Context: an optimization exercise on an open-source flow, tuned for small area. The choices shown serve that exercise and are no tape-out recipe. Function was checked by simulation only, so behaviour that the tests miss may differ from the original. The series may have gaps, and a smaller design here may also do less where the tests do not look. Power is estimated from default activity; no workload was simulated.

===== design/flow/config.mk =====
export PLATFORM = sky130hd
export DESIGN_NAME = frogger
export DESIGN_NICKNAME = frogger
export VERILOG_FILES = /design/flow/design.v
export SDC_FILE = /design/flow/constraint.sdc
export NUM_CORES = 4
export LEC_CHECK = 0
export ABC_AREA = 1
export CAP_MARGIN = 20
export CORE_MARGIN = 2
export CORE_UTILIZATION = 40
export SLEW_MARGIN = 20

===== design/flow/design.v =====
module car_rom(input [5:0] r, output [159:0] v);
assign v =
  ({160{r == 6'd0}} & 160'b0000001111111111111111111111111111111111000111111111111111111111111111111111111111111111111111111111111111111111111111111111111111111111111111111111111111000000) |
  ({160{r == 6'd1}} & 160'b0000111111111111111111111111111111111110001111111111111111111111111111111111111111111111111111111111111111111111111111111111111111111111111111111111111111110000) |
  ({160{r == 6'd2}} & 160'b0011111111111111111111111111111111111100011100000011111111100000011111111100000000000111111111111111111111111111111111111111111111111111111111111111111111111100) |
  ({160{r == 6'd3}} & 160'b0011111111111111111111111111111111111000100000000001111000000111000011110000001111000001111111111111111111111111111111111111111111111111111111111111111111111100) |
  ({160{r == 6'd4}} & 160'b0111111111111111111111111111111111110000000011111000000001111111111000000001111111111000000000111111111111111111111111111111111111111111111111111111111111111110) |
  ({160{r == 6'd5}} & 160'b0111111111111111111111111111111111100001111111111111111111111111111111111111111111111111100000000011111111111111111111111111111111111111111111111111111111111110) |
  ({160{r == 6'd6}} & 160'b1111111111111111111111111111111111000001111111111111111111111111111111111111111111111111111100000000111111111111111111111111111111111111111111111111111111111111) |
  ({160{r == 6'd7}} & 160'b1111111111111111111111111111111111000011111111111111111111111111111111111111111111111111111111111000000001111111111111111111111111111111111111111111111111111111) |
  ({160{r == 6'd8}} & 160'b1111111111111111111111111111111110000011111111111111111111111111111111111111111111111111111111111111100000000111111111111111111111111111111111111111111111111111) |
  ({160{r == 6'd9}} & 160'b1111111111111111111111111111111100000000000000000000000000000000000000000000000000000000000000000000000000000000000000000000000000000000000000000000000000000000) |
  ({160{r == 6'd10}} & 160'b1111111111111111111111111111111100000000000000000000000000000000000000000000000000000000000000000000000000000000000000000000000000000000000000000000000000000000) |
  ({160{r == 6'd11}} & 160'b1111111111111111111111111111111000000000000000000000000000000000000000000000000000000000000000000000000000000000000000000000000000000000000000000000000000000000) |
  ({160{r == 6'd12}} & 160'b1111111111111111111111111111111000000000000000000000000000000000000000000000000000000000000000000000000000000000000000000000000000000000000000000000000000000000) |
  ({160{r == 6'd13}} & 160'b1111111111111111111111111111110000001111111111111111110000000111111111111111111111111111111111111111111111111111111111111111111111000000000000111111111111111111) |
  ({160{r == 6'd14}} & 160'b0011111111111111111111111111110000011111111111111111111111000000000011111111111111111111111111111111111111111111111111111111110000000000000111111111111111111111) |
  ({160{r == 6'd15}} & 160'b0000111111111111111111111111100000011111111111111111111111111110000000000000000000000000000000000000000000000000000000000000000000001111111111111111111111111111) |
  ({160{r == 6'd16}} & 160'b0000011111111111111111111111100000011111111111111111111111111111111111111111111111111111111111111111111111111111111111111111111111111111111111111111111111111111) |
  ({160{r == 6'd17}} & 160'b0000001111111111111111111111000000011111111111111111111111111111111111111111111111111111111111111111111111111111111111111111111111111111111111111111111111111111) |
  ({160{r == 6'd18}} & 160'b0000001111111111111111111111000000011111111111111111111111111111111111111111111111111111111111111111111111111111111111111111111111111111111111111111111111111111) |
  ({160{r == 6'd19}} & 160'b0000001111111111111111111110000000011111111111111111111111111111111111111111111111111111111111111111111111111111111111111111111111111111111111111111111111111111) |
  ({160{r == 6'd20}} & 160'b0000001111111111111111111110000000111111111110000000000111111111111111111111100000111111111111111000000001111111111111111111000000011111111111111111111111111111) |
  ({160{r == 6'd21}} & 160'b0000001111111111111111111110000000111111110000000000000111111111111111111110000000011111111111111000000001111111111111110000000000011111111111111111111111111111) |
  ({160{r == 6'd22}} & 160'b0000011111111111111111111100000000111111000011111110000111111111111111111100011110001111111111111000000001111111111111000011111000011111111111111111111111111111) |
  ({160{r == 6'd23}} & 160'b0000111111111111111111111100000000111100000011111111000111111111111111111000111111000111111111111000000001111111111100000111111000011111111111111111111111111111) |
  ({160{r == 6'd24}} & 160'b0011111111111111111111111100000000111111000011111111000111111111111111110001111111100011111111111000000001111111111100001111111000011111111111111111111111111111) |
  ({160{r == 6'd25}} & 160'b1111111111111111111111111100000000111111100000000000000111111111111111100000000000000001111111111000000001111111111100001111111000011111111111111111111111111111) |
  ({160{r == 6'd26}} & 160'b1111111111111111111111111100000000111111100000000001000111111111111111000000000000000000111111111000000001111111111110000111111000011111111111111111111111111111) |
  ({160{r == 6'd27}} & 160'b1111111111111111111111111100000000111111000011111111000111111111111110001111111111111100011111111000000001111111111110000011111000011111111111111111111111111111) |
  ({160{r == 6'd28}} & 160'b1111111111111111111111111100000000111100000111111111000111111111111100011111111111111110001111111000000001111111111111100000111000011111111111111111111111111111) |
  ({160{r == 6'd29}} & 160'b1111111111111111111111111100000000111000000111111111000111111111111000111111111111111111000111111000000001111111111111111100000000011111111111111111111111111111) |
  ({160{r == 6'd30}} & 160'b1111111111111111111111111100000000111110000000000001000111111111110001111111111111111111100011111000000001111111111111111111100000011111111111111111111111111111) |
  ({160{r == 6'd31}} & 160'b1111111111111111111111111100000000111111111111111111111111111111111111111111111111111111111111111000000001111111111111111111111111111111111111111111111111111111) |
  ({160{r == 6'd32}} & 160'b1111111111111111111111111100000000111111111111111111111111111111111111111111111111111111111111111000000001111111111111111111111111111111111111111111111111111111) |
  ({160{r == 6'd33}} & 160'b1111111111111111111111111100000000111111111111111111111111111111111111111111111111111111111111111000000001111111111111111111111111111111111111111111111111111111) |
  ({160{r == 6'd34}} & 160'b1111111111111111111111111100000000111111111111111111111111111111111111111111111111111111111111111000000001111111111111111111111111111111111111111111111111111111) |
  ({160{r == 6'd35}} & 160'b0011111111111111111111111100000000111111111111111111000000000000000000000000000000000000000000000000000001111111111111111111111111111111111111111111111111111111) |
  ({160{r == 6'd36}} & 160'b0000111111111111111111111100000000111111111111111111000000000000000000000000000000000000000000000000000001111111111111111111111111111111111111111111111111111111) |
  ({160{r == 6'd37}} & 160'b0000011111111111111111111100000000111111111111111111111111111111111111111111111111111111111111111111111111111111111111111111111111111111111111111111111111111111) |
  ({160{r == 6'd38}} & 160'b0000001111111111111111111110000000111111111111111111111111111111111111111111111111111111111111111111111111111111111111111111111111111111111111111111111111111111) |
  ({160{r == 6'd39}} & 160'b0000001111111111111111111110000000111111111111111111111111111111111111111111111111111111111111111111111111111111111111111111111111111111111111111111111111111111) |
  ({160{r == 6'd40}} & 160'b0000001111111111111111111110000000011111111111111111111111111111111111111111111111111111111111111111111111111111111111111111111111111111111111111111111111111111) |
  ({160{r == 6'd41}} & 160'b0000001111111111111111111111000000011111111111111111111111111111111111111111111111111111111111111111111111111111111111111111111111111111111111111111111111111111) |
  ({160{r == 6'd42}} & 160'b0000001111111111111111111111000000011111111111111111111111111111111111111111111111111111111111111111111111111111111111111111111111111111111111111111111111111111) |
  ({160{r == 6'd43}} & 160'b0000011111111111111111111111100000011111111111111111111111111111111111111111111111111111111111111111111111111111111111111111111111111111111111111111111111111111) |
  ({160{r == 6'd44}} & 160'b0000111111111111111111111111100000011111111111111111111111111110000000000000000000000000000000000000000000000000000000000000000000001111111111111111111111111111) |
  ({160{r == 6'd45}} & 160'b0011111111111111111111111111110000011111111111111111111111000000000011111111111111111111111111111111111111111111111111111111110000000000000111111111111111111111) |
  ({160{r == 6'd46}} & 160'b1111111111111111111111111111110000001111111111111111110000000111111111111111111111111111111111111111111111111111111111111111111111000000000000111111111111111111) |
  ({160{r == 6'd47}} & 160'b1111111111111111111111111111111000000000000000000000000000000000000000000000000000000000000000000000000000000000000000000000000000000000000000000000000000000000) |
  ({160{r == 6'd48}} & 160'b1111111111111111111111111111111000000000000000000000000000000000000000000000000000000000000000000000000000000000000000000000000000000000000000000000000000000000) |
  ({160{r == 6'd49}} & 160'b1111111111111111111111111111111100000000000000000000000000000000000000000000000000000000000000000000000000000000000000000000000000000000000000000000000000000000) |
  ({160{r == 6'd50}} & 160'b1111111111111111111111111111111100000000000000000000000000000000000000000000000000000000000000000000000000000000000000000000000000000000000000000000000000000000) |
  ({160{r == 6'd51}} & 160'b1111111111111111111111111111111110000011111111111111111111111111111111111111111111111111111111111111100000000111111111111111111111111111111111111111111111111111) |
  ({160{r == 6'd52}} & 160'b1111111111111111111111111111111111000011111111111111111111111111111111111111111111111111111111111000000001111111111111111111111111111111111111111111111111111111) |
  ({160{r == 6'd53}} & 160'b1111111111111111111111111111111111000001111111111111111111111111111111111111111111111111111100000000111111111111111111111111111111111111111111111111111111111111) |
  ({160{r == 6'd54}} & 160'b0111111111111111111111111111111111100001111111111111111111111111111111111111111111111111100000000011111111111111111111111111111111111111111111111111111111111110) |
  ({160{r == 6'd55}} & 160'b0111111111111111111111111111111111110000000011111000000001111111111000000001111111111000000000111111111111111111111111111111111111111111111111111111111111111110) |
  ({160{r == 6'd56}} & 160'b0011111111111111111111111111111111111000100000000001111000000111000011110000001111000001111111111111111111111111111111111111111111111111111111111111111111111100) |
  ({160{r == 6'd57}} & 160'b0011111111111111111111111111111111111100011100000011111111100000011111111100000000000111111111111111111111111111111111111111111111111111111111111111111111111100) |
  ({160{r == 6'd58}} & 160'b0000111111111111111111111111111111111110001111111111111111111111111111111111111111111111111111111111111111111111111111111111111111111111111111111111111111110000) |
  ({160{r == 6'd59}} & 160'b0000001111111111111111111111111111111111000111111111111111111111111111111111111111111111111111111111111111111111111111111111111111111111111111111111111111000000);
endmodule
module word_rom(input [6:0] r, output [7:0] v);
assign v =
  ({8{r == 7'd1}} & 8'b00111100) |
  ({8{r == 7'd2}} & 8'b01100110) |
  ({8{r == 7'd3}} & 8'b01000011) |
  ({8{r == 7'd4}} & 8'b00000011) |
  ({8{r == 7'd5}} & 8'b00000011) |
  ({8{r == 7'd6}} & 8'b01111011) |
  ({8{r == 7'd7}} & 8'b01100011) |
  ({8{r == 7'd8}} & 8'b01100011) |
  ({8{r == 7'd9}} & 8'b01100110) |
  ({8{r == 7'd10}} & 8'b01011100) |
  ({8{r == 7'd17}} & 8'b00001000) |
  ({8{r == 7'd18}} & 8'b00011100) |
  ({8{r == 7'd19}} & 8'b00110110) |
  ({8{r == 7'd20}} & 8'b01100011) |
  ({8{r == 7'd21}} & 8'b01100011) |
  ({8{r == 7'd22}} & 8'b01111111) |
  ({8{r == 7'd23}} & 8'b01100011) |
  ({8{r == 7'd24}} & 8'b01100011) |
  ({8{r == 7'd25}} & 8'b01100011) |
  ({8{r == 7'd26}} & 8'b01100011) |
  ({8{r == 7'd33}} & 8'b11000011) |
  ({8{r == 7'd34}} & 8'b11100111) |
  ({8{r == 7'd35}} & 8'b11111111) |
  ({8{r == 7'd36}} & 8'b11111111) |
  ({8{r == 7'd37}} & 8'b11011011) |
  ({8{r == 7'd38}} & 8'b11000011) |
  ({8{r == 7'd39}} & 8'b11000011) |
  ({8{r == 7'd40}} & 8'b11000011) |
  ({8{r == 7'd41}} & 8'b11000011) |
  ({8{r == 7'd42}} & 8'b11000011) |
  ({8{r == 7'd49}} & 8'b01111111) |
  ({8{r == 7'd50}} & 8'b01100110) |
  ({8{r == 7'd51}} & 8'b01000110) |
  ({8{r == 7'd52}} & 8'b00010110) |
  ({8{r == 7'd53}} & 8'b00011110) |
  ({8{r == 7'd54}} & 8'b00010110) |
  ({8{r == 7'd55}} & 8'b00000110) |
  ({8{r == 7'd56}} & 8'b01000110) |
  ({8{r == 7'd57}} & 8'b01100110) |
  ({8{r == 7'd58}} & 8'b01111111) |
  ({8{r == 7'd65}} & 8'b00111110) |
  ({8{r == 7'd66}} & 8'b01100011) |
  ({8{r == 7'd67}} & 8'b01100011) |
  ({8{r == 7'd68}} & 8'b01100011) |
  ({8{r == 7'd69}} & 8'b01100011) |
  ({8{r == 7'd70}} & 8'b01100011) |
  ({8{r == 7'd71}} & 8'b01100011) |
  ({8{r == 7'd72}} & 8'b01100011) |
  ({8{r == 7'd73}} & 8'b01100011) |
  ({8{r == 7'd74}} & 8'b00111110) |
  ({8{r == 7'd81}} & 8'b11000011) |
  ({8{r == 7'd82}} & 8'b11000011) |
  ({8{r == 7'd83}} & 8'b11000011) |
  ({8{r == 7'd84}} & 8'b11000011) |
  ({8{r == 7'd85}} & 8'b11000011) |
  ({8{r == 7'd86}} & 8'b11000011) |
  ({8{r == 7'd87}} & 8'b11000011) |
  ({8{r == 7'd88}} & 8'b01100110) |
  ({8{r == 7'd89}} & 8'b00111100) |
  ({8{r == 7'd90}} & 8'b00011000) |
  ({8{r == 7'd97}} & 8'b01111111) |
  ({8{r == 7'd98}} & 8'b01100110) |
  ({8{r == 7'd99}} & 8'b01000110) |
  ({8{r == 7'd100}} & 8'b00010110) |
  ({8{r == 7'd101}} & 8'b00011110) |
  ({8{r == 7'd102}} & 8'b00010110) |
  ({8{r == 7'd103}} & 8'b00000110) |
  ({8{r == 7'd104}} & 8'b01000110) |
  ({8{r == 7'd105}} & 8'b01100110) |
  ({8{r == 7'd106}} & 8'b01111111) |
  ({8{r == 7'd113}} & 8'b00111111) |
  ({8{r == 7'd114}} & 8'b01100110) |
  ({8{r == 7'd115}} & 8'b01100110) |
  ({8{r == 7'd116}} & 8'b01100110) |
  ({8{r == 7'd117}} & 8'b00111110) |
  ({8{r == 7'd118}} & 8'b00110110) |
  ({8{r == 7'd119}} & 8'b00110110) |
  ({8{r == 7'd120}} & 8'b00110110) |
  ({8{r == 7'd121}} & 8'b01100110) |
  ({8{r == 7'd122}} & 8'b01100111);
endmodule
module skull_rom(input [4:0] r, output [41:0] v);
assign v =
  ({42{r == 5'd0}} & 42'b000000000000000000011111110000000000000000) |
  ({42{r == 5'd1}} & 42'b000000000000001111111111111110000000000000) |
  ({42{r == 5'd2}} & 42'b000000000001111111111111111111110000000000) |
  ({42{r == 5'd3}} & 42'b000000000011111111111111111111111000000000) |
  ({42{r == 5'd4}} & 42'b000000000111111111111111111111111100000000) |
  ({42{r == 5'd5}} & 42'b000000001111111111111111111111111110000000) |
  ({42{r == 5'd6}} & 42'b000000001111111111111111111111111110000000) |
  ({42{r == 5'd7}} & 42'b000000001111111110001111100011111110000000) |
  ({42{r == 5'd8}} & 42'b000000001111100000001110000001111110000000) |
  ({42{r == 5'd9}} & 42'b000000000111100000001110000000111100000000) |
  ({42{r == 5'd10}} & 42'b000000000111100000011111000000111100000000) |
  ({42{r == 5'd11}} & 42'b000000000011111111110001111111111000000000) |
  ({42{r == 5'd12}} & 42'b000000000001111111110001111111110000000000) |
  ({42{r == 5'd13}} & 42'b000000000000011111111111111111000000000000) |
  ({42{r == 5'd14}} & 42'b000000000000001111111111111110000000000000) |
  ({42{r == 5'd15}} & 42'b000011100000001111010101011110000000011100) |
  ({42{r == 5'd16}} & 42'b000111110000000111111111111100000000111110) |
  ({42{r == 5'd17}} & 42'b000111111110000011111111111000000111111100) |
  ({42{r == 5'd18}} & 42'b011111111111111000011111000011111111111111) |
  ({42{r == 5'd19}} & 42'b011111111111111111100011111111111111111111) |
  ({42{r == 5'd20}} & 42'b000000000011111101111111111111110000001110) |
  ({42{r == 5'd21}} & 42'b000000000001111111111111110111100000000000) |
  ({42{r == 5'd22}} & 42'b001111111111111111111011111111111111111100) |
  ({42{r == 5'd23}} & 42'b011111111111111000000000001111111111111100) |
  ({42{r == 5'd24}} & 42'b001111111100000000000000000000001111111000) |
  ({42{r == 5'd25}} & 42'b000111110000000000000000000000000111100000);
endmodule
module frog_rom(input [5:0] r, output [63:0] v);
assign v =
  ({64{r == 6'd0}} & 64'b0000000000000000000000000000011111110000000000000000000000000000) |
  ({64{r == 6'd1}} & 64'b0000000000000000000000011111111111111111110000000000000000000000) |
  ({64{r == 6'd2}} & 64'b0000000000000000000111111111111111111111111110000000000000000000) |
  ({64{r == 6'd3}} & 64'b0000000000000000011111111111111111111111111111100000000000000000) |
  ({64{r == 6'd4}} & 64'b0000000000000001111111111111111111111111111111111100000000000000) |
  ({64{r == 6'd5}} & 64'b0000000000000011111111111111111111111111111111111110000000000000) |
  ({64{r == 6'd6}} & 64'b0000000000000111111111111111111111111111111111111111000000000000) |
  ({64{r == 6'd7}} & 64'b0000000000001111111000000000011111111111111111111111110000000000) |
  ({64{r == 6'd8}} & 64'b0000000000011111000000000001100111111111111111111111111100000000) |
  ({64{r == 6'd9}} & 64'b0000000000111101000000000000000101111111111111111111111110000000) |
  ({64{r == 6'd10}} & 64'b0000000001111000000000000000000001111111111111111111111111000000) |
  ({64{r == 6'd11}} & 64'b0000000011111000000000000000000001111111111111111111111111000000) |
  ({64{r == 6'd12}} & 64'b0000000111110000000000000000000001111111111111111111111110000000) |
  ({64{r == 6'd13}} & 64'b0000001111110000000000000000000001111111111111111111111111000000) |
  ({64{r == 6'd14}} & 64'b0000001111110000000000000000000000111111111111111111111111000000) |
  ({64{r == 6'd15}} & 64'b0000001111110000000000000000000000101111111111111111111111100000) |
  ({64{r == 6'd16}} & 64'b0000001111110000000000000000000000101111111111111111111111100000) |
  ({64{r == 6'd17}} & 64'b0000001111110000000000000000000010001111111111111111111111100000) |
  ({64{r == 6'd18}} & 64'b0000001111110000000000000000000000001111111111111111111111000000) |
  ({64{r == 6'd19}} & 64'b0000001111110000000000000000000000001011111111111111111111100000) |
  ({64{r == 6'd20}} & 64'b0000011111110000000000000000000000001001111111111111111111110000) |
  ({64{r == 6'd21}} & 64'b0000011111100000000000000000000000001111111111111111111111110000) |
  ({64{r == 6'd22}} & 64'b0000011111110000000000000011111110111111111111111111111111110000) |
  ({64{r == 6'd23}} & 64'b0000011111101111111000000111111111111111111111111111111111110000) |
  ({64{r == 6'd24}} & 64'b0000011111111111111000001111111111111111111111111111111111110000) |
  ({64{r == 6'd25}} & 64'b0000011111111111111100001111111111111111111111111111111111110000) |
  ({64{r == 6'd26}} & 64'b0000111111111101111110001110000011111111111111111111111111110000) |
  ({64{r == 6'd27}} & 64'b0000011111111000111110011110000011111101111111111111111111110000) |
  ({64{r == 6'd28}} & 64'b0000111111011000111100001111001111111000011111111111111111111100) |
  ({64{r == 6'd29}} & 64'b0000111111000000000000001110000000000000111111111111111111111000) |
  ({64{r == 6'd30}} & 64'b0000111111000000000000011100000000000001111111111111111111111000) |
  ({64{r == 6'd31}} & 64'b0000111111100000000000001001000000000001111111111111111111111000) |
  ({64{r == 6'd32}} & 64'b0000011101100000000000000110000000000000111111111111111111111000) |
  ({64{r == 6'd33}} & 64'b0000111111100000000000001001000000000001111111111111111111111000) |
  ({64{r == 6'd34}} & 64'b0000011101100000000000000110000000000000111111111111111111111000) |
  ({64{r == 6'd35}} & 64'b0001010111110000000000001111000000000001111111111111111111110110) |
  ({64{r == 6'd36}} & 64'b0001111111110000000100011111000000000011111111111111111011111100) |
  ({64{r == 6'd37}} & 64'b0001111111110000000111111111000000000111111101111011110111111010) |
  ({64{r == 6'd38}} & 64'b0001111111111000000011111111000000001111011011101111111111101110) |
  ({64{r == 6'd39}} & 64'b0000111111111100000111111111000000001111011011101111111111101110) |
  ({64{r == 6'd40}} & 64'b0000111111111110000111111111000000001111011011101111111111101110) |
  ({64{r == 6'd41}} & 64'b0001101111111110000000111111100000011111101111111110111111111110) |
  ({64{r == 6'd42}} & 64'b0001111101111110100010111111100000011111111111110111111111111010) |
  ({64{r == 6'd43}} & 64'b0000111110111110001111111111100000011111111111111110111110101110) |
  ({64{r == 6'd44}} & 64'b0001111111111111000011111111100000111111011111111111111111111110) |
  ({64{r == 6'd45}} & 64'b0000111111111111100001111111000010011111011111111111111111111110) |
  ({64{r == 6'd46}} & 64'b0000111110111110100001110010000000110111111111011111111111111110) |
  ({64{r == 6'd47}} & 64'b0001111111101110101000000000000001101111111111111111111111011110) |
  ({64{r == 6'd48}} & 64'b0001111111101110100000000000010011101111111111111111111111011110) |
  ({64{r == 6'd49}} & 64'b0010111111111111110000000000010011101111011111101111111011111110) |
  ({64{r == 6'd50}} & 64'b0001111110111111111100000000000110111111111111111111111111011110) |
  ({64{r == 6'd51}} & 64'b0010110101111111111111000000011011111111111111111111111110111110) |
  ({64{r == 6'd52}} & 64'b0000101111111111111111100001111111111101111111111111111111111110) |
  ({64{r == 6'd53}} & 64'b0001111011111111111111111111111111111111101110111111111111111110) |
  ({64{r == 6'd54}} & 64'b0001111110111111111111111111111011011111111111111111110111111110) |
  ({64{r == 6'd55}} & 64'b0001111111111111111111111101111111111111111111111110111111111010) |
  ({64{r == 6'd56}} & 64'b0001111111111111111111111000011111110111111111011111111111110110) |
  ({64{r == 6'd57}} & 64'b0001111010111111111111111000000111111111111111011111110111111110) |
  ({64{r == 6'd58}} & 64'b0001111111101110111111111100000000010000001101111111111101111110) |
  ({64{r == 6'd59}} & 64'b0001111111111111111111111101000000000000001011111111111111111110) |
  ({64{r == 6'd60}} & 64'b0001111111111111111111111101000000000000000011111111111111111110) |
  ({64{r == 6'd61}} & 64'b0001111111111111111111111101000000000000000011111111111111111110) |
  ({64{r == 6'd62}} & 64'b0001111111111111111111111101111111111110011001111111111111111110) |
  ({64{r == 6'd63}} & 64'b0001111111111111111111111111111111111111111111111111111111111110);
endmodule
`timescale 1ns / 1ps
module frogger(
	input clk,
	input PS2_CLK,
	input PS2_DATA,
	input rst,
	input [3:0]SW,
	output [4:0]LED,
	output VGA_RED,
	output VGA_GREEN,
	output VGA_BLUE,
	output VGA_HSYNC,
	output VGA_VSYNC,
	output reg LCD_E,
	output reg LCD_RS,
	output reg LCD_RW,
	output reg SF_8,
	output reg SF_9,
	output reg SF_10,
	output reg SF_11
    );
localparam IDLE=3'd0, PLAY=3'd1, OVER=3'd2, CRAZY=3'd3, PLUGIN=3'd4, DANGER=3'd5;
function [4:0] leaf_hw;
  input [4:0] i;
  begin
    case (i)
      5'd0: leaf_hw = 5'd30;
      5'd1: leaf_hw = 5'd29;
      5'd2: leaf_hw = 5'd29;
      5'd3: leaf_hw = 5'd29;
      5'd4: leaf_hw = 5'd29;
      5'd5: leaf_hw = 5'd29;
      5'd6: leaf_hw = 5'd29;
      5'd7: leaf_hw = 5'd29;
      5'd8: leaf_hw = 5'd28;
      5'd9: leaf_hw = 5'd28;
      5'd10: leaf_hw = 5'd28;
      5'd11: leaf_hw = 5'd27;
      5'd12: leaf_hw = 5'd27;
      5'd13: leaf_hw = 5'd27;
      5'd14: leaf_hw = 5'd26;
      5'd15: leaf_hw = 5'd25;
      5'd16: leaf_hw = 5'd25;
      5'd17: leaf_hw = 5'd24;
      5'd18: leaf_hw = 5'd24;
      5'd19: leaf_hw = 5'd23;
      5'd20: leaf_hw = 5'd22;
      5'd21: leaf_hw = 5'd21;
      5'd22: leaf_hw = 5'd20;
      5'd23: leaf_hw = 5'd19;
      5'd24: leaf_hw = 5'd18;
      5'd25: leaf_hw = 5'd16;
      5'd26: leaf_hw = 5'd14;
      5'd27: leaf_hw = 5'd13;
      5'd28: leaf_hw = 5'd10;
      5'd29: leaf_hw = 5'd7;
      5'd30: leaf_hw = 5'd0;
      default: leaf_hw = 5'd0;
    endcase
  end
endfunction
function [5:0] cave_a;
  input [5:0] i;
  begin
    case (i)
      6'd0: cave_a = 6'd60;
      6'd1: cave_a = 6'd59;
      6'd2: cave_a = 6'd59;
      6'd3: cave_a = 6'd59;
      6'd4: cave_a = 6'd59;
      6'd5: cave_a = 6'd59;
      6'd6: cave_a = 6'd59;
      6'd7: cave_a = 6'd59;
      6'd8: cave_a = 6'd59;
      6'd9: cave_a = 6'd59;
      6'd10: cave_a = 6'd59;
      6'd11: cave_a = 6'd58;
      6'd12: cave_a = 6'd58;
      6'd13: cave_a = 6'd58;
      6'd14: cave_a = 6'd58;
      6'd15: cave_a = 6'd58;
      6'd16: cave_a = 6'd57;
      6'd17: cave_a = 6'd57;
      6'd18: cave_a = 6'd57;
      6'd19: cave_a = 6'd56;
      6'd20: cave_a = 6'd56;
      6'd21: cave_a = 6'd56;
      6'd22: cave_a = 6'd55;
      6'd23: cave_a = 6'd55;
      6'd24: cave_a = 6'd54;
      6'd25: cave_a = 6'd54;
      6'd26: cave_a = 6'd54;
      6'd27: cave_a = 6'd53;
      6'd28: cave_a = 6'd53;
      6'd29: cave_a = 6'd52;
      6'd30: cave_a = 6'd51;
      6'd31: cave_a = 6'd51;
      6'd32: cave_a = 6'd50;
      6'd33: cave_a = 6'd50;
      6'd34: cave_a = 6'd49;
      6'd35: cave_a = 6'd48;
      6'd36: cave_a = 6'd48;
      6'd37: cave_a = 6'd47;
      6'd38: cave_a = 6'd46;
      6'd39: cave_a = 6'd45;
      6'd40: cave_a = 6'd44;
      6'd41: cave_a = 6'd43;
      6'd42: cave_a = 6'd42;
      6'd43: cave_a = 6'd41;
      6'd44: cave_a = 6'd40;
      6'd45: cave_a = 6'd39;
      6'd46: cave_a = 6'd38;
      6'd47: cave_a = 6'd37;
      6'd48: cave_a = 6'd36;
      6'd49: cave_a = 6'd34;
      6'd50: cave_a = 6'd33;
      6'd51: cave_a = 6'd31;
      6'd52: cave_a = 6'd29;
      6'd53: cave_a = 6'd28;
      6'd54: cave_a = 6'd26;
      6'd55: cave_a = 6'd23;
      6'd56: cave_a = 6'd21;
      6'd57: cave_a = 6'd18;
      6'd58: cave_a = 6'd15;
      6'd59: cave_a = 6'd10;
      6'd60: cave_a = 6'd0;
      default: cave_a = 6'd0;
    endcase
  end
endfunction
function [5:0] cave_b;
  input [5:0] i;
  begin
    case (i)
      6'd0: cave_b = 6'd60;
      6'd1: cave_b = 6'd60;
      6'd2: cave_b = 6'd60;
      6'd3: cave_b = 6'd60;
      6'd4: cave_b = 6'd60;
      6'd5: cave_b = 6'd60;
      6'd6: cave_b = 6'd60;
      6'd7: cave_b = 6'd60;
      6'd8: cave_b = 6'd60;
      6'd9: cave_b = 6'd60;
      6'd10: cave_b = 6'd60;
      6'd11: cave_b = 6'd59;
      6'd12: cave_b = 6'd59;
      6'd13: cave_b = 6'd59;
      6'd14: cave_b = 6'd59;
      6'd15: cave_b = 6'd59;
      6'd16: cave_b = 6'd58;
      6'd17: cave_b = 6'd58;
      6'd18: cave_b = 6'd58;
      6'd19: cave_b = 6'd57;
      6'd20: cave_b = 6'd57;
      6'd21: cave_b = 6'd57;
      6'd22: cave_b = 6'd56;
      6'd23: cave_b = 6'd56;
      6'd24: cave_b = 6'd55;
      6'd25: cave_b = 6'd55;
      6'd26: cave_b = 6'd55;
      6'd27: cave_b = 6'd54;
      6'd28: cave_b = 6'd54;
      6'd29: cave_b = 6'd53;
      6'd30: cave_b = 6'd52;
      6'd31: cave_b = 6'd52;
      6'd32: cave_b = 6'd51;
      6'd33: cave_b = 6'd51;
      6'd34: cave_b = 6'd50;
      6'd35: cave_b = 6'd49;
      6'd36: cave_b = 6'd48;
      6'd37: cave_b = 6'd48;
      6'd38: cave_b = 6'd47;
      6'd39: cave_b = 6'd46;
      6'd40: cave_b = 6'd45;
      6'd41: cave_b = 6'd44;
      6'd42: cave_b = 6'd43;
      6'd43: cave_b = 6'd42;
      6'd44: cave_b = 6'd41;
      6'd45: cave_b = 6'd40;
      6'd46: cave_b = 6'd39;
      6'd47: cave_b = 6'd38;
      6'd48: cave_b = 6'd36;
      6'd49: cave_b = 6'd35;
      6'd50: cave_b = 6'd34;
      6'd51: cave_b = 6'd32;
      6'd52: cave_b = 6'd30;
      6'd53: cave_b = 6'd29;
      6'd54: cave_b = 6'd27;
      6'd55: cave_b = 6'd24;
      6'd56: cave_b = 6'd22;
      6'd57: cave_b = 6'd19;
      6'd58: cave_b = 6'd16;
      6'd59: cave_b = 6'd11;
      6'd60: cave_b = 6'd0;
      6'd61: cave_b = 6'd0;
      6'd62: cave_b = 6'd0;
      default: cave_b = 6'd0;
    endcase
  end
endfunction
function [5:0] cave_c;
  input [5:0] i;
  begin
    case (i)
      6'd0: cave_c = 6'd62;
      6'd1: cave_c = 6'd62;
      6'd2: cave_c = 6'd62;
      6'd3: cave_c = 6'd62;
      6'd4: cave_c = 6'd62;
      6'd5: cave_c = 6'd62;
      6'd6: cave_c = 6'd62;
      6'd7: cave_c = 6'd62;
      6'd8: cave_c = 6'd61;
      6'd9: cave_c = 6'd61;
      6'd10: cave_c = 6'd61;
      6'd11: cave_c = 6'd61;
      6'd12: cave_c = 6'd61;
      6'd13: cave_c = 6'd61;
      6'd14: cave_c = 6'd60;
      6'd15: cave_c = 6'd60;
      6'd16: cave_c = 6'd60;
      6'd17: cave_c = 6'd60;
      6'd18: cave_c = 6'd59;
      6'd19: cave_c = 6'd59;
      6'd20: cave_c = 6'd59;
      6'd21: cave_c = 6'd58;
      6'd22: cave_c = 6'd58;
      6'd23: cave_c = 6'd58;
      6'd24: cave_c = 6'd57;
      6'd25: cave_c = 6'd57;
      6'd26: cave_c = 6'd56;
      6'd27: cave_c = 6'd56;
      6'd28: cave_c = 6'd55;
      6'd29: cave_c = 6'd55;
      6'd30: cave_c = 6'd54;
      6'd31: cave_c = 6'd54;
      6'd32: cave_c = 6'd53;
      6'd33: cave_c = 6'd53;
      6'd34: cave_c = 6'd52;
      6'd35: cave_c = 6'd51;
      6'd36: cave_c = 6'd51;
      6'd37: cave_c = 6'd50;
      6'd38: cave_c = 6'd49;
      6'd39: cave_c = 6'd48;
      6'd40: cave_c = 6'd47;
      6'd41: cave_c = 6'd47;
      6'd42: cave_c = 6'd46;
      6'd43: cave_c = 6'd45;
      6'd44: cave_c = 6'd44;
      6'd45: cave_c = 6'd43;
      6'd46: cave_c = 6'd42;
      6'd47: cave_c = 6'd41;
      6'd48: cave_c = 6'd39;
      6'd49: cave_c = 6'd38;
      6'd50: cave_c = 6'd37;
      6'd51: cave_c = 6'd36;
      6'd52: cave_c = 6'd34;
      6'd53: cave_c = 6'd33;
      6'd54: cave_c = 6'd31;
      6'd55: cave_c = 6'd29;
      6'd56: cave_c = 6'd27;
      6'd57: cave_c = 6'd25;
      6'd58: cave_c = 6'd23;
      6'd59: cave_c = 6'd20;
      6'd60: cave_c = 6'd17;
      6'd61: cave_c = 6'd13;
      6'd62: cave_c = 6'd7;
      default: cave_c = 6'd0;
    endcase
  end
endfunction
function [4:0] div10;
  input [7:0] i;
  begin
    case (i)
      8'd0: div10 = 5'd0;
      8'd1: div10 = 5'd0;
      8'd2: div10 = 5'd0;
      8'd3: div10 = 5'd0;
      8'd4: div10 = 5'd0;
      8'd5: div10 = 5'd0;
      8'd6: div10 = 5'd0;
      8'd7: div10 = 5'd0;
      8'd8: div10 = 5'd0;
      8'd9: div10 = 5'd0;
      8'd10: div10 = 5'd1;
      8'd11: div10 = 5'd1;
      8'd12: div10 = 5'd1;
      8'd13: div10 = 5'd1;
      8'd14: div10 = 5'd1;
      8'd15: div10 = 5'd1;
      8'd16: div10 = 5'd1;
      8'd17: div10 = 5'd1;
      8'd18: div10 = 5'd1;
      8'd19: div10 = 5'd1;
      8'd20: div10 = 5'd2;
      8'd21: div10 = 5'd2;
      8'd22: div10 = 5'd2;
      8'd23: div10 = 5'd2;
      8'd24: div10 = 5'd2;
      8'd25: div10 = 5'd2;
      8'd26: div10 = 5'd2;
      8'd27: div10 = 5'd2;
      8'd28: div10 = 5'd2;
      8'd29: div10 = 5'd2;
      8'd30: div10 = 5'd3;
      8'd31: div10 = 5'd3;
      8'd32: div10 = 5'd3;
      8'd33: div10 = 5'd3;
      8'd34: div10 = 5'd3;
      8'd35: div10 = 5'd3;
      8'd36: div10 = 5'd3;
      8'd37: div10 = 5'd3;
      8'd38: div10 = 5'd3;
      8'd39: div10 = 5'd3;
      8'd40: div10 = 5'd4;
      8'd41: div10 = 5'd4;
      8'd42: div10 = 5'd4;
      8'd43: div10 = 5'd4;
      8'd44: div10 = 5'd4;
      8'd45: div10 = 5'd4;
      8'd46: div10 = 5'd4;
      8'd47: div10 = 5'd4;
      8'd48: div10 = 5'd4;
      8'd49: div10 = 5'd4;
      8'd50: div10 = 5'd5;
      8'd51: div10 = 5'd5;
      8'd52: div10 = 5'd5;
      8'd53: div10 = 5'd5;
      8'd54: div10 = 5'd5;
      8'd55: div10 = 5'd5;
      8'd56: div10 = 5'd5;
      8'd57: div10 = 5'd5;
      8'd58: div10 = 5'd5;
      8'd59: div10 = 5'd5;
      8'd60: div10 = 5'd6;
      8'd61: div10 = 5'd6;
      8'd62: div10 = 5'd6;
      8'd63: div10 = 5'd6;
      8'd64: div10 = 5'd6;
      8'd65: div10 = 5'd6;
      8'd66: div10 = 5'd6;
      8'd67: div10 = 5'd6;
      8'd68: div10 = 5'd6;
      8'd69: div10 = 5'd6;
      8'd70: div10 = 5'd7;
      8'd71: div10 = 5'd7;
      8'd72: div10 = 5'd7;
      8'd73: div10 = 5'd7;
      8'd74: div10 = 5'd7;
      8'd75: div10 = 5'd7;
      8'd76: div10 = 5'd7;
      8'd77: div10 = 5'd7;
      8'd78: div10 = 5'd7;
      8'd79: div10 = 5'd7;
      8'd80: div10 = 5'd8;
      8'd81: div10 = 5'd8;
      8'd82: div10 = 5'd8;
      8'd83: div10 = 5'd8;
      8'd84: div10 = 5'd8;
      8'd85: div10 = 5'd8;
      8'd86: div10 = 5'd8;
      8'd87: div10 = 5'd8;
      8'd88: div10 = 5'd8;
      8'd89: div10 = 5'd8;
      8'd90: div10 = 5'd9;
      8'd91: div10 = 5'd9;
      8'd92: div10 = 5'd9;
      8'd93: div10 = 5'd9;
      8'd94: div10 = 5'd9;
      8'd95: div10 = 5'd9;
      8'd96: div10 = 5'd9;
      8'd97: div10 = 5'd9;
      8'd98: div10 = 5'd9;
      8'd99: div10 = 5'd9;
      8'd100: div10 = 5'd10;
      8'd101: div10 = 5'd10;
      8'd102: div10 = 5'd10;
      8'd103: div10 = 5'd10;
      8'd104: div10 = 5'd10;
      8'd105: div10 = 5'd10;
      8'd106: div10 = 5'd10;
      8'd107: div10 = 5'd10;
      8'd108: div10 = 5'd10;
      8'd109: div10 = 5'd10;
      8'd110: div10 = 5'd11;
      8'd111: div10 = 5'd11;
      8'd112: div10 = 5'd11;
      8'd113: div10 = 5'd11;
      8'd114: div10 = 5'd11;
      8'd115: div10 = 5'd11;
      8'd116: div10 = 5'd11;
      8'd117: div10 = 5'd11;
      8'd118: div10 = 5'd11;
      8'd119: div10 = 5'd11;
      8'd120: div10 = 5'd12;
      8'd121: div10 = 5'd12;
      8'd122: div10 = 5'd12;
      8'd123: div10 = 5'd12;
      8'd124: div10 = 5'd12;
      8'd125: div10 = 5'd12;
      8'd126: div10 = 5'd12;
      8'd127: div10 = 5'd12;
      8'd128: div10 = 5'd12;
      8'd129: div10 = 5'd12;
      8'd130: div10 = 5'd13;
      8'd131: div10 = 5'd13;
      8'd132: div10 = 5'd13;
      8'd133: div10 = 5'd13;
      8'd134: div10 = 5'd13;
      8'd135: div10 = 5'd13;
      8'd136: div10 = 5'd13;
      8'd137: div10 = 5'd13;
      8'd138: div10 = 5'd13;
      8'd139: div10 = 5'd13;
      8'd140: div10 = 5'd14;
      8'd141: div10 = 5'd14;
      8'd142: div10 = 5'd14;
      8'd143: div10 = 5'd14;
      8'd144: div10 = 5'd14;
      8'd145: div10 = 5'd14;
      8'd146: div10 = 5'd14;
      8'd147: div10 = 5'd14;
      8'd148: div10 = 5'd14;
      8'd149: div10 = 5'd14;
      8'd150: div10 = 5'd15;
      8'd151: div10 = 5'd15;
      8'd152: div10 = 5'd15;
      8'd153: div10 = 5'd15;
      8'd154: div10 = 5'd15;
      8'd155: div10 = 5'd15;
      8'd156: div10 = 5'd15;
      8'd157: div10 = 5'd15;
      8'd158: div10 = 5'd15;
      8'd159: div10 = 5'd15;
      8'd160: div10 = 5'd16;
      8'd161: div10 = 5'd16;
      8'd162: div10 = 5'd16;
      8'd163: div10 = 5'd16;
      8'd164: div10 = 5'd16;
      8'd165: div10 = 5'd16;
      8'd166: div10 = 5'd16;
      8'd167: div10 = 5'd16;
      8'd168: div10 = 5'd16;
      8'd169: div10 = 5'd16;
      8'd170: div10 = 5'd17;
      8'd171: div10 = 5'd17;
      8'd172: div10 = 5'd17;
      8'd173: div10 = 5'd17;
      8'd174: div10 = 5'd17;
      8'd175: div10 = 5'd17;
      8'd176: div10 = 5'd17;
      8'd177: div10 = 5'd17;
      8'd178: div10 = 5'd17;
      8'd179: div10 = 5'd17;
      8'd180: div10 = 5'd18;
      8'd181: div10 = 5'd18;
      8'd182: div10 = 5'd18;
      8'd183: div10 = 5'd18;
      8'd184: div10 = 5'd18;
      8'd185: div10 = 5'd18;
      8'd186: div10 = 5'd18;
      8'd187: div10 = 5'd18;
      8'd188: div10 = 5'd18;
      8'd189: div10 = 5'd18;
      8'd190: div10 = 5'd19;
      8'd191: div10 = 5'd19;
      8'd192: div10 = 5'd19;
      8'd193: div10 = 5'd19;
      8'd194: div10 = 5'd19;
      8'd195: div10 = 5'd19;
      8'd196: div10 = 5'd19;
      8'd197: div10 = 5'd19;
      8'd198: div10 = 5'd19;
      8'd199: div10 = 5'd19;
      8'd200: div10 = 5'd20;
      8'd201: div10 = 5'd20;
      8'd202: div10 = 5'd20;
      8'd203: div10 = 5'd20;
      8'd204: div10 = 5'd20;
      8'd205: div10 = 5'd20;
      8'd206: div10 = 5'd20;
      8'd207: div10 = 5'd20;
      8'd208: div10 = 5'd20;
      8'd209: div10 = 5'd20;
      8'd210: div10 = 5'd21;
      8'd211: div10 = 5'd21;
      8'd212: div10 = 5'd21;
      8'd213: div10 = 5'd21;
      8'd214: div10 = 5'd21;
      8'd215: div10 = 5'd21;
      8'd216: div10 = 5'd21;
      8'd217: div10 = 5'd21;
      8'd218: div10 = 5'd21;
      8'd219: div10 = 5'd21;
      8'd220: div10 = 5'd22;
      8'd221: div10 = 5'd22;
      8'd222: div10 = 5'd22;
      8'd223: div10 = 5'd22;
      8'd224: div10 = 5'd22;
      8'd225: div10 = 5'd22;
      8'd226: div10 = 5'd22;
      8'd227: div10 = 5'd22;
      8'd228: div10 = 5'd22;
      8'd229: div10 = 5'd22;
      8'd230: div10 = 5'd23;
      8'd231: div10 = 5'd23;
      8'd232: div10 = 5'd23;
      8'd233: div10 = 5'd23;
      8'd234: div10 = 5'd23;
      8'd235: div10 = 5'd23;
      8'd236: div10 = 5'd23;
      8'd237: div10 = 5'd23;
      8'd238: div10 = 5'd23;
      8'd239: div10 = 5'd23;
      8'd240: div10 = 5'd24;
      8'd241: div10 = 5'd24;
      8'd242: div10 = 5'd24;
      8'd243: div10 = 5'd24;
      8'd244: div10 = 5'd24;
      8'd245: div10 = 5'd24;
      8'd246: div10 = 5'd24;
      8'd247: div10 = 5'd24;
      8'd248: div10 = 5'd24;
      8'd249: div10 = 5'd24;
      8'd250: div10 = 5'd25;
      8'd251: div10 = 5'd25;
      8'd252: div10 = 5'd25;
      8'd253: div10 = 5'd25;
      8'd254: div10 = 5'd25;
      8'd255: div10 = 5'd25;
      default: div10 = 5'd0;
    endcase
  end
endfunction
reg [3:0] led;
assign LED = {1'b0, led};
always @(posedge clk) led <= SW;
reg ps_cur, ps_nxt;
reg [21:1] key_reg;
reg [3:0] key_counter;
reg [7:0] key_data;
reg [2:0] move;
reg [2:0] cstate;
reg crazy;
always @(posedge clk) begin
	if (rst) begin
		ps_cur <= 1'b0;
		ps_nxt <= 1'b0;
	end else begin
		ps_cur <= ps_nxt;
		ps_nxt <= PS2_CLK;
	end
end
always @(posedge clk) begin
	if (rst)
		key_reg <= 21'd0;
	else if (ps_cur & ~ps_nxt)
		key_reg <= {PS2_DATA, key_reg[21:2]};
end
wire check = ^key_reg[9:1];
always @(posedge clk) begin
	if (rst)
		key_counter <= 4'd0;
	else if (PS2_CLK)
		key_counter <= (key_counter < 4'd11) ? key_counter + 4'd1 : 4'd0;
end
always @(posedge clk) begin
	if (rst || cstate == IDLE)
		key_data <= 8'd0;
	else if (key_counter == 4'd11 && check)
		key_data <= (key_reg[8:1] == 8'hf0) ? 8'd0 : key_reg[19:12];
end
wire key14 = (key_data == 8'h14);
always @(posedge clk) begin
	if (rst || cstate == IDLE)
		move <= 3'd0;
	else case (key_data)
		8'h75: move <= 3'd1;
		8'h72: move <= 3'd2;
		8'h6b: move <= 3'd3;
		8'h74: move <= 3'd4;
		default: move <= 3'd0;
	endcase
end
reg [16:0] count4;
reg [1:0] over;
always @(posedge clk) begin
	if (rst)
		count4 <= 17'd0;
	else if (cstate == IDLE) begin
		if (count4 <= 17'd50000) count4 <= count4 + 17'd1;
	end else if (cstate == DANGER) begin
		if (count4 <= 17'd100000) count4 <= count4 + 17'd1;
	end else
		count4 <= 17'd0;
end
wire flag4 = (count4 == 17'd50001);
wire flag5 = (count4 == 17'd100001);
reg [2:0] nstate;
always @(*) begin
	case (cstate)
		IDLE:   nstate = flag4 ? PLAY : IDLE;
		PLAY:   nstate = (over == 2'd1) ? OVER : (over == 2'd2) ? IDLE :
		                 (key_data == 8'h76) ? DANGER : (key_data == 8'h01) ? PLUGIN : PLAY;
		OVER:   nstate = key14 ? PLAY : OVER;
		CRAZY:  nstate = (over == 2'd1) ? OVER : (over == 2'd2) ? IDLE :
		                 (key_data == 8'h01) ? PLUGIN : CRAZY;
		PLUGIN: nstate = (over == 2'd1) ? OVER : (over == 2'd2) ? IDLE : PLUGIN;
		DANGER: nstate = flag5 ? CRAZY : DANGER;
		default: nstate = IDLE;
	endcase
end
always @(posedge clk) begin
	if (rst) cstate <= IDLE;
	else cstate <= nstate;
end
always @(posedge clk) begin
	if (rst || cstate == IDLE || cstate == OVER)
		crazy <= 1'b0;
	else if (key_data == 8'h76)
		crazy <= 1'b1;
end
reg [12:0] count;
reg flag;
reg [11:0] cnt2;           
reg [15:0] count3;         
reg [15:0] sec_count;
reg [12:0] count_lim;
always @(*) begin
	if (crazy) count_lim = 13'd100;
	else case (led)
		4'd0: count_lim = 13'd6000;
		4'd1: count_lim = 13'd5500;
		4'd2: count_lim = 13'd5000;
		4'd3: count_lim = 13'd4500;
		4'd4: count_lim = 13'd4000;
		4'd5: count_lim = 13'd3500;
		4'd6: count_lim = 13'd3000;
		4'd7: count_lim = 13'd2500;
		4'd8: count_lim = 13'd2000;
		4'd9: count_lim = 13'd1500;
		4'd10: count_lim = 13'd1000;
		4'd11: count_lim = 13'd850;
		4'd12: count_lim = 13'd700;
		4'd13: count_lim = 13'd550;
		4'd14: count_lim = 13'd400;
		default: count_lim = 13'd250;
	endcase
end
always @(posedge clk) begin
	if (rst) count <= 13'd0;
	else if (count == count_lim) count <= 13'd0;
	else count <= count + 13'd1;
end
always @(posedge clk) begin
	if (rst) flag <= 1'b0;
	else if (count == 13'd0) flag <= ~flag;
end
wire flag_rise = (count == 13'd0) && !flag;
always @(posedge clk) begin
	if (rst) cnt2 <= 12'd0;
	else if (cnt2 == 12'd4001) cnt2 <= 12'd0;
	else cnt2 <= cnt2 + 12'd1;
end
wire flag2_rise = (cnt2 == 12'd0);
always @(posedge clk) begin
	if (rst) count3 <= 16'hffff;
	else count3 <= count3 + 16'd1;
end
wire flag3 = count3[15];
wire f1 = count3[14];
reg [15:0] sec_lim;
reg sec_nolim;
always @(*) begin
	sec_nolim = 1'b0;
	if (crazy) sec_lim = 16'd599;
	else case (led)
		4'd0: sec_lim = 16'd19999;
		4'd1: sec_lim = 16'd18999;
		4'd2: sec_lim = 16'd17999;
		4'd3: sec_lim = 16'd16999;
		4'd4: sec_lim = 16'd15999;
		4'd5: sec_lim = 16'd14999;
		4'd6: sec_lim = 16'd13999;
		4'd7: sec_lim = 16'd12999;
		4'd8: sec_lim = 16'd10999;
		4'd9: sec_lim = 16'd8999;
		4'd10: begin sec_lim = 16'd0; sec_nolim = 1'b1; end
		4'd11: sec_lim = 16'd4999;
		4'd12: sec_lim = 16'd3999;
		4'd13: sec_lim = 16'd2999;
		4'd14: sec_lim = 16'd1999;
		default: sec_lim = 16'd1599;
	endcase
end
always @(posedge clk) begin
	if (rst) sec_count <= 16'd0;
	else if (!sec_nolim && sec_count == sec_lim) sec_count <= 16'd0;
	else sec_count <= sec_count + 16'd1;
end
reg [10:0] col, row;
always @(posedge clk) begin
	if (rst) col <= 11'd0;
	else if (col == 11'd1039) col <= 11'd0;
	else col <= col + 11'd1;
end
always @(posedge clk) begin
	if (rst) row <= 11'd0;
	else if (row == 11'd665) row <= 11'd0;
	else if (col == 11'd1039) row <= row + 11'd1;
end
assign VGA_HSYNC = ~((col >= 11'd919) & (col < 11'd1039));
assign VGA_VSYNC = ~((row >= 11'd659) & (row < 11'd665));
wire visible = (col >= 11'd104) & (col < 11'd904) & (row >= 11'd23) & (row < 11'd623);
reg [3:0] cm;
reg [6:0] ck;
reg [1:0] ck3;
always @(posedge clk) begin
	if (rst || col == 11'd1039) begin
		cm <= 4'd5;
		ck <= 7'd0;
		ck3 <= 2'd0;
	end else if (cm == 4'd9) begin
		cm <= 4'd0;
		ck <= ck + 7'd1;
		ck3 <= (ck3 == 2'd2) ? 2'd0 : ck3 + 2'd1;
	end else
		cm <= cm + 4'd1;
end
reg [9:0] P;
reg signed [10:0] h;
always @(posedge clk) begin
	if (rst) P <= 10'd0;
	else if (flag_rise) begin
		if (key14) P <= 10'd0;
		else if (P == 10'd850) P <= 10'd0;
		else P <= P + 10'd10;
	end
end
always @(posedge clk) begin
	if (rst) h <= 11'sd0;
	else if (flag_rise) begin
		if (key14) h <= 11'sd0;
		else if (h > 11'sd400) h <= -11'sd900;
		else h <= h + 11'sd15;
	end
end
reg signed [11:0] s1, s2, s3, s4;
wire car_step = (sec_count == 16'd1);
always @(posedge clk) begin
	if (rst) begin
		s1 <= 12'sd620;
		s2 <= 12'sd220;
		s3 <= 12'sd300;
		s4 <= 12'sd620;
	end else if (car_step) begin
		s1 <= (s1 <= 12'sd800) ? s1 + 12'sd6 : -12'sd159;
		s2 <= (s2 <= 12'sd800) ? s2 + 12'sd6 : -12'sd159;
		s3 <= (s3 >= -12'sd159) ? s3 - 12'sd8 : 12'sd800;
		s4 <= (s4 >= -12'sd159) ? s4 - 12'sd8 : 12'sd800;
	end
end
reg signed [10:0] x, z, w;
reg [2:0] iy;                  
wire signed [13:0] x1 = x + z + w;
wire signed [13:0] P14 = {4'd0, P};
wire signed [13:0] V = x1 - P14;
wire signed [13:0] W = x1 + P14;
wire lb_w = (P >= 10'd750);
wire la_w = (P >= 10'd690);
wire lc_w = (P >= 10'd300);
wire ld_w = (P >= 10'd240);
wire le_w = (P >= 10'd430);
wire lg_w = (P >= 10'd550);
wire on_ab = (lb_w ? (V > -14'sd750) : (V > 14'sd110)) && (la_w ? (V < -14'sd570) : (V < 14'sd290));
wire on_cd = (lc_w ? (V > -14'sd300) : (V > 14'sd560)) && (ld_w ? (V < -14'sd120) : (V < 14'sd740));
wire on_eg = (le_w ? (W > 14'sd1270) : (W > 14'sd410)) && (lg_w ? (W < 14'sd1510) : (W < 14'sd650));
always @(posedge clk) begin
	if (rst) begin
		x <= 11'sd840;
		iy <= 3'd6;
	end else if (flag2_rise) begin
		if (key14 || cstate == IDLE) begin
			x <= 11'sd840;
			iy <= 3'd6;
		end else if (cstate == PLUGIN || cstate == PLAY || cstate == CRAZY) begin
			case (move)
				3'd1: if (iy >= 3'd1) iy <= iy - 3'd1;
				3'd2: if (iy <= 3'd5) iy <= iy + 3'd1;
				3'd3: if (cstate == PLUGIN ? (x >= 11'sd150) : (x1 >= 14'sd150)) x <= x - 11'sd30;
				3'd4: if (cstate == PLUGIN ? (x <= 11'sd810) : (x1 <= 14'sd810)) x <= x + 11'sd30;
				default: ;
			endcase
		end
	end
end
wire signed [13:0] z_wrap = 14'sd60 - x - w;
wire signed [13:0] w_wrap = 14'sd900 - x - z;
always @(posedge clk) begin
	if (rst) z <= 11'sd0;
	else if (flag_rise) begin
		if (key14 || cstate == IDLE || cstate == PLUGIN)
			z <= 11'sd0;
		else if (iy == 3'd1 && (on_ab || on_cd))
			z <= (x1 > 14'sd900) ? z_wrap[10:0] : z + 11'sd10;
	end
end
always @(posedge clk) begin
	if (rst) w <= 11'sd0;
	else if (flag_rise) begin
		if (key14 || cstate == IDLE || cstate == PLUGIN)
			w <= 11'sd0;
		else if (iy == 3'd2 && on_eg)
			w <= (x1 < 14'sd100) ? w_wrap[10:0] : w - 11'sd10;
	end
end
wire signed [12:0] sca = (iy == 3'd5) ? s1 : s3;
wire signed [12:0] scb = (iy == 3'd5) ? s2 : s4;
wire signed [13:0] dca = x1 - sca;
wire signed [13:0] dcb = x1 - scb;
wire car_hit = ((dca > 14'sd44) && (dca < 14'sd263)) || ((dcb > 14'sd44) && (dcb < 14'sd263));
wire signed [13:0] dth = x1 - h;
wire train_hit = (dth > 14'sd440) && (dth < 14'sd750);
wire x1_out = (x1 > 14'sd849) || (x1 < 14'sd104);
always @(posedge clk) begin
	if (key14 || cstate == IDLE)
		over <= 2'd0;
	else if (cstate == PLUGIN) begin
		if (iy == 3'd0 && x >= 11'sd60 && x <= 11'sd180) over <= 2'd2;
	end else if (cstate == PLAY || cstate == CRAZY) begin
		if (iy == 3'd0 && x1 >= 14'sd60 && x1 <= 14'sd180) over <= 2'd2;
		else if (iy == 3'd1) begin
			if (x1_out || !(on_ab || on_cd)) over <= 2'd1;
		end else if (iy == 3'd2) begin
			if (x1_out || !on_eg) over <= 2'd1;
		end else if ((iy == 3'd5 || iy == 3'd4) && car_hit) over <= 2'd1;
		else if (iy == 3'd3 && train_hit) over <= 2'd1;
	end
end
reg [9:0] ytop;                
always @(*) begin
	case (iy)
		3'd0: ytop = 10'd49;
		3'd1: ytop = 10'd129;
		3'd2: ytop = 10'd209;
		3'd3: ytop = 10'd289;
		3'd4: ytop = 10'd369;
		3'd5: ytop = 10'd449;
		default: ytop = 10'd529;
	endcase
end
wire [10:0] frog_s = x1[10:0];
wire signed [11:0] col12 = {1'b0, col};
wire signed [11:0] row12 = {1'b0, row};
wire signed [11:0] fs12 = {1'b0, frog_s};
wire signed [11:0] yt12 = {2'b0, ytop};
wire signed [11:0] fdc = col12 - fs12;
wire signed [11:0] fdr = row12 - yt12;
wire fcol_in = (fdc >= 12'sd1) && (fdc <= 12'sd64);
wire frow_in = (fdr >= 12'sd0) && (fdr <= 12'sd63);
reg [5:0] jrow, fcol;
reg mzero;
always @(posedge clk) begin
	if (rst) begin
		jrow <= 6'd0;
		mzero <= 1'b1;
	end else if (frow_in) begin
		jrow <= fdr[5:0];
		mzero <= 1'b0;
	end
end
always @(posedge clk) begin
	if (rst) fcol <= 6'd0;
	else if (fcol_in) fcol <= 6'd0 - fdc[5:0];
end
wire [63:0] frog_row;
frog_rom frog_rom_i(.r(jrow), .v(frog_row));
wire frog_1 = frow_in && fcol_in && !mzero && frog_row[fcol];
wire signed [12:0] col13 = {2'b0, col};
wire band_r = (row > 11'd450) && (row <= 11'd510);
wire band_y = (row > 11'd370) && (row <= 11'd430);
wire signed [11:0] sa = band_r ? s1 : s3;
wire signed [11:0] sb = band_r ? s2 : s4;
wire signed [12:0] ua = col13 - 13'sd104 - sa;
wire signed [12:0] ub = col13 - 13'sd104 - sb;
wire in_a = (ua >= 13'sd0) && (ua <= 13'sd159);
wire in_b = (ub >= 13'sd0) && (ub <= 13'sd159);
wire draw_a = in_a && (band_r || !sa[11]);
wire draw_b = in_b && (band_r || !sb[11]);
wire [7:0] uab = draw_a ? ua[7:0] : ub[7:0];
wire [7:0] cidx = band_r ? uab : 8'd159 - uab;
wire [10:0] crow_full = row - (band_r ? 11'd451 : 11'd371);
wire [159:0] car_row;
car_rom car_rom_i(.r(crow_full[5:0]), .v(car_row));
wire car_pix = (band_r || band_y) && (draw_a || draw_b) && car_row[cidx];
wire red_car = band_r && car_pix;
wire yellow_car = band_y && car_pix;
wire span_a = (sa >= -12'sd104) && (ua >= 13'sd1) && (ua <= 13'sd159);
wire span_b = (sb >= -12'sd104) && (ub >= 13'sd1) && (ub <= 13'sd159);
wire inner_a = span_a && (band_r ? (ua <= 13'sd149) : (ua >= 13'sd11));
wire inner_b = span_b && (band_r ? (ub <= 13'sd149) : (ub >= 13'sd11));
wire signed [12:0] tcol = col13 - h;
wire white_train = (row > 11'd290) && (row <= 11'd350) &&
                   ((!h[10] && (tcol > 13'sd500) && (tcol <= 13'sd750)) ||
                    ((h >= -11'sd749) && (h <= -11'sd500)));
wire bandA = (row >= 11'd130) && (row <= 11'd190);
wire bandB = (row >= 11'd210) && (row <= 11'd270);
wire [10:0] dyl = row - (bandA ? 11'd160 : 11'd240);
wire [4:0] ady = dyl[10] ? 5'd0 - dyl[4:0] : dyl[4:0];
wire [4:0] hw = leaf_hw(ady);
wire Pz = (P == 10'd0);
wire [9:0] Pp = Pz ? 10'd860 : P;
wire signed [12:0] Pp13 = {3'b0, Pp};
wire signed [12:0] P13 = {3'b0, P};
wire signed [12:0] T = col13 - Pp13;
wire signed [12:0] U = col13 + P13;
function inleaf;
	input signed [12:0] d;
	input [4:0] hwv;
	reg signed [12:0] hs;
	begin
		hs = {8'd0, hwv};
		inleaf = (d >= -hs) && (d <= hs);
	end
endfunction
wire leaf1 = bandA && (Pz || P >= 10'd750) && inleaf(T + 13'sd660, hw);
wire leaf2 = bandA && (Pz || P >= 10'd690) && inleaf(T + 13'sd600, hw);
wire leaf3 = bandA && (Pz || P >= 10'd300) && inleaf(T + 13'sd210, hw);
wire leaf4 = bandA && (Pz || P >= 10'd240) && inleaf(T + 13'sd150, hw);
wire leaf5 = bandB && (P < 10'd430) && inleaf(U - 13'sd500, hw);
wire leaf6 = bandB && (P < 10'd490) && inleaf(U - 13'sd560, hw);
wire leaf7 = bandB && (P < 10'd550) && inleaf(U - 13'sd620, hw);
wire leaf = leaf1 | leaf2 | leaf3 | leaf4 | leaf5 | leaf6 | leaf7;
wire [10:0] cdy = 11'd120 - row;
wire signed [12:0] cdx = col13 - 13'sd180;
wire [5:0] ca = cave_a(cdy[5:0]);
wire [5:0] cb = cave_b(cdy[5:0]);
wire [5:0] cc = cave_c(cdy[5:0]);
wire signed [12:0] ca13 = {7'd0, ca};
wire signed [12:0] cb13 = {7'd0, cb};
wire signed [12:0] cc13 = {7'd0, cc};
wire cave = (row <= 11'd120) && (cdy <= 11'd60) &&
            (cdx >= 13'sd1 - ca13) && (cdx <= 13'sd1 + ca13);
wire cave2 = (row <= 11'd120) && (cdy <= 11'd62) &&
             (((cdx >= cb13) && (cdx <= cc13)) ||
              ((cdx <= -cb13) && (cdx >= -cc13)));
wire [7:0] rdiff = row[7:0] - 8'd210;
wire [4:0] rblk = div10(rdiff);
wire [6:0] sq = ck - 7'd30;
wire [41:0] sk_row;
skull_rom skull_rom_i(.r(rblk), .v(sk_row));
wire danger = (row >= 11'd210) && (row <= 11'd460) && (col >= 11'd295) && (col < 11'd714) && sk_row[sq[5:0]];
wire [6:0] ckl = ((cm == 4'd9) ? ck + 7'd1 : ck) - 7'd19;
wire [2:0] wl = ckl[5:3];
wire [2:0] wt = ck[2:0] + 3'd5;
wire [4:0] wrow = rblk - 5'd4;
wire [7:0] w_row;
word_rom word_rom_i(.r({wl, wrow[3:0]}), .v(w_row));
wire gameover = (row >= 11'd250) && (row < 11'd400) && (col >= 11'd184) && (col < 11'd824) && w_row[wt];
wire line = ((row > 11'd118) && (row <= 11'd122)) || ((row > 11'd518) && (row <= 11'd522)) ||
            ((row > 11'd438) && (row <= 11'd442)) || ((row > 11'd358) && (row <= 11'd362)) ||
            ((row > 11'd278) && (row <= 11'd282));
wire line_blink = (((row > 11'd358) && (row <= 11'd362)) || ((row > 11'd278) && (row <= 11'd282))) && (h < -11'sd640);
wire rail = ((row > 11'd303) && (row <= 11'd307)) || ((row > 11'd333) && (row <= 11'd337));
wire rail2 = (row > 11'd295) && (row < 11'd345);
wire tie = (ck3 == 2'd2) && (cm >= 4'd6) && (cm <= 4'd8) && (col >= 11'd111);
wire incol = (col > 11'd104) && (col <= 11'd904);
wire road = (row <= 11'd600) && (row > 11'd360) && incol;
wire ground = (((row > 11'd280) && (row <= 11'd360)) || ((row > 11'd40) && (row <= 11'd120))) && incol;
wire river = (row > 11'd120) && (row <= 11'd280) && incol;
wire chk = row[0] ^ col[0];
reg [2:0] scene;       
always @(*) begin
	if (leaf) scene = 3'b010;
	else if (cave) scene = 3'b000;
	else if (cave2) scene = 3'b110;
	else if (rail) scene = 3'b000;
	else if (rail2) scene = tie ? 3'b000 : 3'b010;
	else if (road) begin
		if (band_r) begin
			if (span_a || span_b) begin
				if (inner_a || inner_b) scene = flag3 ? 3'b110 : 3'b000;
				else scene = ((row > 11'd460) && (row <= 11'd500) && flag) ? 3'b110 : 3'b000;
			end else scene = chk ? 3'b111 : 3'b000;
		end else if (band_y) begin
			if (span_a || span_b) begin
				if (inner_a || inner_b) scene = flag3 ? 3'b100 : 3'b000;
				else scene = ((row > 11'd380) && (row <= 11'd420) && flag) ? 3'b100 : 3'b000;
			end else scene = chk ? 3'b111 : 3'b000;
		end else scene = chk ? 3'b111 : 3'b000;
	end
	else if (ground) scene = 3'b010;
	else if (river) scene = 3'b001;
	else scene = 3'b011;
end
reg [2:0] top;         
reg top_hit;
always @(*) begin
	top_hit = 1'b1;
	if (line) top = (line_blink && flag) ? 3'b100 : 3'b111;
	else if (red_car) top = 3'b100;
	else if (yellow_car) top = 3'b110;
	else if (white_train) top = 3'b111;
	else begin top = 3'b000; top_hit = 1'b0; end
end
reg [2:0] color;
assign {VGA_RED, VGA_GREEN, VGA_BLUE} = color;
always @(posedge clk) begin
	if (rst) color <= 3'b000;
	else if (visible) begin
		if (cstate == OVER) color <= gameover ? 3'b111 : 3'b000;
		else if (cstate == DANGER) color <= danger ? 3'b111 : 3'b000;
		else if (cstate == PLUGIN) begin
			if (frog_1) color <= f1 ? (flag3 ? 3'b101 : 3'b111) : (flag3 ? 3'b011 : 3'b110);
			else if (top_hit) color <= top;
			else color <= scene;
		end else begin
			if (top_hit) color <= top;
			else if (frog_1) color <= 3'b101;
			else color <= scene;
		end
	end else color <= 3'b000;
end
reg [13:0] lcd_count;
reg [5:0] code;
reg refresh;
reg [3:0] led_d;       
reg crazy_d;
reg r2_over, r2_crazy;  
always @(posedge clk) begin
	led_d <= led;
	crazy_d <= crazy;
end
always @(posedge clk) begin
	if (rst) begin
		r2_over <= 1'b0;
		r2_crazy <= 1'b0;
	end else begin
		r2_over <= (cstate == OVER);
		r2_crazy <= crazy;
	end
end
wire ten = (led_d > 4'd9);
wire [3:0] sc_hi = crazy_d ? 4'hf : {3'd0, ten};
wire [3:0] sc_lo = crazy_d ? 4'hf : (ten ? led_d - 4'd10 : led_d);
reg [63:0] row2;
always @(*) begin
	if (r2_over) row2 = 64'b0101100101101111011101010010000001000100011010010110010100100001;
	else if (r2_crazy) row2 = 64'b0100010001000001010011100100011101000101010100100010000100100001;
	else row2 = 64'b0010000000100000001000000010000000100000001000000010000000100000;
end
localparam [47:0] ROW1 = 48'b010011000110010101110110011001010110110000111010;
wire [5:0] step = lcd_count[13:8];
reg [5:0] code_n;
always @(*) begin
	case (step)
		6'd0, 6'd1, 6'd2: code_n = 6'h03;
		6'd3, 6'd4: code_n = 6'h02;
		6'd5: code_n = 6'h08;
		6'd7: code_n = 6'h06;
		6'd9: code_n = 6'h0c;
		6'd11: code_n = 6'h01;
		6'd12: code_n = {2'b10, ROW1[47:44]};
		6'd13: code_n = {2'b10, ROW1[43:40]};
		6'd14: code_n = {2'b10, ROW1[39:36]};
		6'd15: code_n = {2'b10, ROW1[35:32]};
		6'd16: code_n = {2'b10, ROW1[31:28]};
		6'd17: code_n = {2'b10, ROW1[27:24]};
		6'd18: code_n = {2'b10, ROW1[23:20]};
		6'd19: code_n = {2'b10, ROW1[19:16]};
		6'd20: code_n = {2'b10, ROW1[15:12]};
		6'd21: code_n = {2'b10, ROW1[11:8]};
		6'd22: code_n = {2'b10, ROW1[7:4]};
		6'd23: code_n = {2'b10, ROW1[3:0]};
		6'd24: code_n = {2'b10, 4'h3};
		6'd25: code_n = {2'b10, sc_hi};
		6'd26: code_n = {2'b10, 4'h3};
		6'd27: code_n = {2'b10, sc_lo};
		6'd28: code_n = 6'h0c;
		6'd30: code_n = {2'b10, row2[63:60]};
		6'd31: code_n = {2'b10, row2[59:56]};
		6'd32: code_n = {2'b10, row2[55:52]};
		6'd33: code_n = {2'b10, row2[51:48]};
		6'd34: code_n = {2'b10, row2[47:44]};
		6'd35: code_n = {2'b10, row2[43:40]};
		6'd36: code_n = {2'b10, row2[39:36]};
		6'd37: code_n = {2'b10, row2[35:32]};
		6'd38: code_n = {2'b10, row2[31:28]};
		6'd39: code_n = {2'b10, row2[27:24]};
		6'd40: code_n = {2'b10, row2[23:20]};
		6'd41: code_n = {2'b10, row2[19:16]};
		6'd42: code_n = {2'b10, row2[15:12]};
		6'd43: code_n = {2'b10, row2[11:8]};
		6'd44: code_n = {2'b10, row2[7:4]};
		6'd45: code_n = {2'b10, row2[3:0]};
		6'd46: code_n = 6'h08;
		default: code_n = 6'h00;    
	endcase
end
always @(posedge clk) begin
	if (rst) begin
		code <= 6'd0;
		lcd_count <= 14'd0;
	end else begin
		lcd_count <= (step == 6'd48) ? 14'h0c00 : lcd_count + 14'd1;
		code <= code_n;
		refresh <= lcd_count[7];
		{LCD_E, LCD_RS, LCD_RW, SF_11, SF_10, SF_9, SF_8} <= {refresh, code};
	end
end
endmodule

===== design/flow/constraint.sdc =====
create_clock -name core_clock -period 20.0 [get_ports {clk}]
set_input_delay 4.0000 -clock core_clock [delete_from_list [all_inputs] [get_ports {clk}]]
set_output_delay 4.0000 -clock core_clock [all_outputs]
set_load 0.01 [all_outputs]

===== design/flow/run.sh =====
#!/bin/bash
# synth_recipe.tcl (not shown) runs the flow's synth.tcl, then flattens the netlist and writes it again
# the make line also repeats each setting of config.mk as NAME=value (left out here)
make -C /OpenROAD-flow-scripts/flow DESIGN_CONFIG=/design/flow/config.mk WORK_HOME=/design/flow/orfs CLKGATE_MAP_FILE= SYNTH_SCRIPT=/design/flow/synth_recipe.tcl finish

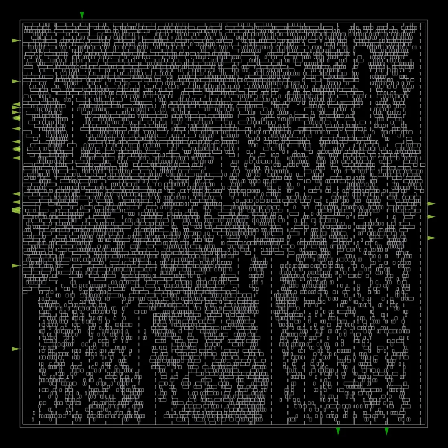
*Placement view, run 1*
# rows: 123
Finished Core Util: 43.2%
Seq Cell Count: 328

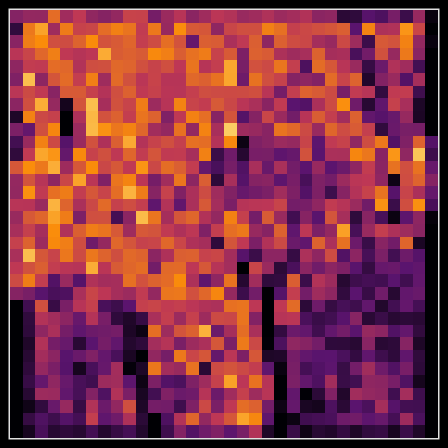
*Local utilization, run 1*
The die is cut into 34 by 34 equal tiles; black is low, pale yellow is high, 0 to 100% covered.
emptiest ninth of the die	lower right
mean over tiles	40%
nearly empty tiles	4.7%
fullest tile	89%
tiles over 75% full	3.3%
Starting Density: 40.2%
CORE AREA: 0.112 sq mm

==> results.toml, run 1 <==
[outcome]
status = "timing/DRC/antenna clean"

[cells_and_area]
final-seq-area_sq_mm = 0.00664
largest_register_ffs = 21
final_nets = 7998
final_cell_mix = "1489 x nand2_1, 1075 x nor2_1, 1063 x inv_1, 537 x nand3_1, 477 x a21oi_1"

[synth]
netlist_instances = 7530
synth_seq_cells = 328
synth-xor-area-share_pct = 4.97
synth_top_family_by_area = "simple AND/OR/NAND/NOR gates"
synth.area.mux_share_pct = 0.0694
synth_edf_count = 7
yosys.area_share.simple_pct = 37.9
ys_seq_area_share_pct = 14.7

[timing]
max_freq_mhz = 110
tightestPinTransition_ns = 1.21
holdWs_ns = 0.351
final_max_slew_viol_count = 0
setup_violations = 0
rsz0062_at_grt = "false"
fin_ws_ns = 10.90

[worst_setup_path]
crit_type = "flop to flop"
path_max_fanout = 12
crit_path_max_incr_delay_ns = 0.76
cp_common_cell = "nand2_1"
critPathRequiredTime_ns = 20.54
start_kind = "flop"
cp.arrival_ns = 9.63

[drt]
first_pass_iters = 6
final_antenna_net_count = 0

[placed_design]
place_ws_ns = 10.88
place_congestion = 1.07

[clock_tree]
clock_path_buffers = 3
h-tree-depth = 2
cts_hold_buffers = 0
path_clk_slew_ns = 0.07
cts_setup_buffers = 0

[power]
intPower_mw = 1.79
switchingPower_mw = 1.58
p_sw_share_pct = 46.9

[die]
design.die.area_sq_mm = 0.115

[grt]
first_global_vias = 49200
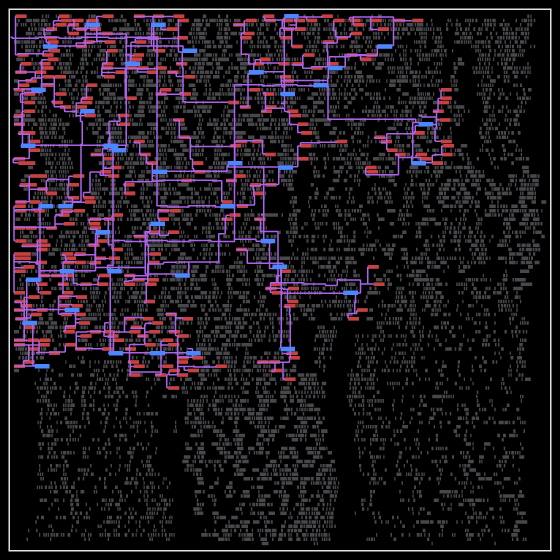
*Clock distribution, run 1*
[red] flip-flops | count: 328
[purple] clock wires | length: 5450 um
[blue] cells driving clock nets | count: 40
routed clock nets	41
Clk pwr share: 23.4%
Clock group: 788 uW
worst skew pair latency: 0.61 ns
Final Skew: 0.0405 ns

-- run 1: final cells by class --
cell class	count	share of cell area, %
Tap cell	1500	3.88
Antenna cell	2	0.0103
Clock buffer	56	2.40
Inverter	1122	8.70
Multi-Input combinational cell	5936	69.3
Timing Repair Buffer	86	1.44
Sequential cell	328	13.7
Clock inverter	18	0.527
-- run 1: metal layers --
layer	vias up	global-route usage, %	share of wire (%)
met3	566	4.09	7.2
met1	24200	42.5	42
met4	0	17.5	6.0
li1	25300	-	-
met5	-	0	0
met2	2350	53.8	45
-- run 1: critical path: cells and delay by family (launching register included) --
kind                     cells  cell delay, ns
buffers and inverters        9            1.57
XOR/XNOR                     2            0.45
AO/OA/AOI/OAI               10            2.37
AND/OR/NAND/NOR             20            3.05
flip-flops                   1            0.72
adder cells (fa/ha/maj)      3            0.90
-- run 1: path summary, 6_finish.rpt --
check,slack [ns],start,endpoint,cells past startpoint
worst max-delay path,10.90,row[2],color[0],44
worst min-delay path,0.35,led[3],led_d[3],0
worst max register to register,10.90,row[2],color[0],44
worst min register to register,0.35,led[3],led_d[3],0
-- run 1: stage by stage --
stage                     std cells  cell area [sq um]
after floorplan                7533              45100
after global placement         8972              47000
after detailed placement       8972              47000
after CTS                      9046              48400
after global routing           9046              48400
final                          9048              48400
-- run 1: logic make-up after synthesis --
kind of cell               count (synthesis)
muxes                                      3
and+or+nand+nor                         3847
adders and majority gates                476
AOI/OAI and AO/OA                       1354
buffers and inverters                   1269
other                                      2
xor gates and xnor gates                 251
DFF                                      328
-- run 1: power by group through the flow --
| stage | sequential (mW) | combinational (mW) | clock, mW |
|---|---|---|---|
| finish | 0.735 | 1.84 | 0.788 |
| global route | 0.740 | 2.08 | 0.830 |
| CTS | 0.734 | 1.82 | 0.803 |
| detailed placement | 0.749 | 1.81 | 0 |
| global placement | 0.748 | 1.79 | 0 |
| floorplan | 0.734 | 1.37 | 0 |
-- run 1: synthesized netlist by cell type, drive strengths merged (28+ instances only) --
cell type and count:
nand2 1533, nor2 1121, inv 1104, nand3 560, a21oi 485, o21ai 469, ha 452, dfxtp 321
nor3 237, nand4 201, xor2 191, nor4 88, clkbuf 87, buf 60, xnor2 60, o211ai 56
a31oi 49, a211oi 47, o31ai 33, or2 33, o21bai 28
### Nets reached from selected ports, run 1

Scale bar: 100 um.
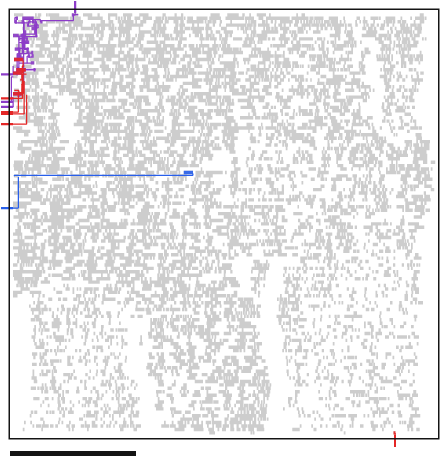

## Run 2: large edit since run 1, in outline
design/flow/design.v: 1355 -> 1083 lines; modules unchanged: 0
  car_rom: edited, 63 -> 4 lines
  word_rom: edited, 83 -> 4 lines
  skull_rom: edited, 29 -> 4 lines
  frog_rom: edited, 67 -> 3 lines
  frogger: edited, 1112 -> 1067 lines
==> module car_rom as of run 2 <==
module car_rom(input [5:0] r, input [7:0] c, output o);
wire [63:0] v = (c[7] ? (c[6] ? 64'b0000000000000000000000000000000000000000000000000000000000000000 : (c[5] ? 64'b0000000000000000000000000000000000000000000000000000000000000000 : (c[4] ? (c[3] ? (c[2] ? (c[1] ? (c[0] ? 64'b0000000000111111110000000000011111111110000000000011111111000000 : 64'b0000000011111111110000000000011111111110000000000011111111110000) : 64'b0000001111111111111000000000111111111111000000000111111111111100) : (c[1] ? (c[0] ? 64'b0000011111111111111100000001111111111111100000001111111111111110 : 64'b0000011111111111111110000011111111111111110000011111111111111110) : 64'b0000111111111111111111111111111111111111111111111111111111111111)) : 64'b0000111111111111111111111111111111111111111111111111111111111111) : (c[3] ? 64'b0000111111111111111111111111111111111111111111111111111111111111 : (c[2] ? (c[1] ? 64'b0000111111111111111111111111111111111111111111111111111111111111 : (c[0] ? 64'b0000111111111111111111111100000000000000001111111111111111111111 : 64'b0000111111111111111111100000000000000000000001111111111111111111)) : (c[1] ? (c[0] ? 64'b0000111111111111111110000000000000000000000000011111111111111111 : 64'b0000111111111111111000000000000000000000000000000111111111111111) : (c[0] ? 64'b0000111111111111100000000000000000000000000000000001111111111111 : 64'b0000111111111110000000000000000000000000000000000000011111111111))))))) : (c[6] ? (c[5] ? (c[4] ? (c[3] ? (c[2] ? (c[1] ? (c[0] ? 64'b0000111111111000000000000000000000000000000000000000000111111111 : 64'b0000111111110000000000000000000000000000000000000000000011111111) : (c[0] ? 64'b0000111111000000000000001111111111111111111100000000000000111111 : 64'b0000111110000000001111111111111111111111111111111100000000011111)) : (c[1] ? (c[0] ? 64'b0000111100000000011111111111111111111111111111111110000000001111 : 64'b0000111000000000011111111111111111011111111111111110000000000111) : (c[0] ? 64'b0000110000011000011111111111111111001111011111111110000110000011 : 64'b0000100001111000011111111111111110001111011111111110000111100001))) : (c[2] ? (c[1] ? (c[0] ? 64'b0000000101111000011111111111111110000110001111111110000111101000 : 64'b0000001001111000011111111111111110000000001111111110000111100100) : (c[0] ? 64'b0000011001111000011111111111111110000000000111111110000111100110 : 64'b0000111001111000011111111111111110110000000111111110000111100111)) : (c[1] ? (c[0] ? 64'b0000110011111000011111111111111110111001110111111110000111110011 : 64'b0000110011111000011111111111111110111001110011111110000111110011) : 64'b0000110011111000011111111111111110111001110011111110000111110011))) : (c[3] ? (c[2] ? (c[1] ? (c[0] ? 64'b0000110011111000011111111111111110111001110011111110000111110011 : 64'b0000110001111000011111111111111110111001110011111110000111100011) : (c[0] ? 64'b0000111001111000011111111111111110111001110011111110000111100111 : 64'b0000111101111000011111111111111111111101100011111110000111101111)) : (c[1] ? 64'b0000111101111000011111111110011110000000000011111110000111101111 : (c[0] ? 64'b0000111101111000001111111110011110000000000011111100000111101111 : 64'b0000111001111000001111111110011111111111111111111100000111100111))) : (c[2] ? (c[1] ? (c[0] ? 64'b0000111001111000001111111110011111111111111111111100000111100111 : 64'b0000111011111000001111111110011111111111111111111100000111110111) : (c[0] ? 64'b0000111011111000000111111110011111111111111111111000000111110111 : 64'b0000110011111000000111111110011111111111111111111000000111110011)) : (c[1] ? (c[0] ? 64'b0000110011111000000111111110011111111111111111111000000111110011 : 64'b0000110111111000010111111110011111111111111111111010000111111011) : (c[0] ? 64'b0000110111111000010111111110011111111111111111111010000111111011 : 64'b0000110111111000010011111110011111111111111111110010000111111011))))) : (c[4] ? (c[3] ? (c[2] ? (c[1] ? (c[0] ? 64'b0000110011111000010011111110011111111111111111110010000111110011 : 64'b0000111011111000010011111110011111111111111111110010000111110111) : (c[0] ? 64'b0000111011111000010011111110011110111111111111110010000111110111 : 64'b0000111001111000010011111110011110011111111111110010000111100111)) : (c[1] ? (c[0] ? 64'b0000111101111000011011111110011110001111111111110110000111101111 : 64'b0000111101111000011011111110011111000111111111110110000111101111) : (c[0] ? 64'b0000111101111000011011111110011111100011111111110110000111101111 : 64'b0000111101111000011011111110011111110001111111110110000111101111))) : (c[2] ? (c[1] ? (c[0] ? 64'b0000111001111000011011111110011111111000111111110110000111100111 : 64'b0000111001111000011011111110011111111000011111110110000111100111) : (c[0] ? 64'b0000110001111000011011111110011111111000001111110110000111100011 : 64'b0000110011111000011011111110011111111001000111110110000111110011)) : (c[1] ? (c[0] ? 64'b0000110011111000011011111110011111111001100111110110000111110011 : 64'b0000110011111000011011111110011111111001110011110110000111110011) : 64'b0000110111111000011011111110011111111001110011110110000111111011))) : (c[3] ? (c[2] ? (c[1] ? (c[0] ? 64'b0000110111111000011011111110011111111001110011110110000111111011 : 64'b0000110111111000011011111110011111111001100011110110000111111011) : (c[0] ? 64'b0000110011111000011011111110011111111001000111110110000111110011 : 64'b0000110011111000011011111110011111111000001111110110000111110011)) : (c[1] ? (c[0] ? 64'b0000110011111000011011111110011111111000011111110110000111110011 : 64'b0000111001111000011011111110011111111000111111110110000111100111) : (c[0] ? 64'b0000111001111000011011111110011111110001111111110110000111100111 : 64'b0000111101111000011011111110011111100011111111110110000111101111))) : (c[2] ? (c[1] ? (c[0] ? 64'b0000111101111000011011111110011111000111111111110110000111101111 : 64'b0000111100111000011011111110011110001111111111110110000111001111) : (c[0] ? 64'b0000111100111000011011111110011110011111111111110110000111001111 : 64'b0000111100111000011011111110011110111111111111110110000111001111)) : (c[1] ? 64'b0000111100011000011011111110011111111111111111110110000110001111 : 64'b0000111110011000011011111110011111111111111111110110000110011111))))) : (c[5] ? (c[4] ? (c[3] ? (c[2] ? (c[1] ? (c[0] ? 64'b0000111110011000011011111110011111111111111111110110000110011111 : 64'b0000111110001000011011111110000000000000000011110110000100011111) : 64'b0000111111001000011011111110000000000000000011110110000100111111) : (c[1] ? (c[0] ? 64'b0000111111101000011011111110000000000000000011110110000101111111 : 64'b0000111111100000011011111110000000000000000011110110000001111111) : 64'b0000111111100000011011111110000000000000000011110110000001111111)) : (c[2] ? (c[1] ? (c[0] ? 64'b0000111111100000011011111110000000000000000011110110000001111111 : 64'b0000111111110000011011111111111111111111111111110110000011111111) : 64'b0000111111110000011011111111111111111111111111110110000011111111) : (c[1] ? (c[0] ? 64'b0000111111110000011011111111111111111111111111110110000011111111 : 64'b0000111111111000011011111111111111111111111111110110000111111111) : 64'b0000111111111000011011111111111111111111111111110110000111111111))) : (c[3] ? (c[2] ? 64'b0000111111111000011011111111111111111111111111110110000111111111 : (c[1] ? (c[0] ? 64'b0000111111111000011011111111111111111100011111110110000111111111 : 64'b0000111111111000011011111111111111110000011111110110000111111111) : (c[0] ? 64'b0000111111111000011011111111111111110000001111110110000111111111 : 64'b0000111111111000011011111111111111100000001111110110000111111111))) : (c[2] ? (c[1] ? (c[0] ? 64'b0000111111111000011011111111111111100011000111110110000111111111 : 64'b0000111111111000011011111111111111100111100111110110000111111111) : 64'b0000111111111000011011111111111111001111110111110110000111111111) : (c[1] ? (c[0] ? 64'b0000111111111000011011111111111111011111110011110110000111111111 : 64'b0000111111111000011011111111111110011111110011110110000111111111) : (c[0] ? 64'b0000111111111000010011111111111110011111110011110010000111111111 : 64'b0000111111111000010011111111111110000000000011110010000111111111))))) : (c[4] ? (c[3] ? (c[2] ? (c[1] ? 64'b0000111111111000010011111111111110000000000011110010000111111111 : (c[0] ? 64'b0000111111111000000011111111111110000000000011110000000111111111 : 64'b0000111111111000000011111111111111111111111111110000000111111111)) : 64'b0000111111111000000111111111111111111111111111111000000111111111) : (c[2] ? (c[1] ? 64'b0000111111111000000111111111111111111111111111111000000111111111 : (c[0] ? 64'b0000111111111000000111111111111111111111111111111000000111111111 : 64'b0000111111111000001111111111111111111111111111111100000111111111)) : (c[1] ? 64'b0000111111111000001111111111111111111111111111111100000111111111 : 64'b0000111111111000011111111111111111111111111111111110000111111111))) : (c[3] ? 64'b0000111111111000011111111111111111111111111111111110000111111111 : (c[2] ? (c[1] ? 64'b0000111111111000011111111111111111111111111111111110000111111111 : 64'b0000011111111000011111111111111111111111111111111110000111111110) : (c[1] ? 64'b0000001111111000011111111111111111111111111111111110000111111100 : (c[0] ? 64'b0000000011111000011111111111111111111111111111111110000111110000 : 64'b0000000000111000011111111111111111111111111111111110000111000000))))))));
assign o = v[r];
endmodule
==> module skull_rom as of run 2 <==
module skull_rom(input [4:0] r, input [5:0] c, output o);
wire [63:0] v = (r[4] ? (r[3] ? (r[2] ? 64'b0000000000000000000000000000000000000000000000000000000000000000 : (r[1] ? 64'b0000000000000000000000000000000000000000000000000000000000000000 : (r[0] ? 64'b0000000000000000000000000111110000000000000000000000000111100000 : 64'b0000000000000000000000001111111100000000000000000000001111111000))) : (r[2] ? (r[1] ? (r[0] ? 64'b0000000000000000000000011111111111111000000000001111111111111100 : 64'b0000000000000000000000001111111111111111111011111111111111111100) : (r[0] ? 64'b0000000000000000000000000000000001111111111111110111100000000000 : 64'b0000000000000000000000000000000011111101111111111111110000001110)) : (r[1] ? (r[0] ? 64'b0000000000000000000000011111111111111111100011111111111111111111 : 64'b0000000000000000000000011111111111111000011111000011111111111111) : (r[0] ? 64'b0000000000000000000000000111111110000011111111111000000111111100 : 64'b0000000000000000000000000111110000000111111111111100000000111110)))) : (r[3] ? (r[2] ? (r[1] ? (r[0] ? 64'b0000000000000000000000000011100000001111010101011110000000011100 : 64'b0000000000000000000000000000000000001111111111111110000000000000) : (r[0] ? 64'b0000000000000000000000000000000000011111111111111111000000000000 : 64'b0000000000000000000000000000000001111111110001111111110000000000)) : (r[1] ? (r[0] ? 64'b0000000000000000000000000000000011111111110001111111111000000000 : 64'b0000000000000000000000000000000111100000011111000000111100000000) : (r[0] ? 64'b0000000000000000000000000000000111100000001110000000111100000000 : 64'b0000000000000000000000000000001111100000001110000001111110000000))) : (r[2] ? (r[1] ? (r[0] ? 64'b0000000000000000000000000000001111111110001111100011111110000000 : 64'b0000000000000000000000000000001111111111111111111111111110000000) : (r[0] ? 64'b0000000000000000000000000000001111111111111111111111111110000000 : 64'b0000000000000000000000000000000111111111111111111111111100000000)) : (r[1] ? (r[0] ? 64'b0000000000000000000000000000000011111111111111111111111000000000 : 64'b0000000000000000000000000000000001111111111111111111110000000000) : (r[0] ? 64'b0000000000000000000000000000000000001111111111111110000000000000 : 64'b0000000000000000000000000000000000000000011111110000000000000000)))));
assign o = v[c];
endmodule
==> module word_rom as of run 2 <==
module word_rom(input [6:0] r, input [2:0] c, output o);
wire [127:0] v = (c[2] ? (c[1] ? (c[0] ? 128'b00000000000000000000000000000000000000001111111000000000000000000000000000000000000001111111111000000000000000000000000000000000 : 128'b00000110000111000000011100001110000000011111111000000011111111000000011100001110000001111111111000000111111100000000011111001100) : (c[0] ? 128'b00000111111111100000011000000110000000110000000000000111111111100000011000000110000000000001110000000111111110000000001111000110 : 128'b00000001111000100000010001110010000001100000000000000100000000100000010001110010000000000011100000000000010011000000010001000010)) : (c[1] ? (c[0] ? 128'b00000000001000100000010000100010000001100000000000000100000000100000010000100010000000000011100000000000010001100000010001000010 : 128'b00000111111111100000011111111110000000110000000000000100000000100000011111111110000000000001110000000000010011000000011000000110) : (c[0] ? 128'b00000111111111100000011111111110000000011111111000000111111111100000011111111110000001111111111000000111111110000000001111111100 : 128'b00000100000000100000010000000010000000001111111000000011111111000000010000000010000001111111111000000111111100000000000111111000)));
assign o = v[r];
endmodule
--- a/design/flow/config.mk
+++ b/design/flow/config.mk
@@ -10,3 +10,5 @@
 export CORE_MARGIN = 2
 export CORE_UTILIZATION = 40
+export CTS_CLUSTER_DIAMETER = 150
+export CTS_CLUSTER_SIZE = 20
 export SLEW_MARGIN = 20
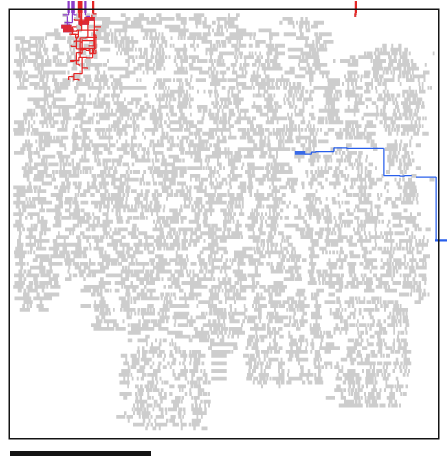
*Nets reached from selected ports, run 2*
Scale bar: 100 um.
colour	port	bits	direction	end cells	buffers	wire
purple	SW	4	input	4	4	55.8 um
red	LED	5	output	5	4	348 um
blue	VGA_BLUE	1	output	1	1	161 um
IO Count: 25
PortBufs: 22

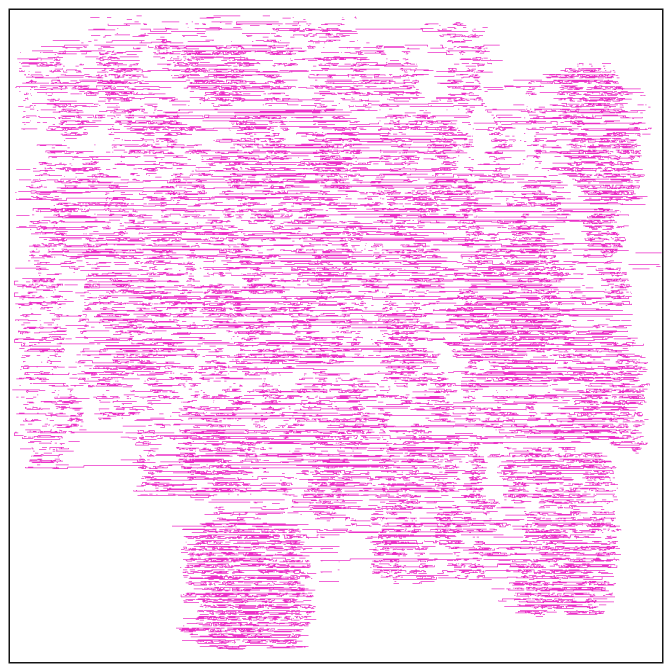
*Signal wires on met1, run 2*
nets with wire on the layer	5857
wire length on this layer	55.7 mm
GRT met1 Usage: 35.0%
detailed-route via count: 39700
routed wire length: 122000 um

==> run 2 against run 1 <==
Net effect:
- count of clock-buffer cells in the layout is 32 lower
- clock power is 47% lower
- area after synthesis is 20% lower
- flip-flop and latch count is 24 lower
- maximum frequency is 5.7% higher
- sequential share of layout area is 2.8 points higher
- register-to-register slack better by 0.49 ns
- cell area is 22% lower
- sequential power is 8.8% lower
- critical endpoint is now color[1]
- highest routed layer unchanged
==> results.toml, run 2 <==
[drt]
final_antenna_net_count = 0
wl_per_cell_um = 17.4
first_pass_iters = 8
avgViaCountPerCell = 5.67

[worst_setup_path]
path_max_fanout = 60
cp_common_cell = "nand2_1"
reg2reg_from = "row[1]"
cp.arrival_ns = 9.05
crit_path_max_incr_delay_ns = 0.59
startpoint = "row[1]"
start_kind = "flop"
critPathRequiredTime_ns = 20.45
crit_type = "flop to flop"

[timing]
tightestPinTransition_ns = 0.944
final_max_slew_viol_count = 0
holdWs_ns = 0.409
rsz0062_at_grt = "false"
clock-skew-final_ns = 0.0321
max_freq_mhz = 116
setup_violations = 0

[synth]
synth.top_cells.by_count = "1137 x nand2_1, 844 x inv_1, 732 x nor2_1, 452 x a21oi_1, 417 x o21ai_0"
synth_edf_count = 19
netlist_instances = 5888
synth_area_leaders = "dfxtp_1 16%, nand2_1 12%, ha_1 11%"
yosys_most_used_dff = "dfxtp_1"
ys_seq_area_share_pct = 17.4
synthMostInstantiatedCell = "nand2_1"
ys_types = 81
synthArstFlopShare_pct = 0
synth_seq_cells = 304

[die]
rows = 110
design.die.area_sq_mm = 0.0925
core_sq_mm = 0.0896
start_util_pct = 40.2

[cells_and_area]
final_nets = 6175
largest_register_ffs = 21
area_growth_pct = 5.23
n_antenna_cell = 0
layout-drive-gt1-share_pct = 3.40
final_cell_area_sq_mm = 0.0379
final_cell_mix = "1137 x nand2_1, 843 x inv_1, 732 x nor2_1, 452 x a21oi_1, 417 x o21ai_0"
utilization_pct = 42.3

[worst_hold_path]
min_from = "code[2]"
hp-class = "flop to flop"

[grt]
first_global_vias = 36400
grtUsageTotal_pct = 25.2

[clock_tree]
path_clk_slew_ns = 0.10
clkLatencyLatePin_ns = 0.58
cts-buffers-inserted = 19
clock_path_buffers = 3
cts_hold_buffers = 0
cts_setup_buffers = 0
h-tree-depth = 1
cts_resized = 0

[power]
p_sw_share_pct = 42.8
switchingPower_uw = 826
power_density_mw_per_mm2 = 50.9
clock_power_share_pct = 21.7
p_leak_nw = 17.3
intPower_mw = 1.10

[placed_design]
postPlaceCellArea_sq_mm = 0.0374
dp_hpwl_um = 94100
place_congestion = 1.04

[outcome]
status = "timing/DRC/antenna clean"
[run 2: changes by cell type after synthesis, moves of 18 or more]
cell / delta
nor2_1: -345
a21oi_1: -25
ha_1: -125
nand3_1: -179
nand2_1: -353
dfxtp_1: -36
nor3_1: -101
inv_1: -219
xor2_1: -39
nor4_1: -49
nand4_1: -93
inv_2: -18
[run 2: cell type report]
| cell class | instances | area [sq um] |
|---|---|---|
| Tap cell | 1176 | 1470 |
| Sequential cell | 304 | 6280 |
| Clock inverter | 3 | 26.3 |
| Fill cell | 9595 | 51700 |
| Inverter | 889 | 3340 |
| Multi-Input combinational cell | 4556 | 25800 |
| Timing Repair Buffer | 55 | 465 |
| Clock buffer | 24 | 504 |
[run 2: cells by family (layout without fill, tap and decap cells)]
| logic type | Yosys count | after routing | share of synthesized area (%) |
|---|---|---|---|
| simple gates | 2658 | 2658 | 32.1 |
| xor+xnor | 204 | 204 | 4.96 |
| buf+inv | 1029 | 971 | 11.0 |
| other cells | 1 | 2 | 0.0104 |
| fa+ha+maj | 342 | 342 | 12.2 |
| flops | 304 | 304 | 17.4 |
| mux | 1 | 1 | 0.0278 |
| compound gates | 1349 | 1349 | 22.3 |
[run 2: path summary, 6_finish.rpt]
check                  end  slack, ns  cells after the start
setup reg to reg  color[1]      11.40                     50
hold / removal       SF_10       0.41                      0
hold reg to reg      SF_10       0.41                      0
setup / recovery  color[1]      11.40                     50
[run 2: layer usage]
metal | GRT usage (%) | routed length [um]
met3 | 2.68 | 8580
met1 | 35.0 | 55700
met4 | 8.77 | 4490
met5 | 0 | 0
met2 | 40.5 | 52800
[run 2: worst max-delay path: cells and delay by family, from the launching register on]
kind | cells | cell delay (ns)
AOI/OAI and AO/OA | 7 | 1.71
adders and majority gates | 3 | 0.92
buffers and inverters | 6 | 0.72
DFF | 1 | 0.59
and+or+nand+nor | 34 | 4.49
[run 2: power groups by stage]
stage                     registers, mW  logic [mW]  clock network [mW]
after floorplan                   0.672       0.642                   0
after global placement            0.683       0.823                   0
after detailed placement          0.683       0.824                   0
after CTS                         0.669       0.829               0.438
after global routing              0.674       0.956               0.455
final                             0.670       0.840               0.419
[run 2: per-stage QoR]
step	total power [mW]	setup slack, ns	std cells
detailed placement	1.51	11.61	6980
finish	1.93	11.40	7007
global placement	1.51	11.80	6980
floorplan	1.31	12.57	5889
CTS	1.94	11.57	7007
global route	2.09	10.55	7007

## re-timing with driven ports
The flow's constraints put no driver on any port. The routed layouts listed below were extracted and timed again, unchanged, in two steps.
Step 1 sets driving cells, clkbuf_16 on the clock port and buf_2 on the other inputs (assumed; they add their load-dependent delay and slew).
Step 2 times the ports against the registers' clock, not the clock port: input delays grow and output delays shrink by t, the midpoint of the rising clock arrivals with the driver on.
a / b / c = ideal ports / drivers / drivers and shift; a / b = the first two.
| run | t (ns) | setup WS [ns] | worst setup path after step 2 | clock arrival spread, ns | worst data-port slew with drivers (ns) |
|---|---|---|---|---|---|
| run 1 | 0.655 | 10.902 / 10.902 / 10.902 | register to register | 0.040 / 0.041 | 0.04 |
| run 2 | 0.623 | 11.397 / 11.397 / 11.397 | register to register | 0.033 / 0.032 | 0.04 |
After both steps every run listed still meets setup and hold.
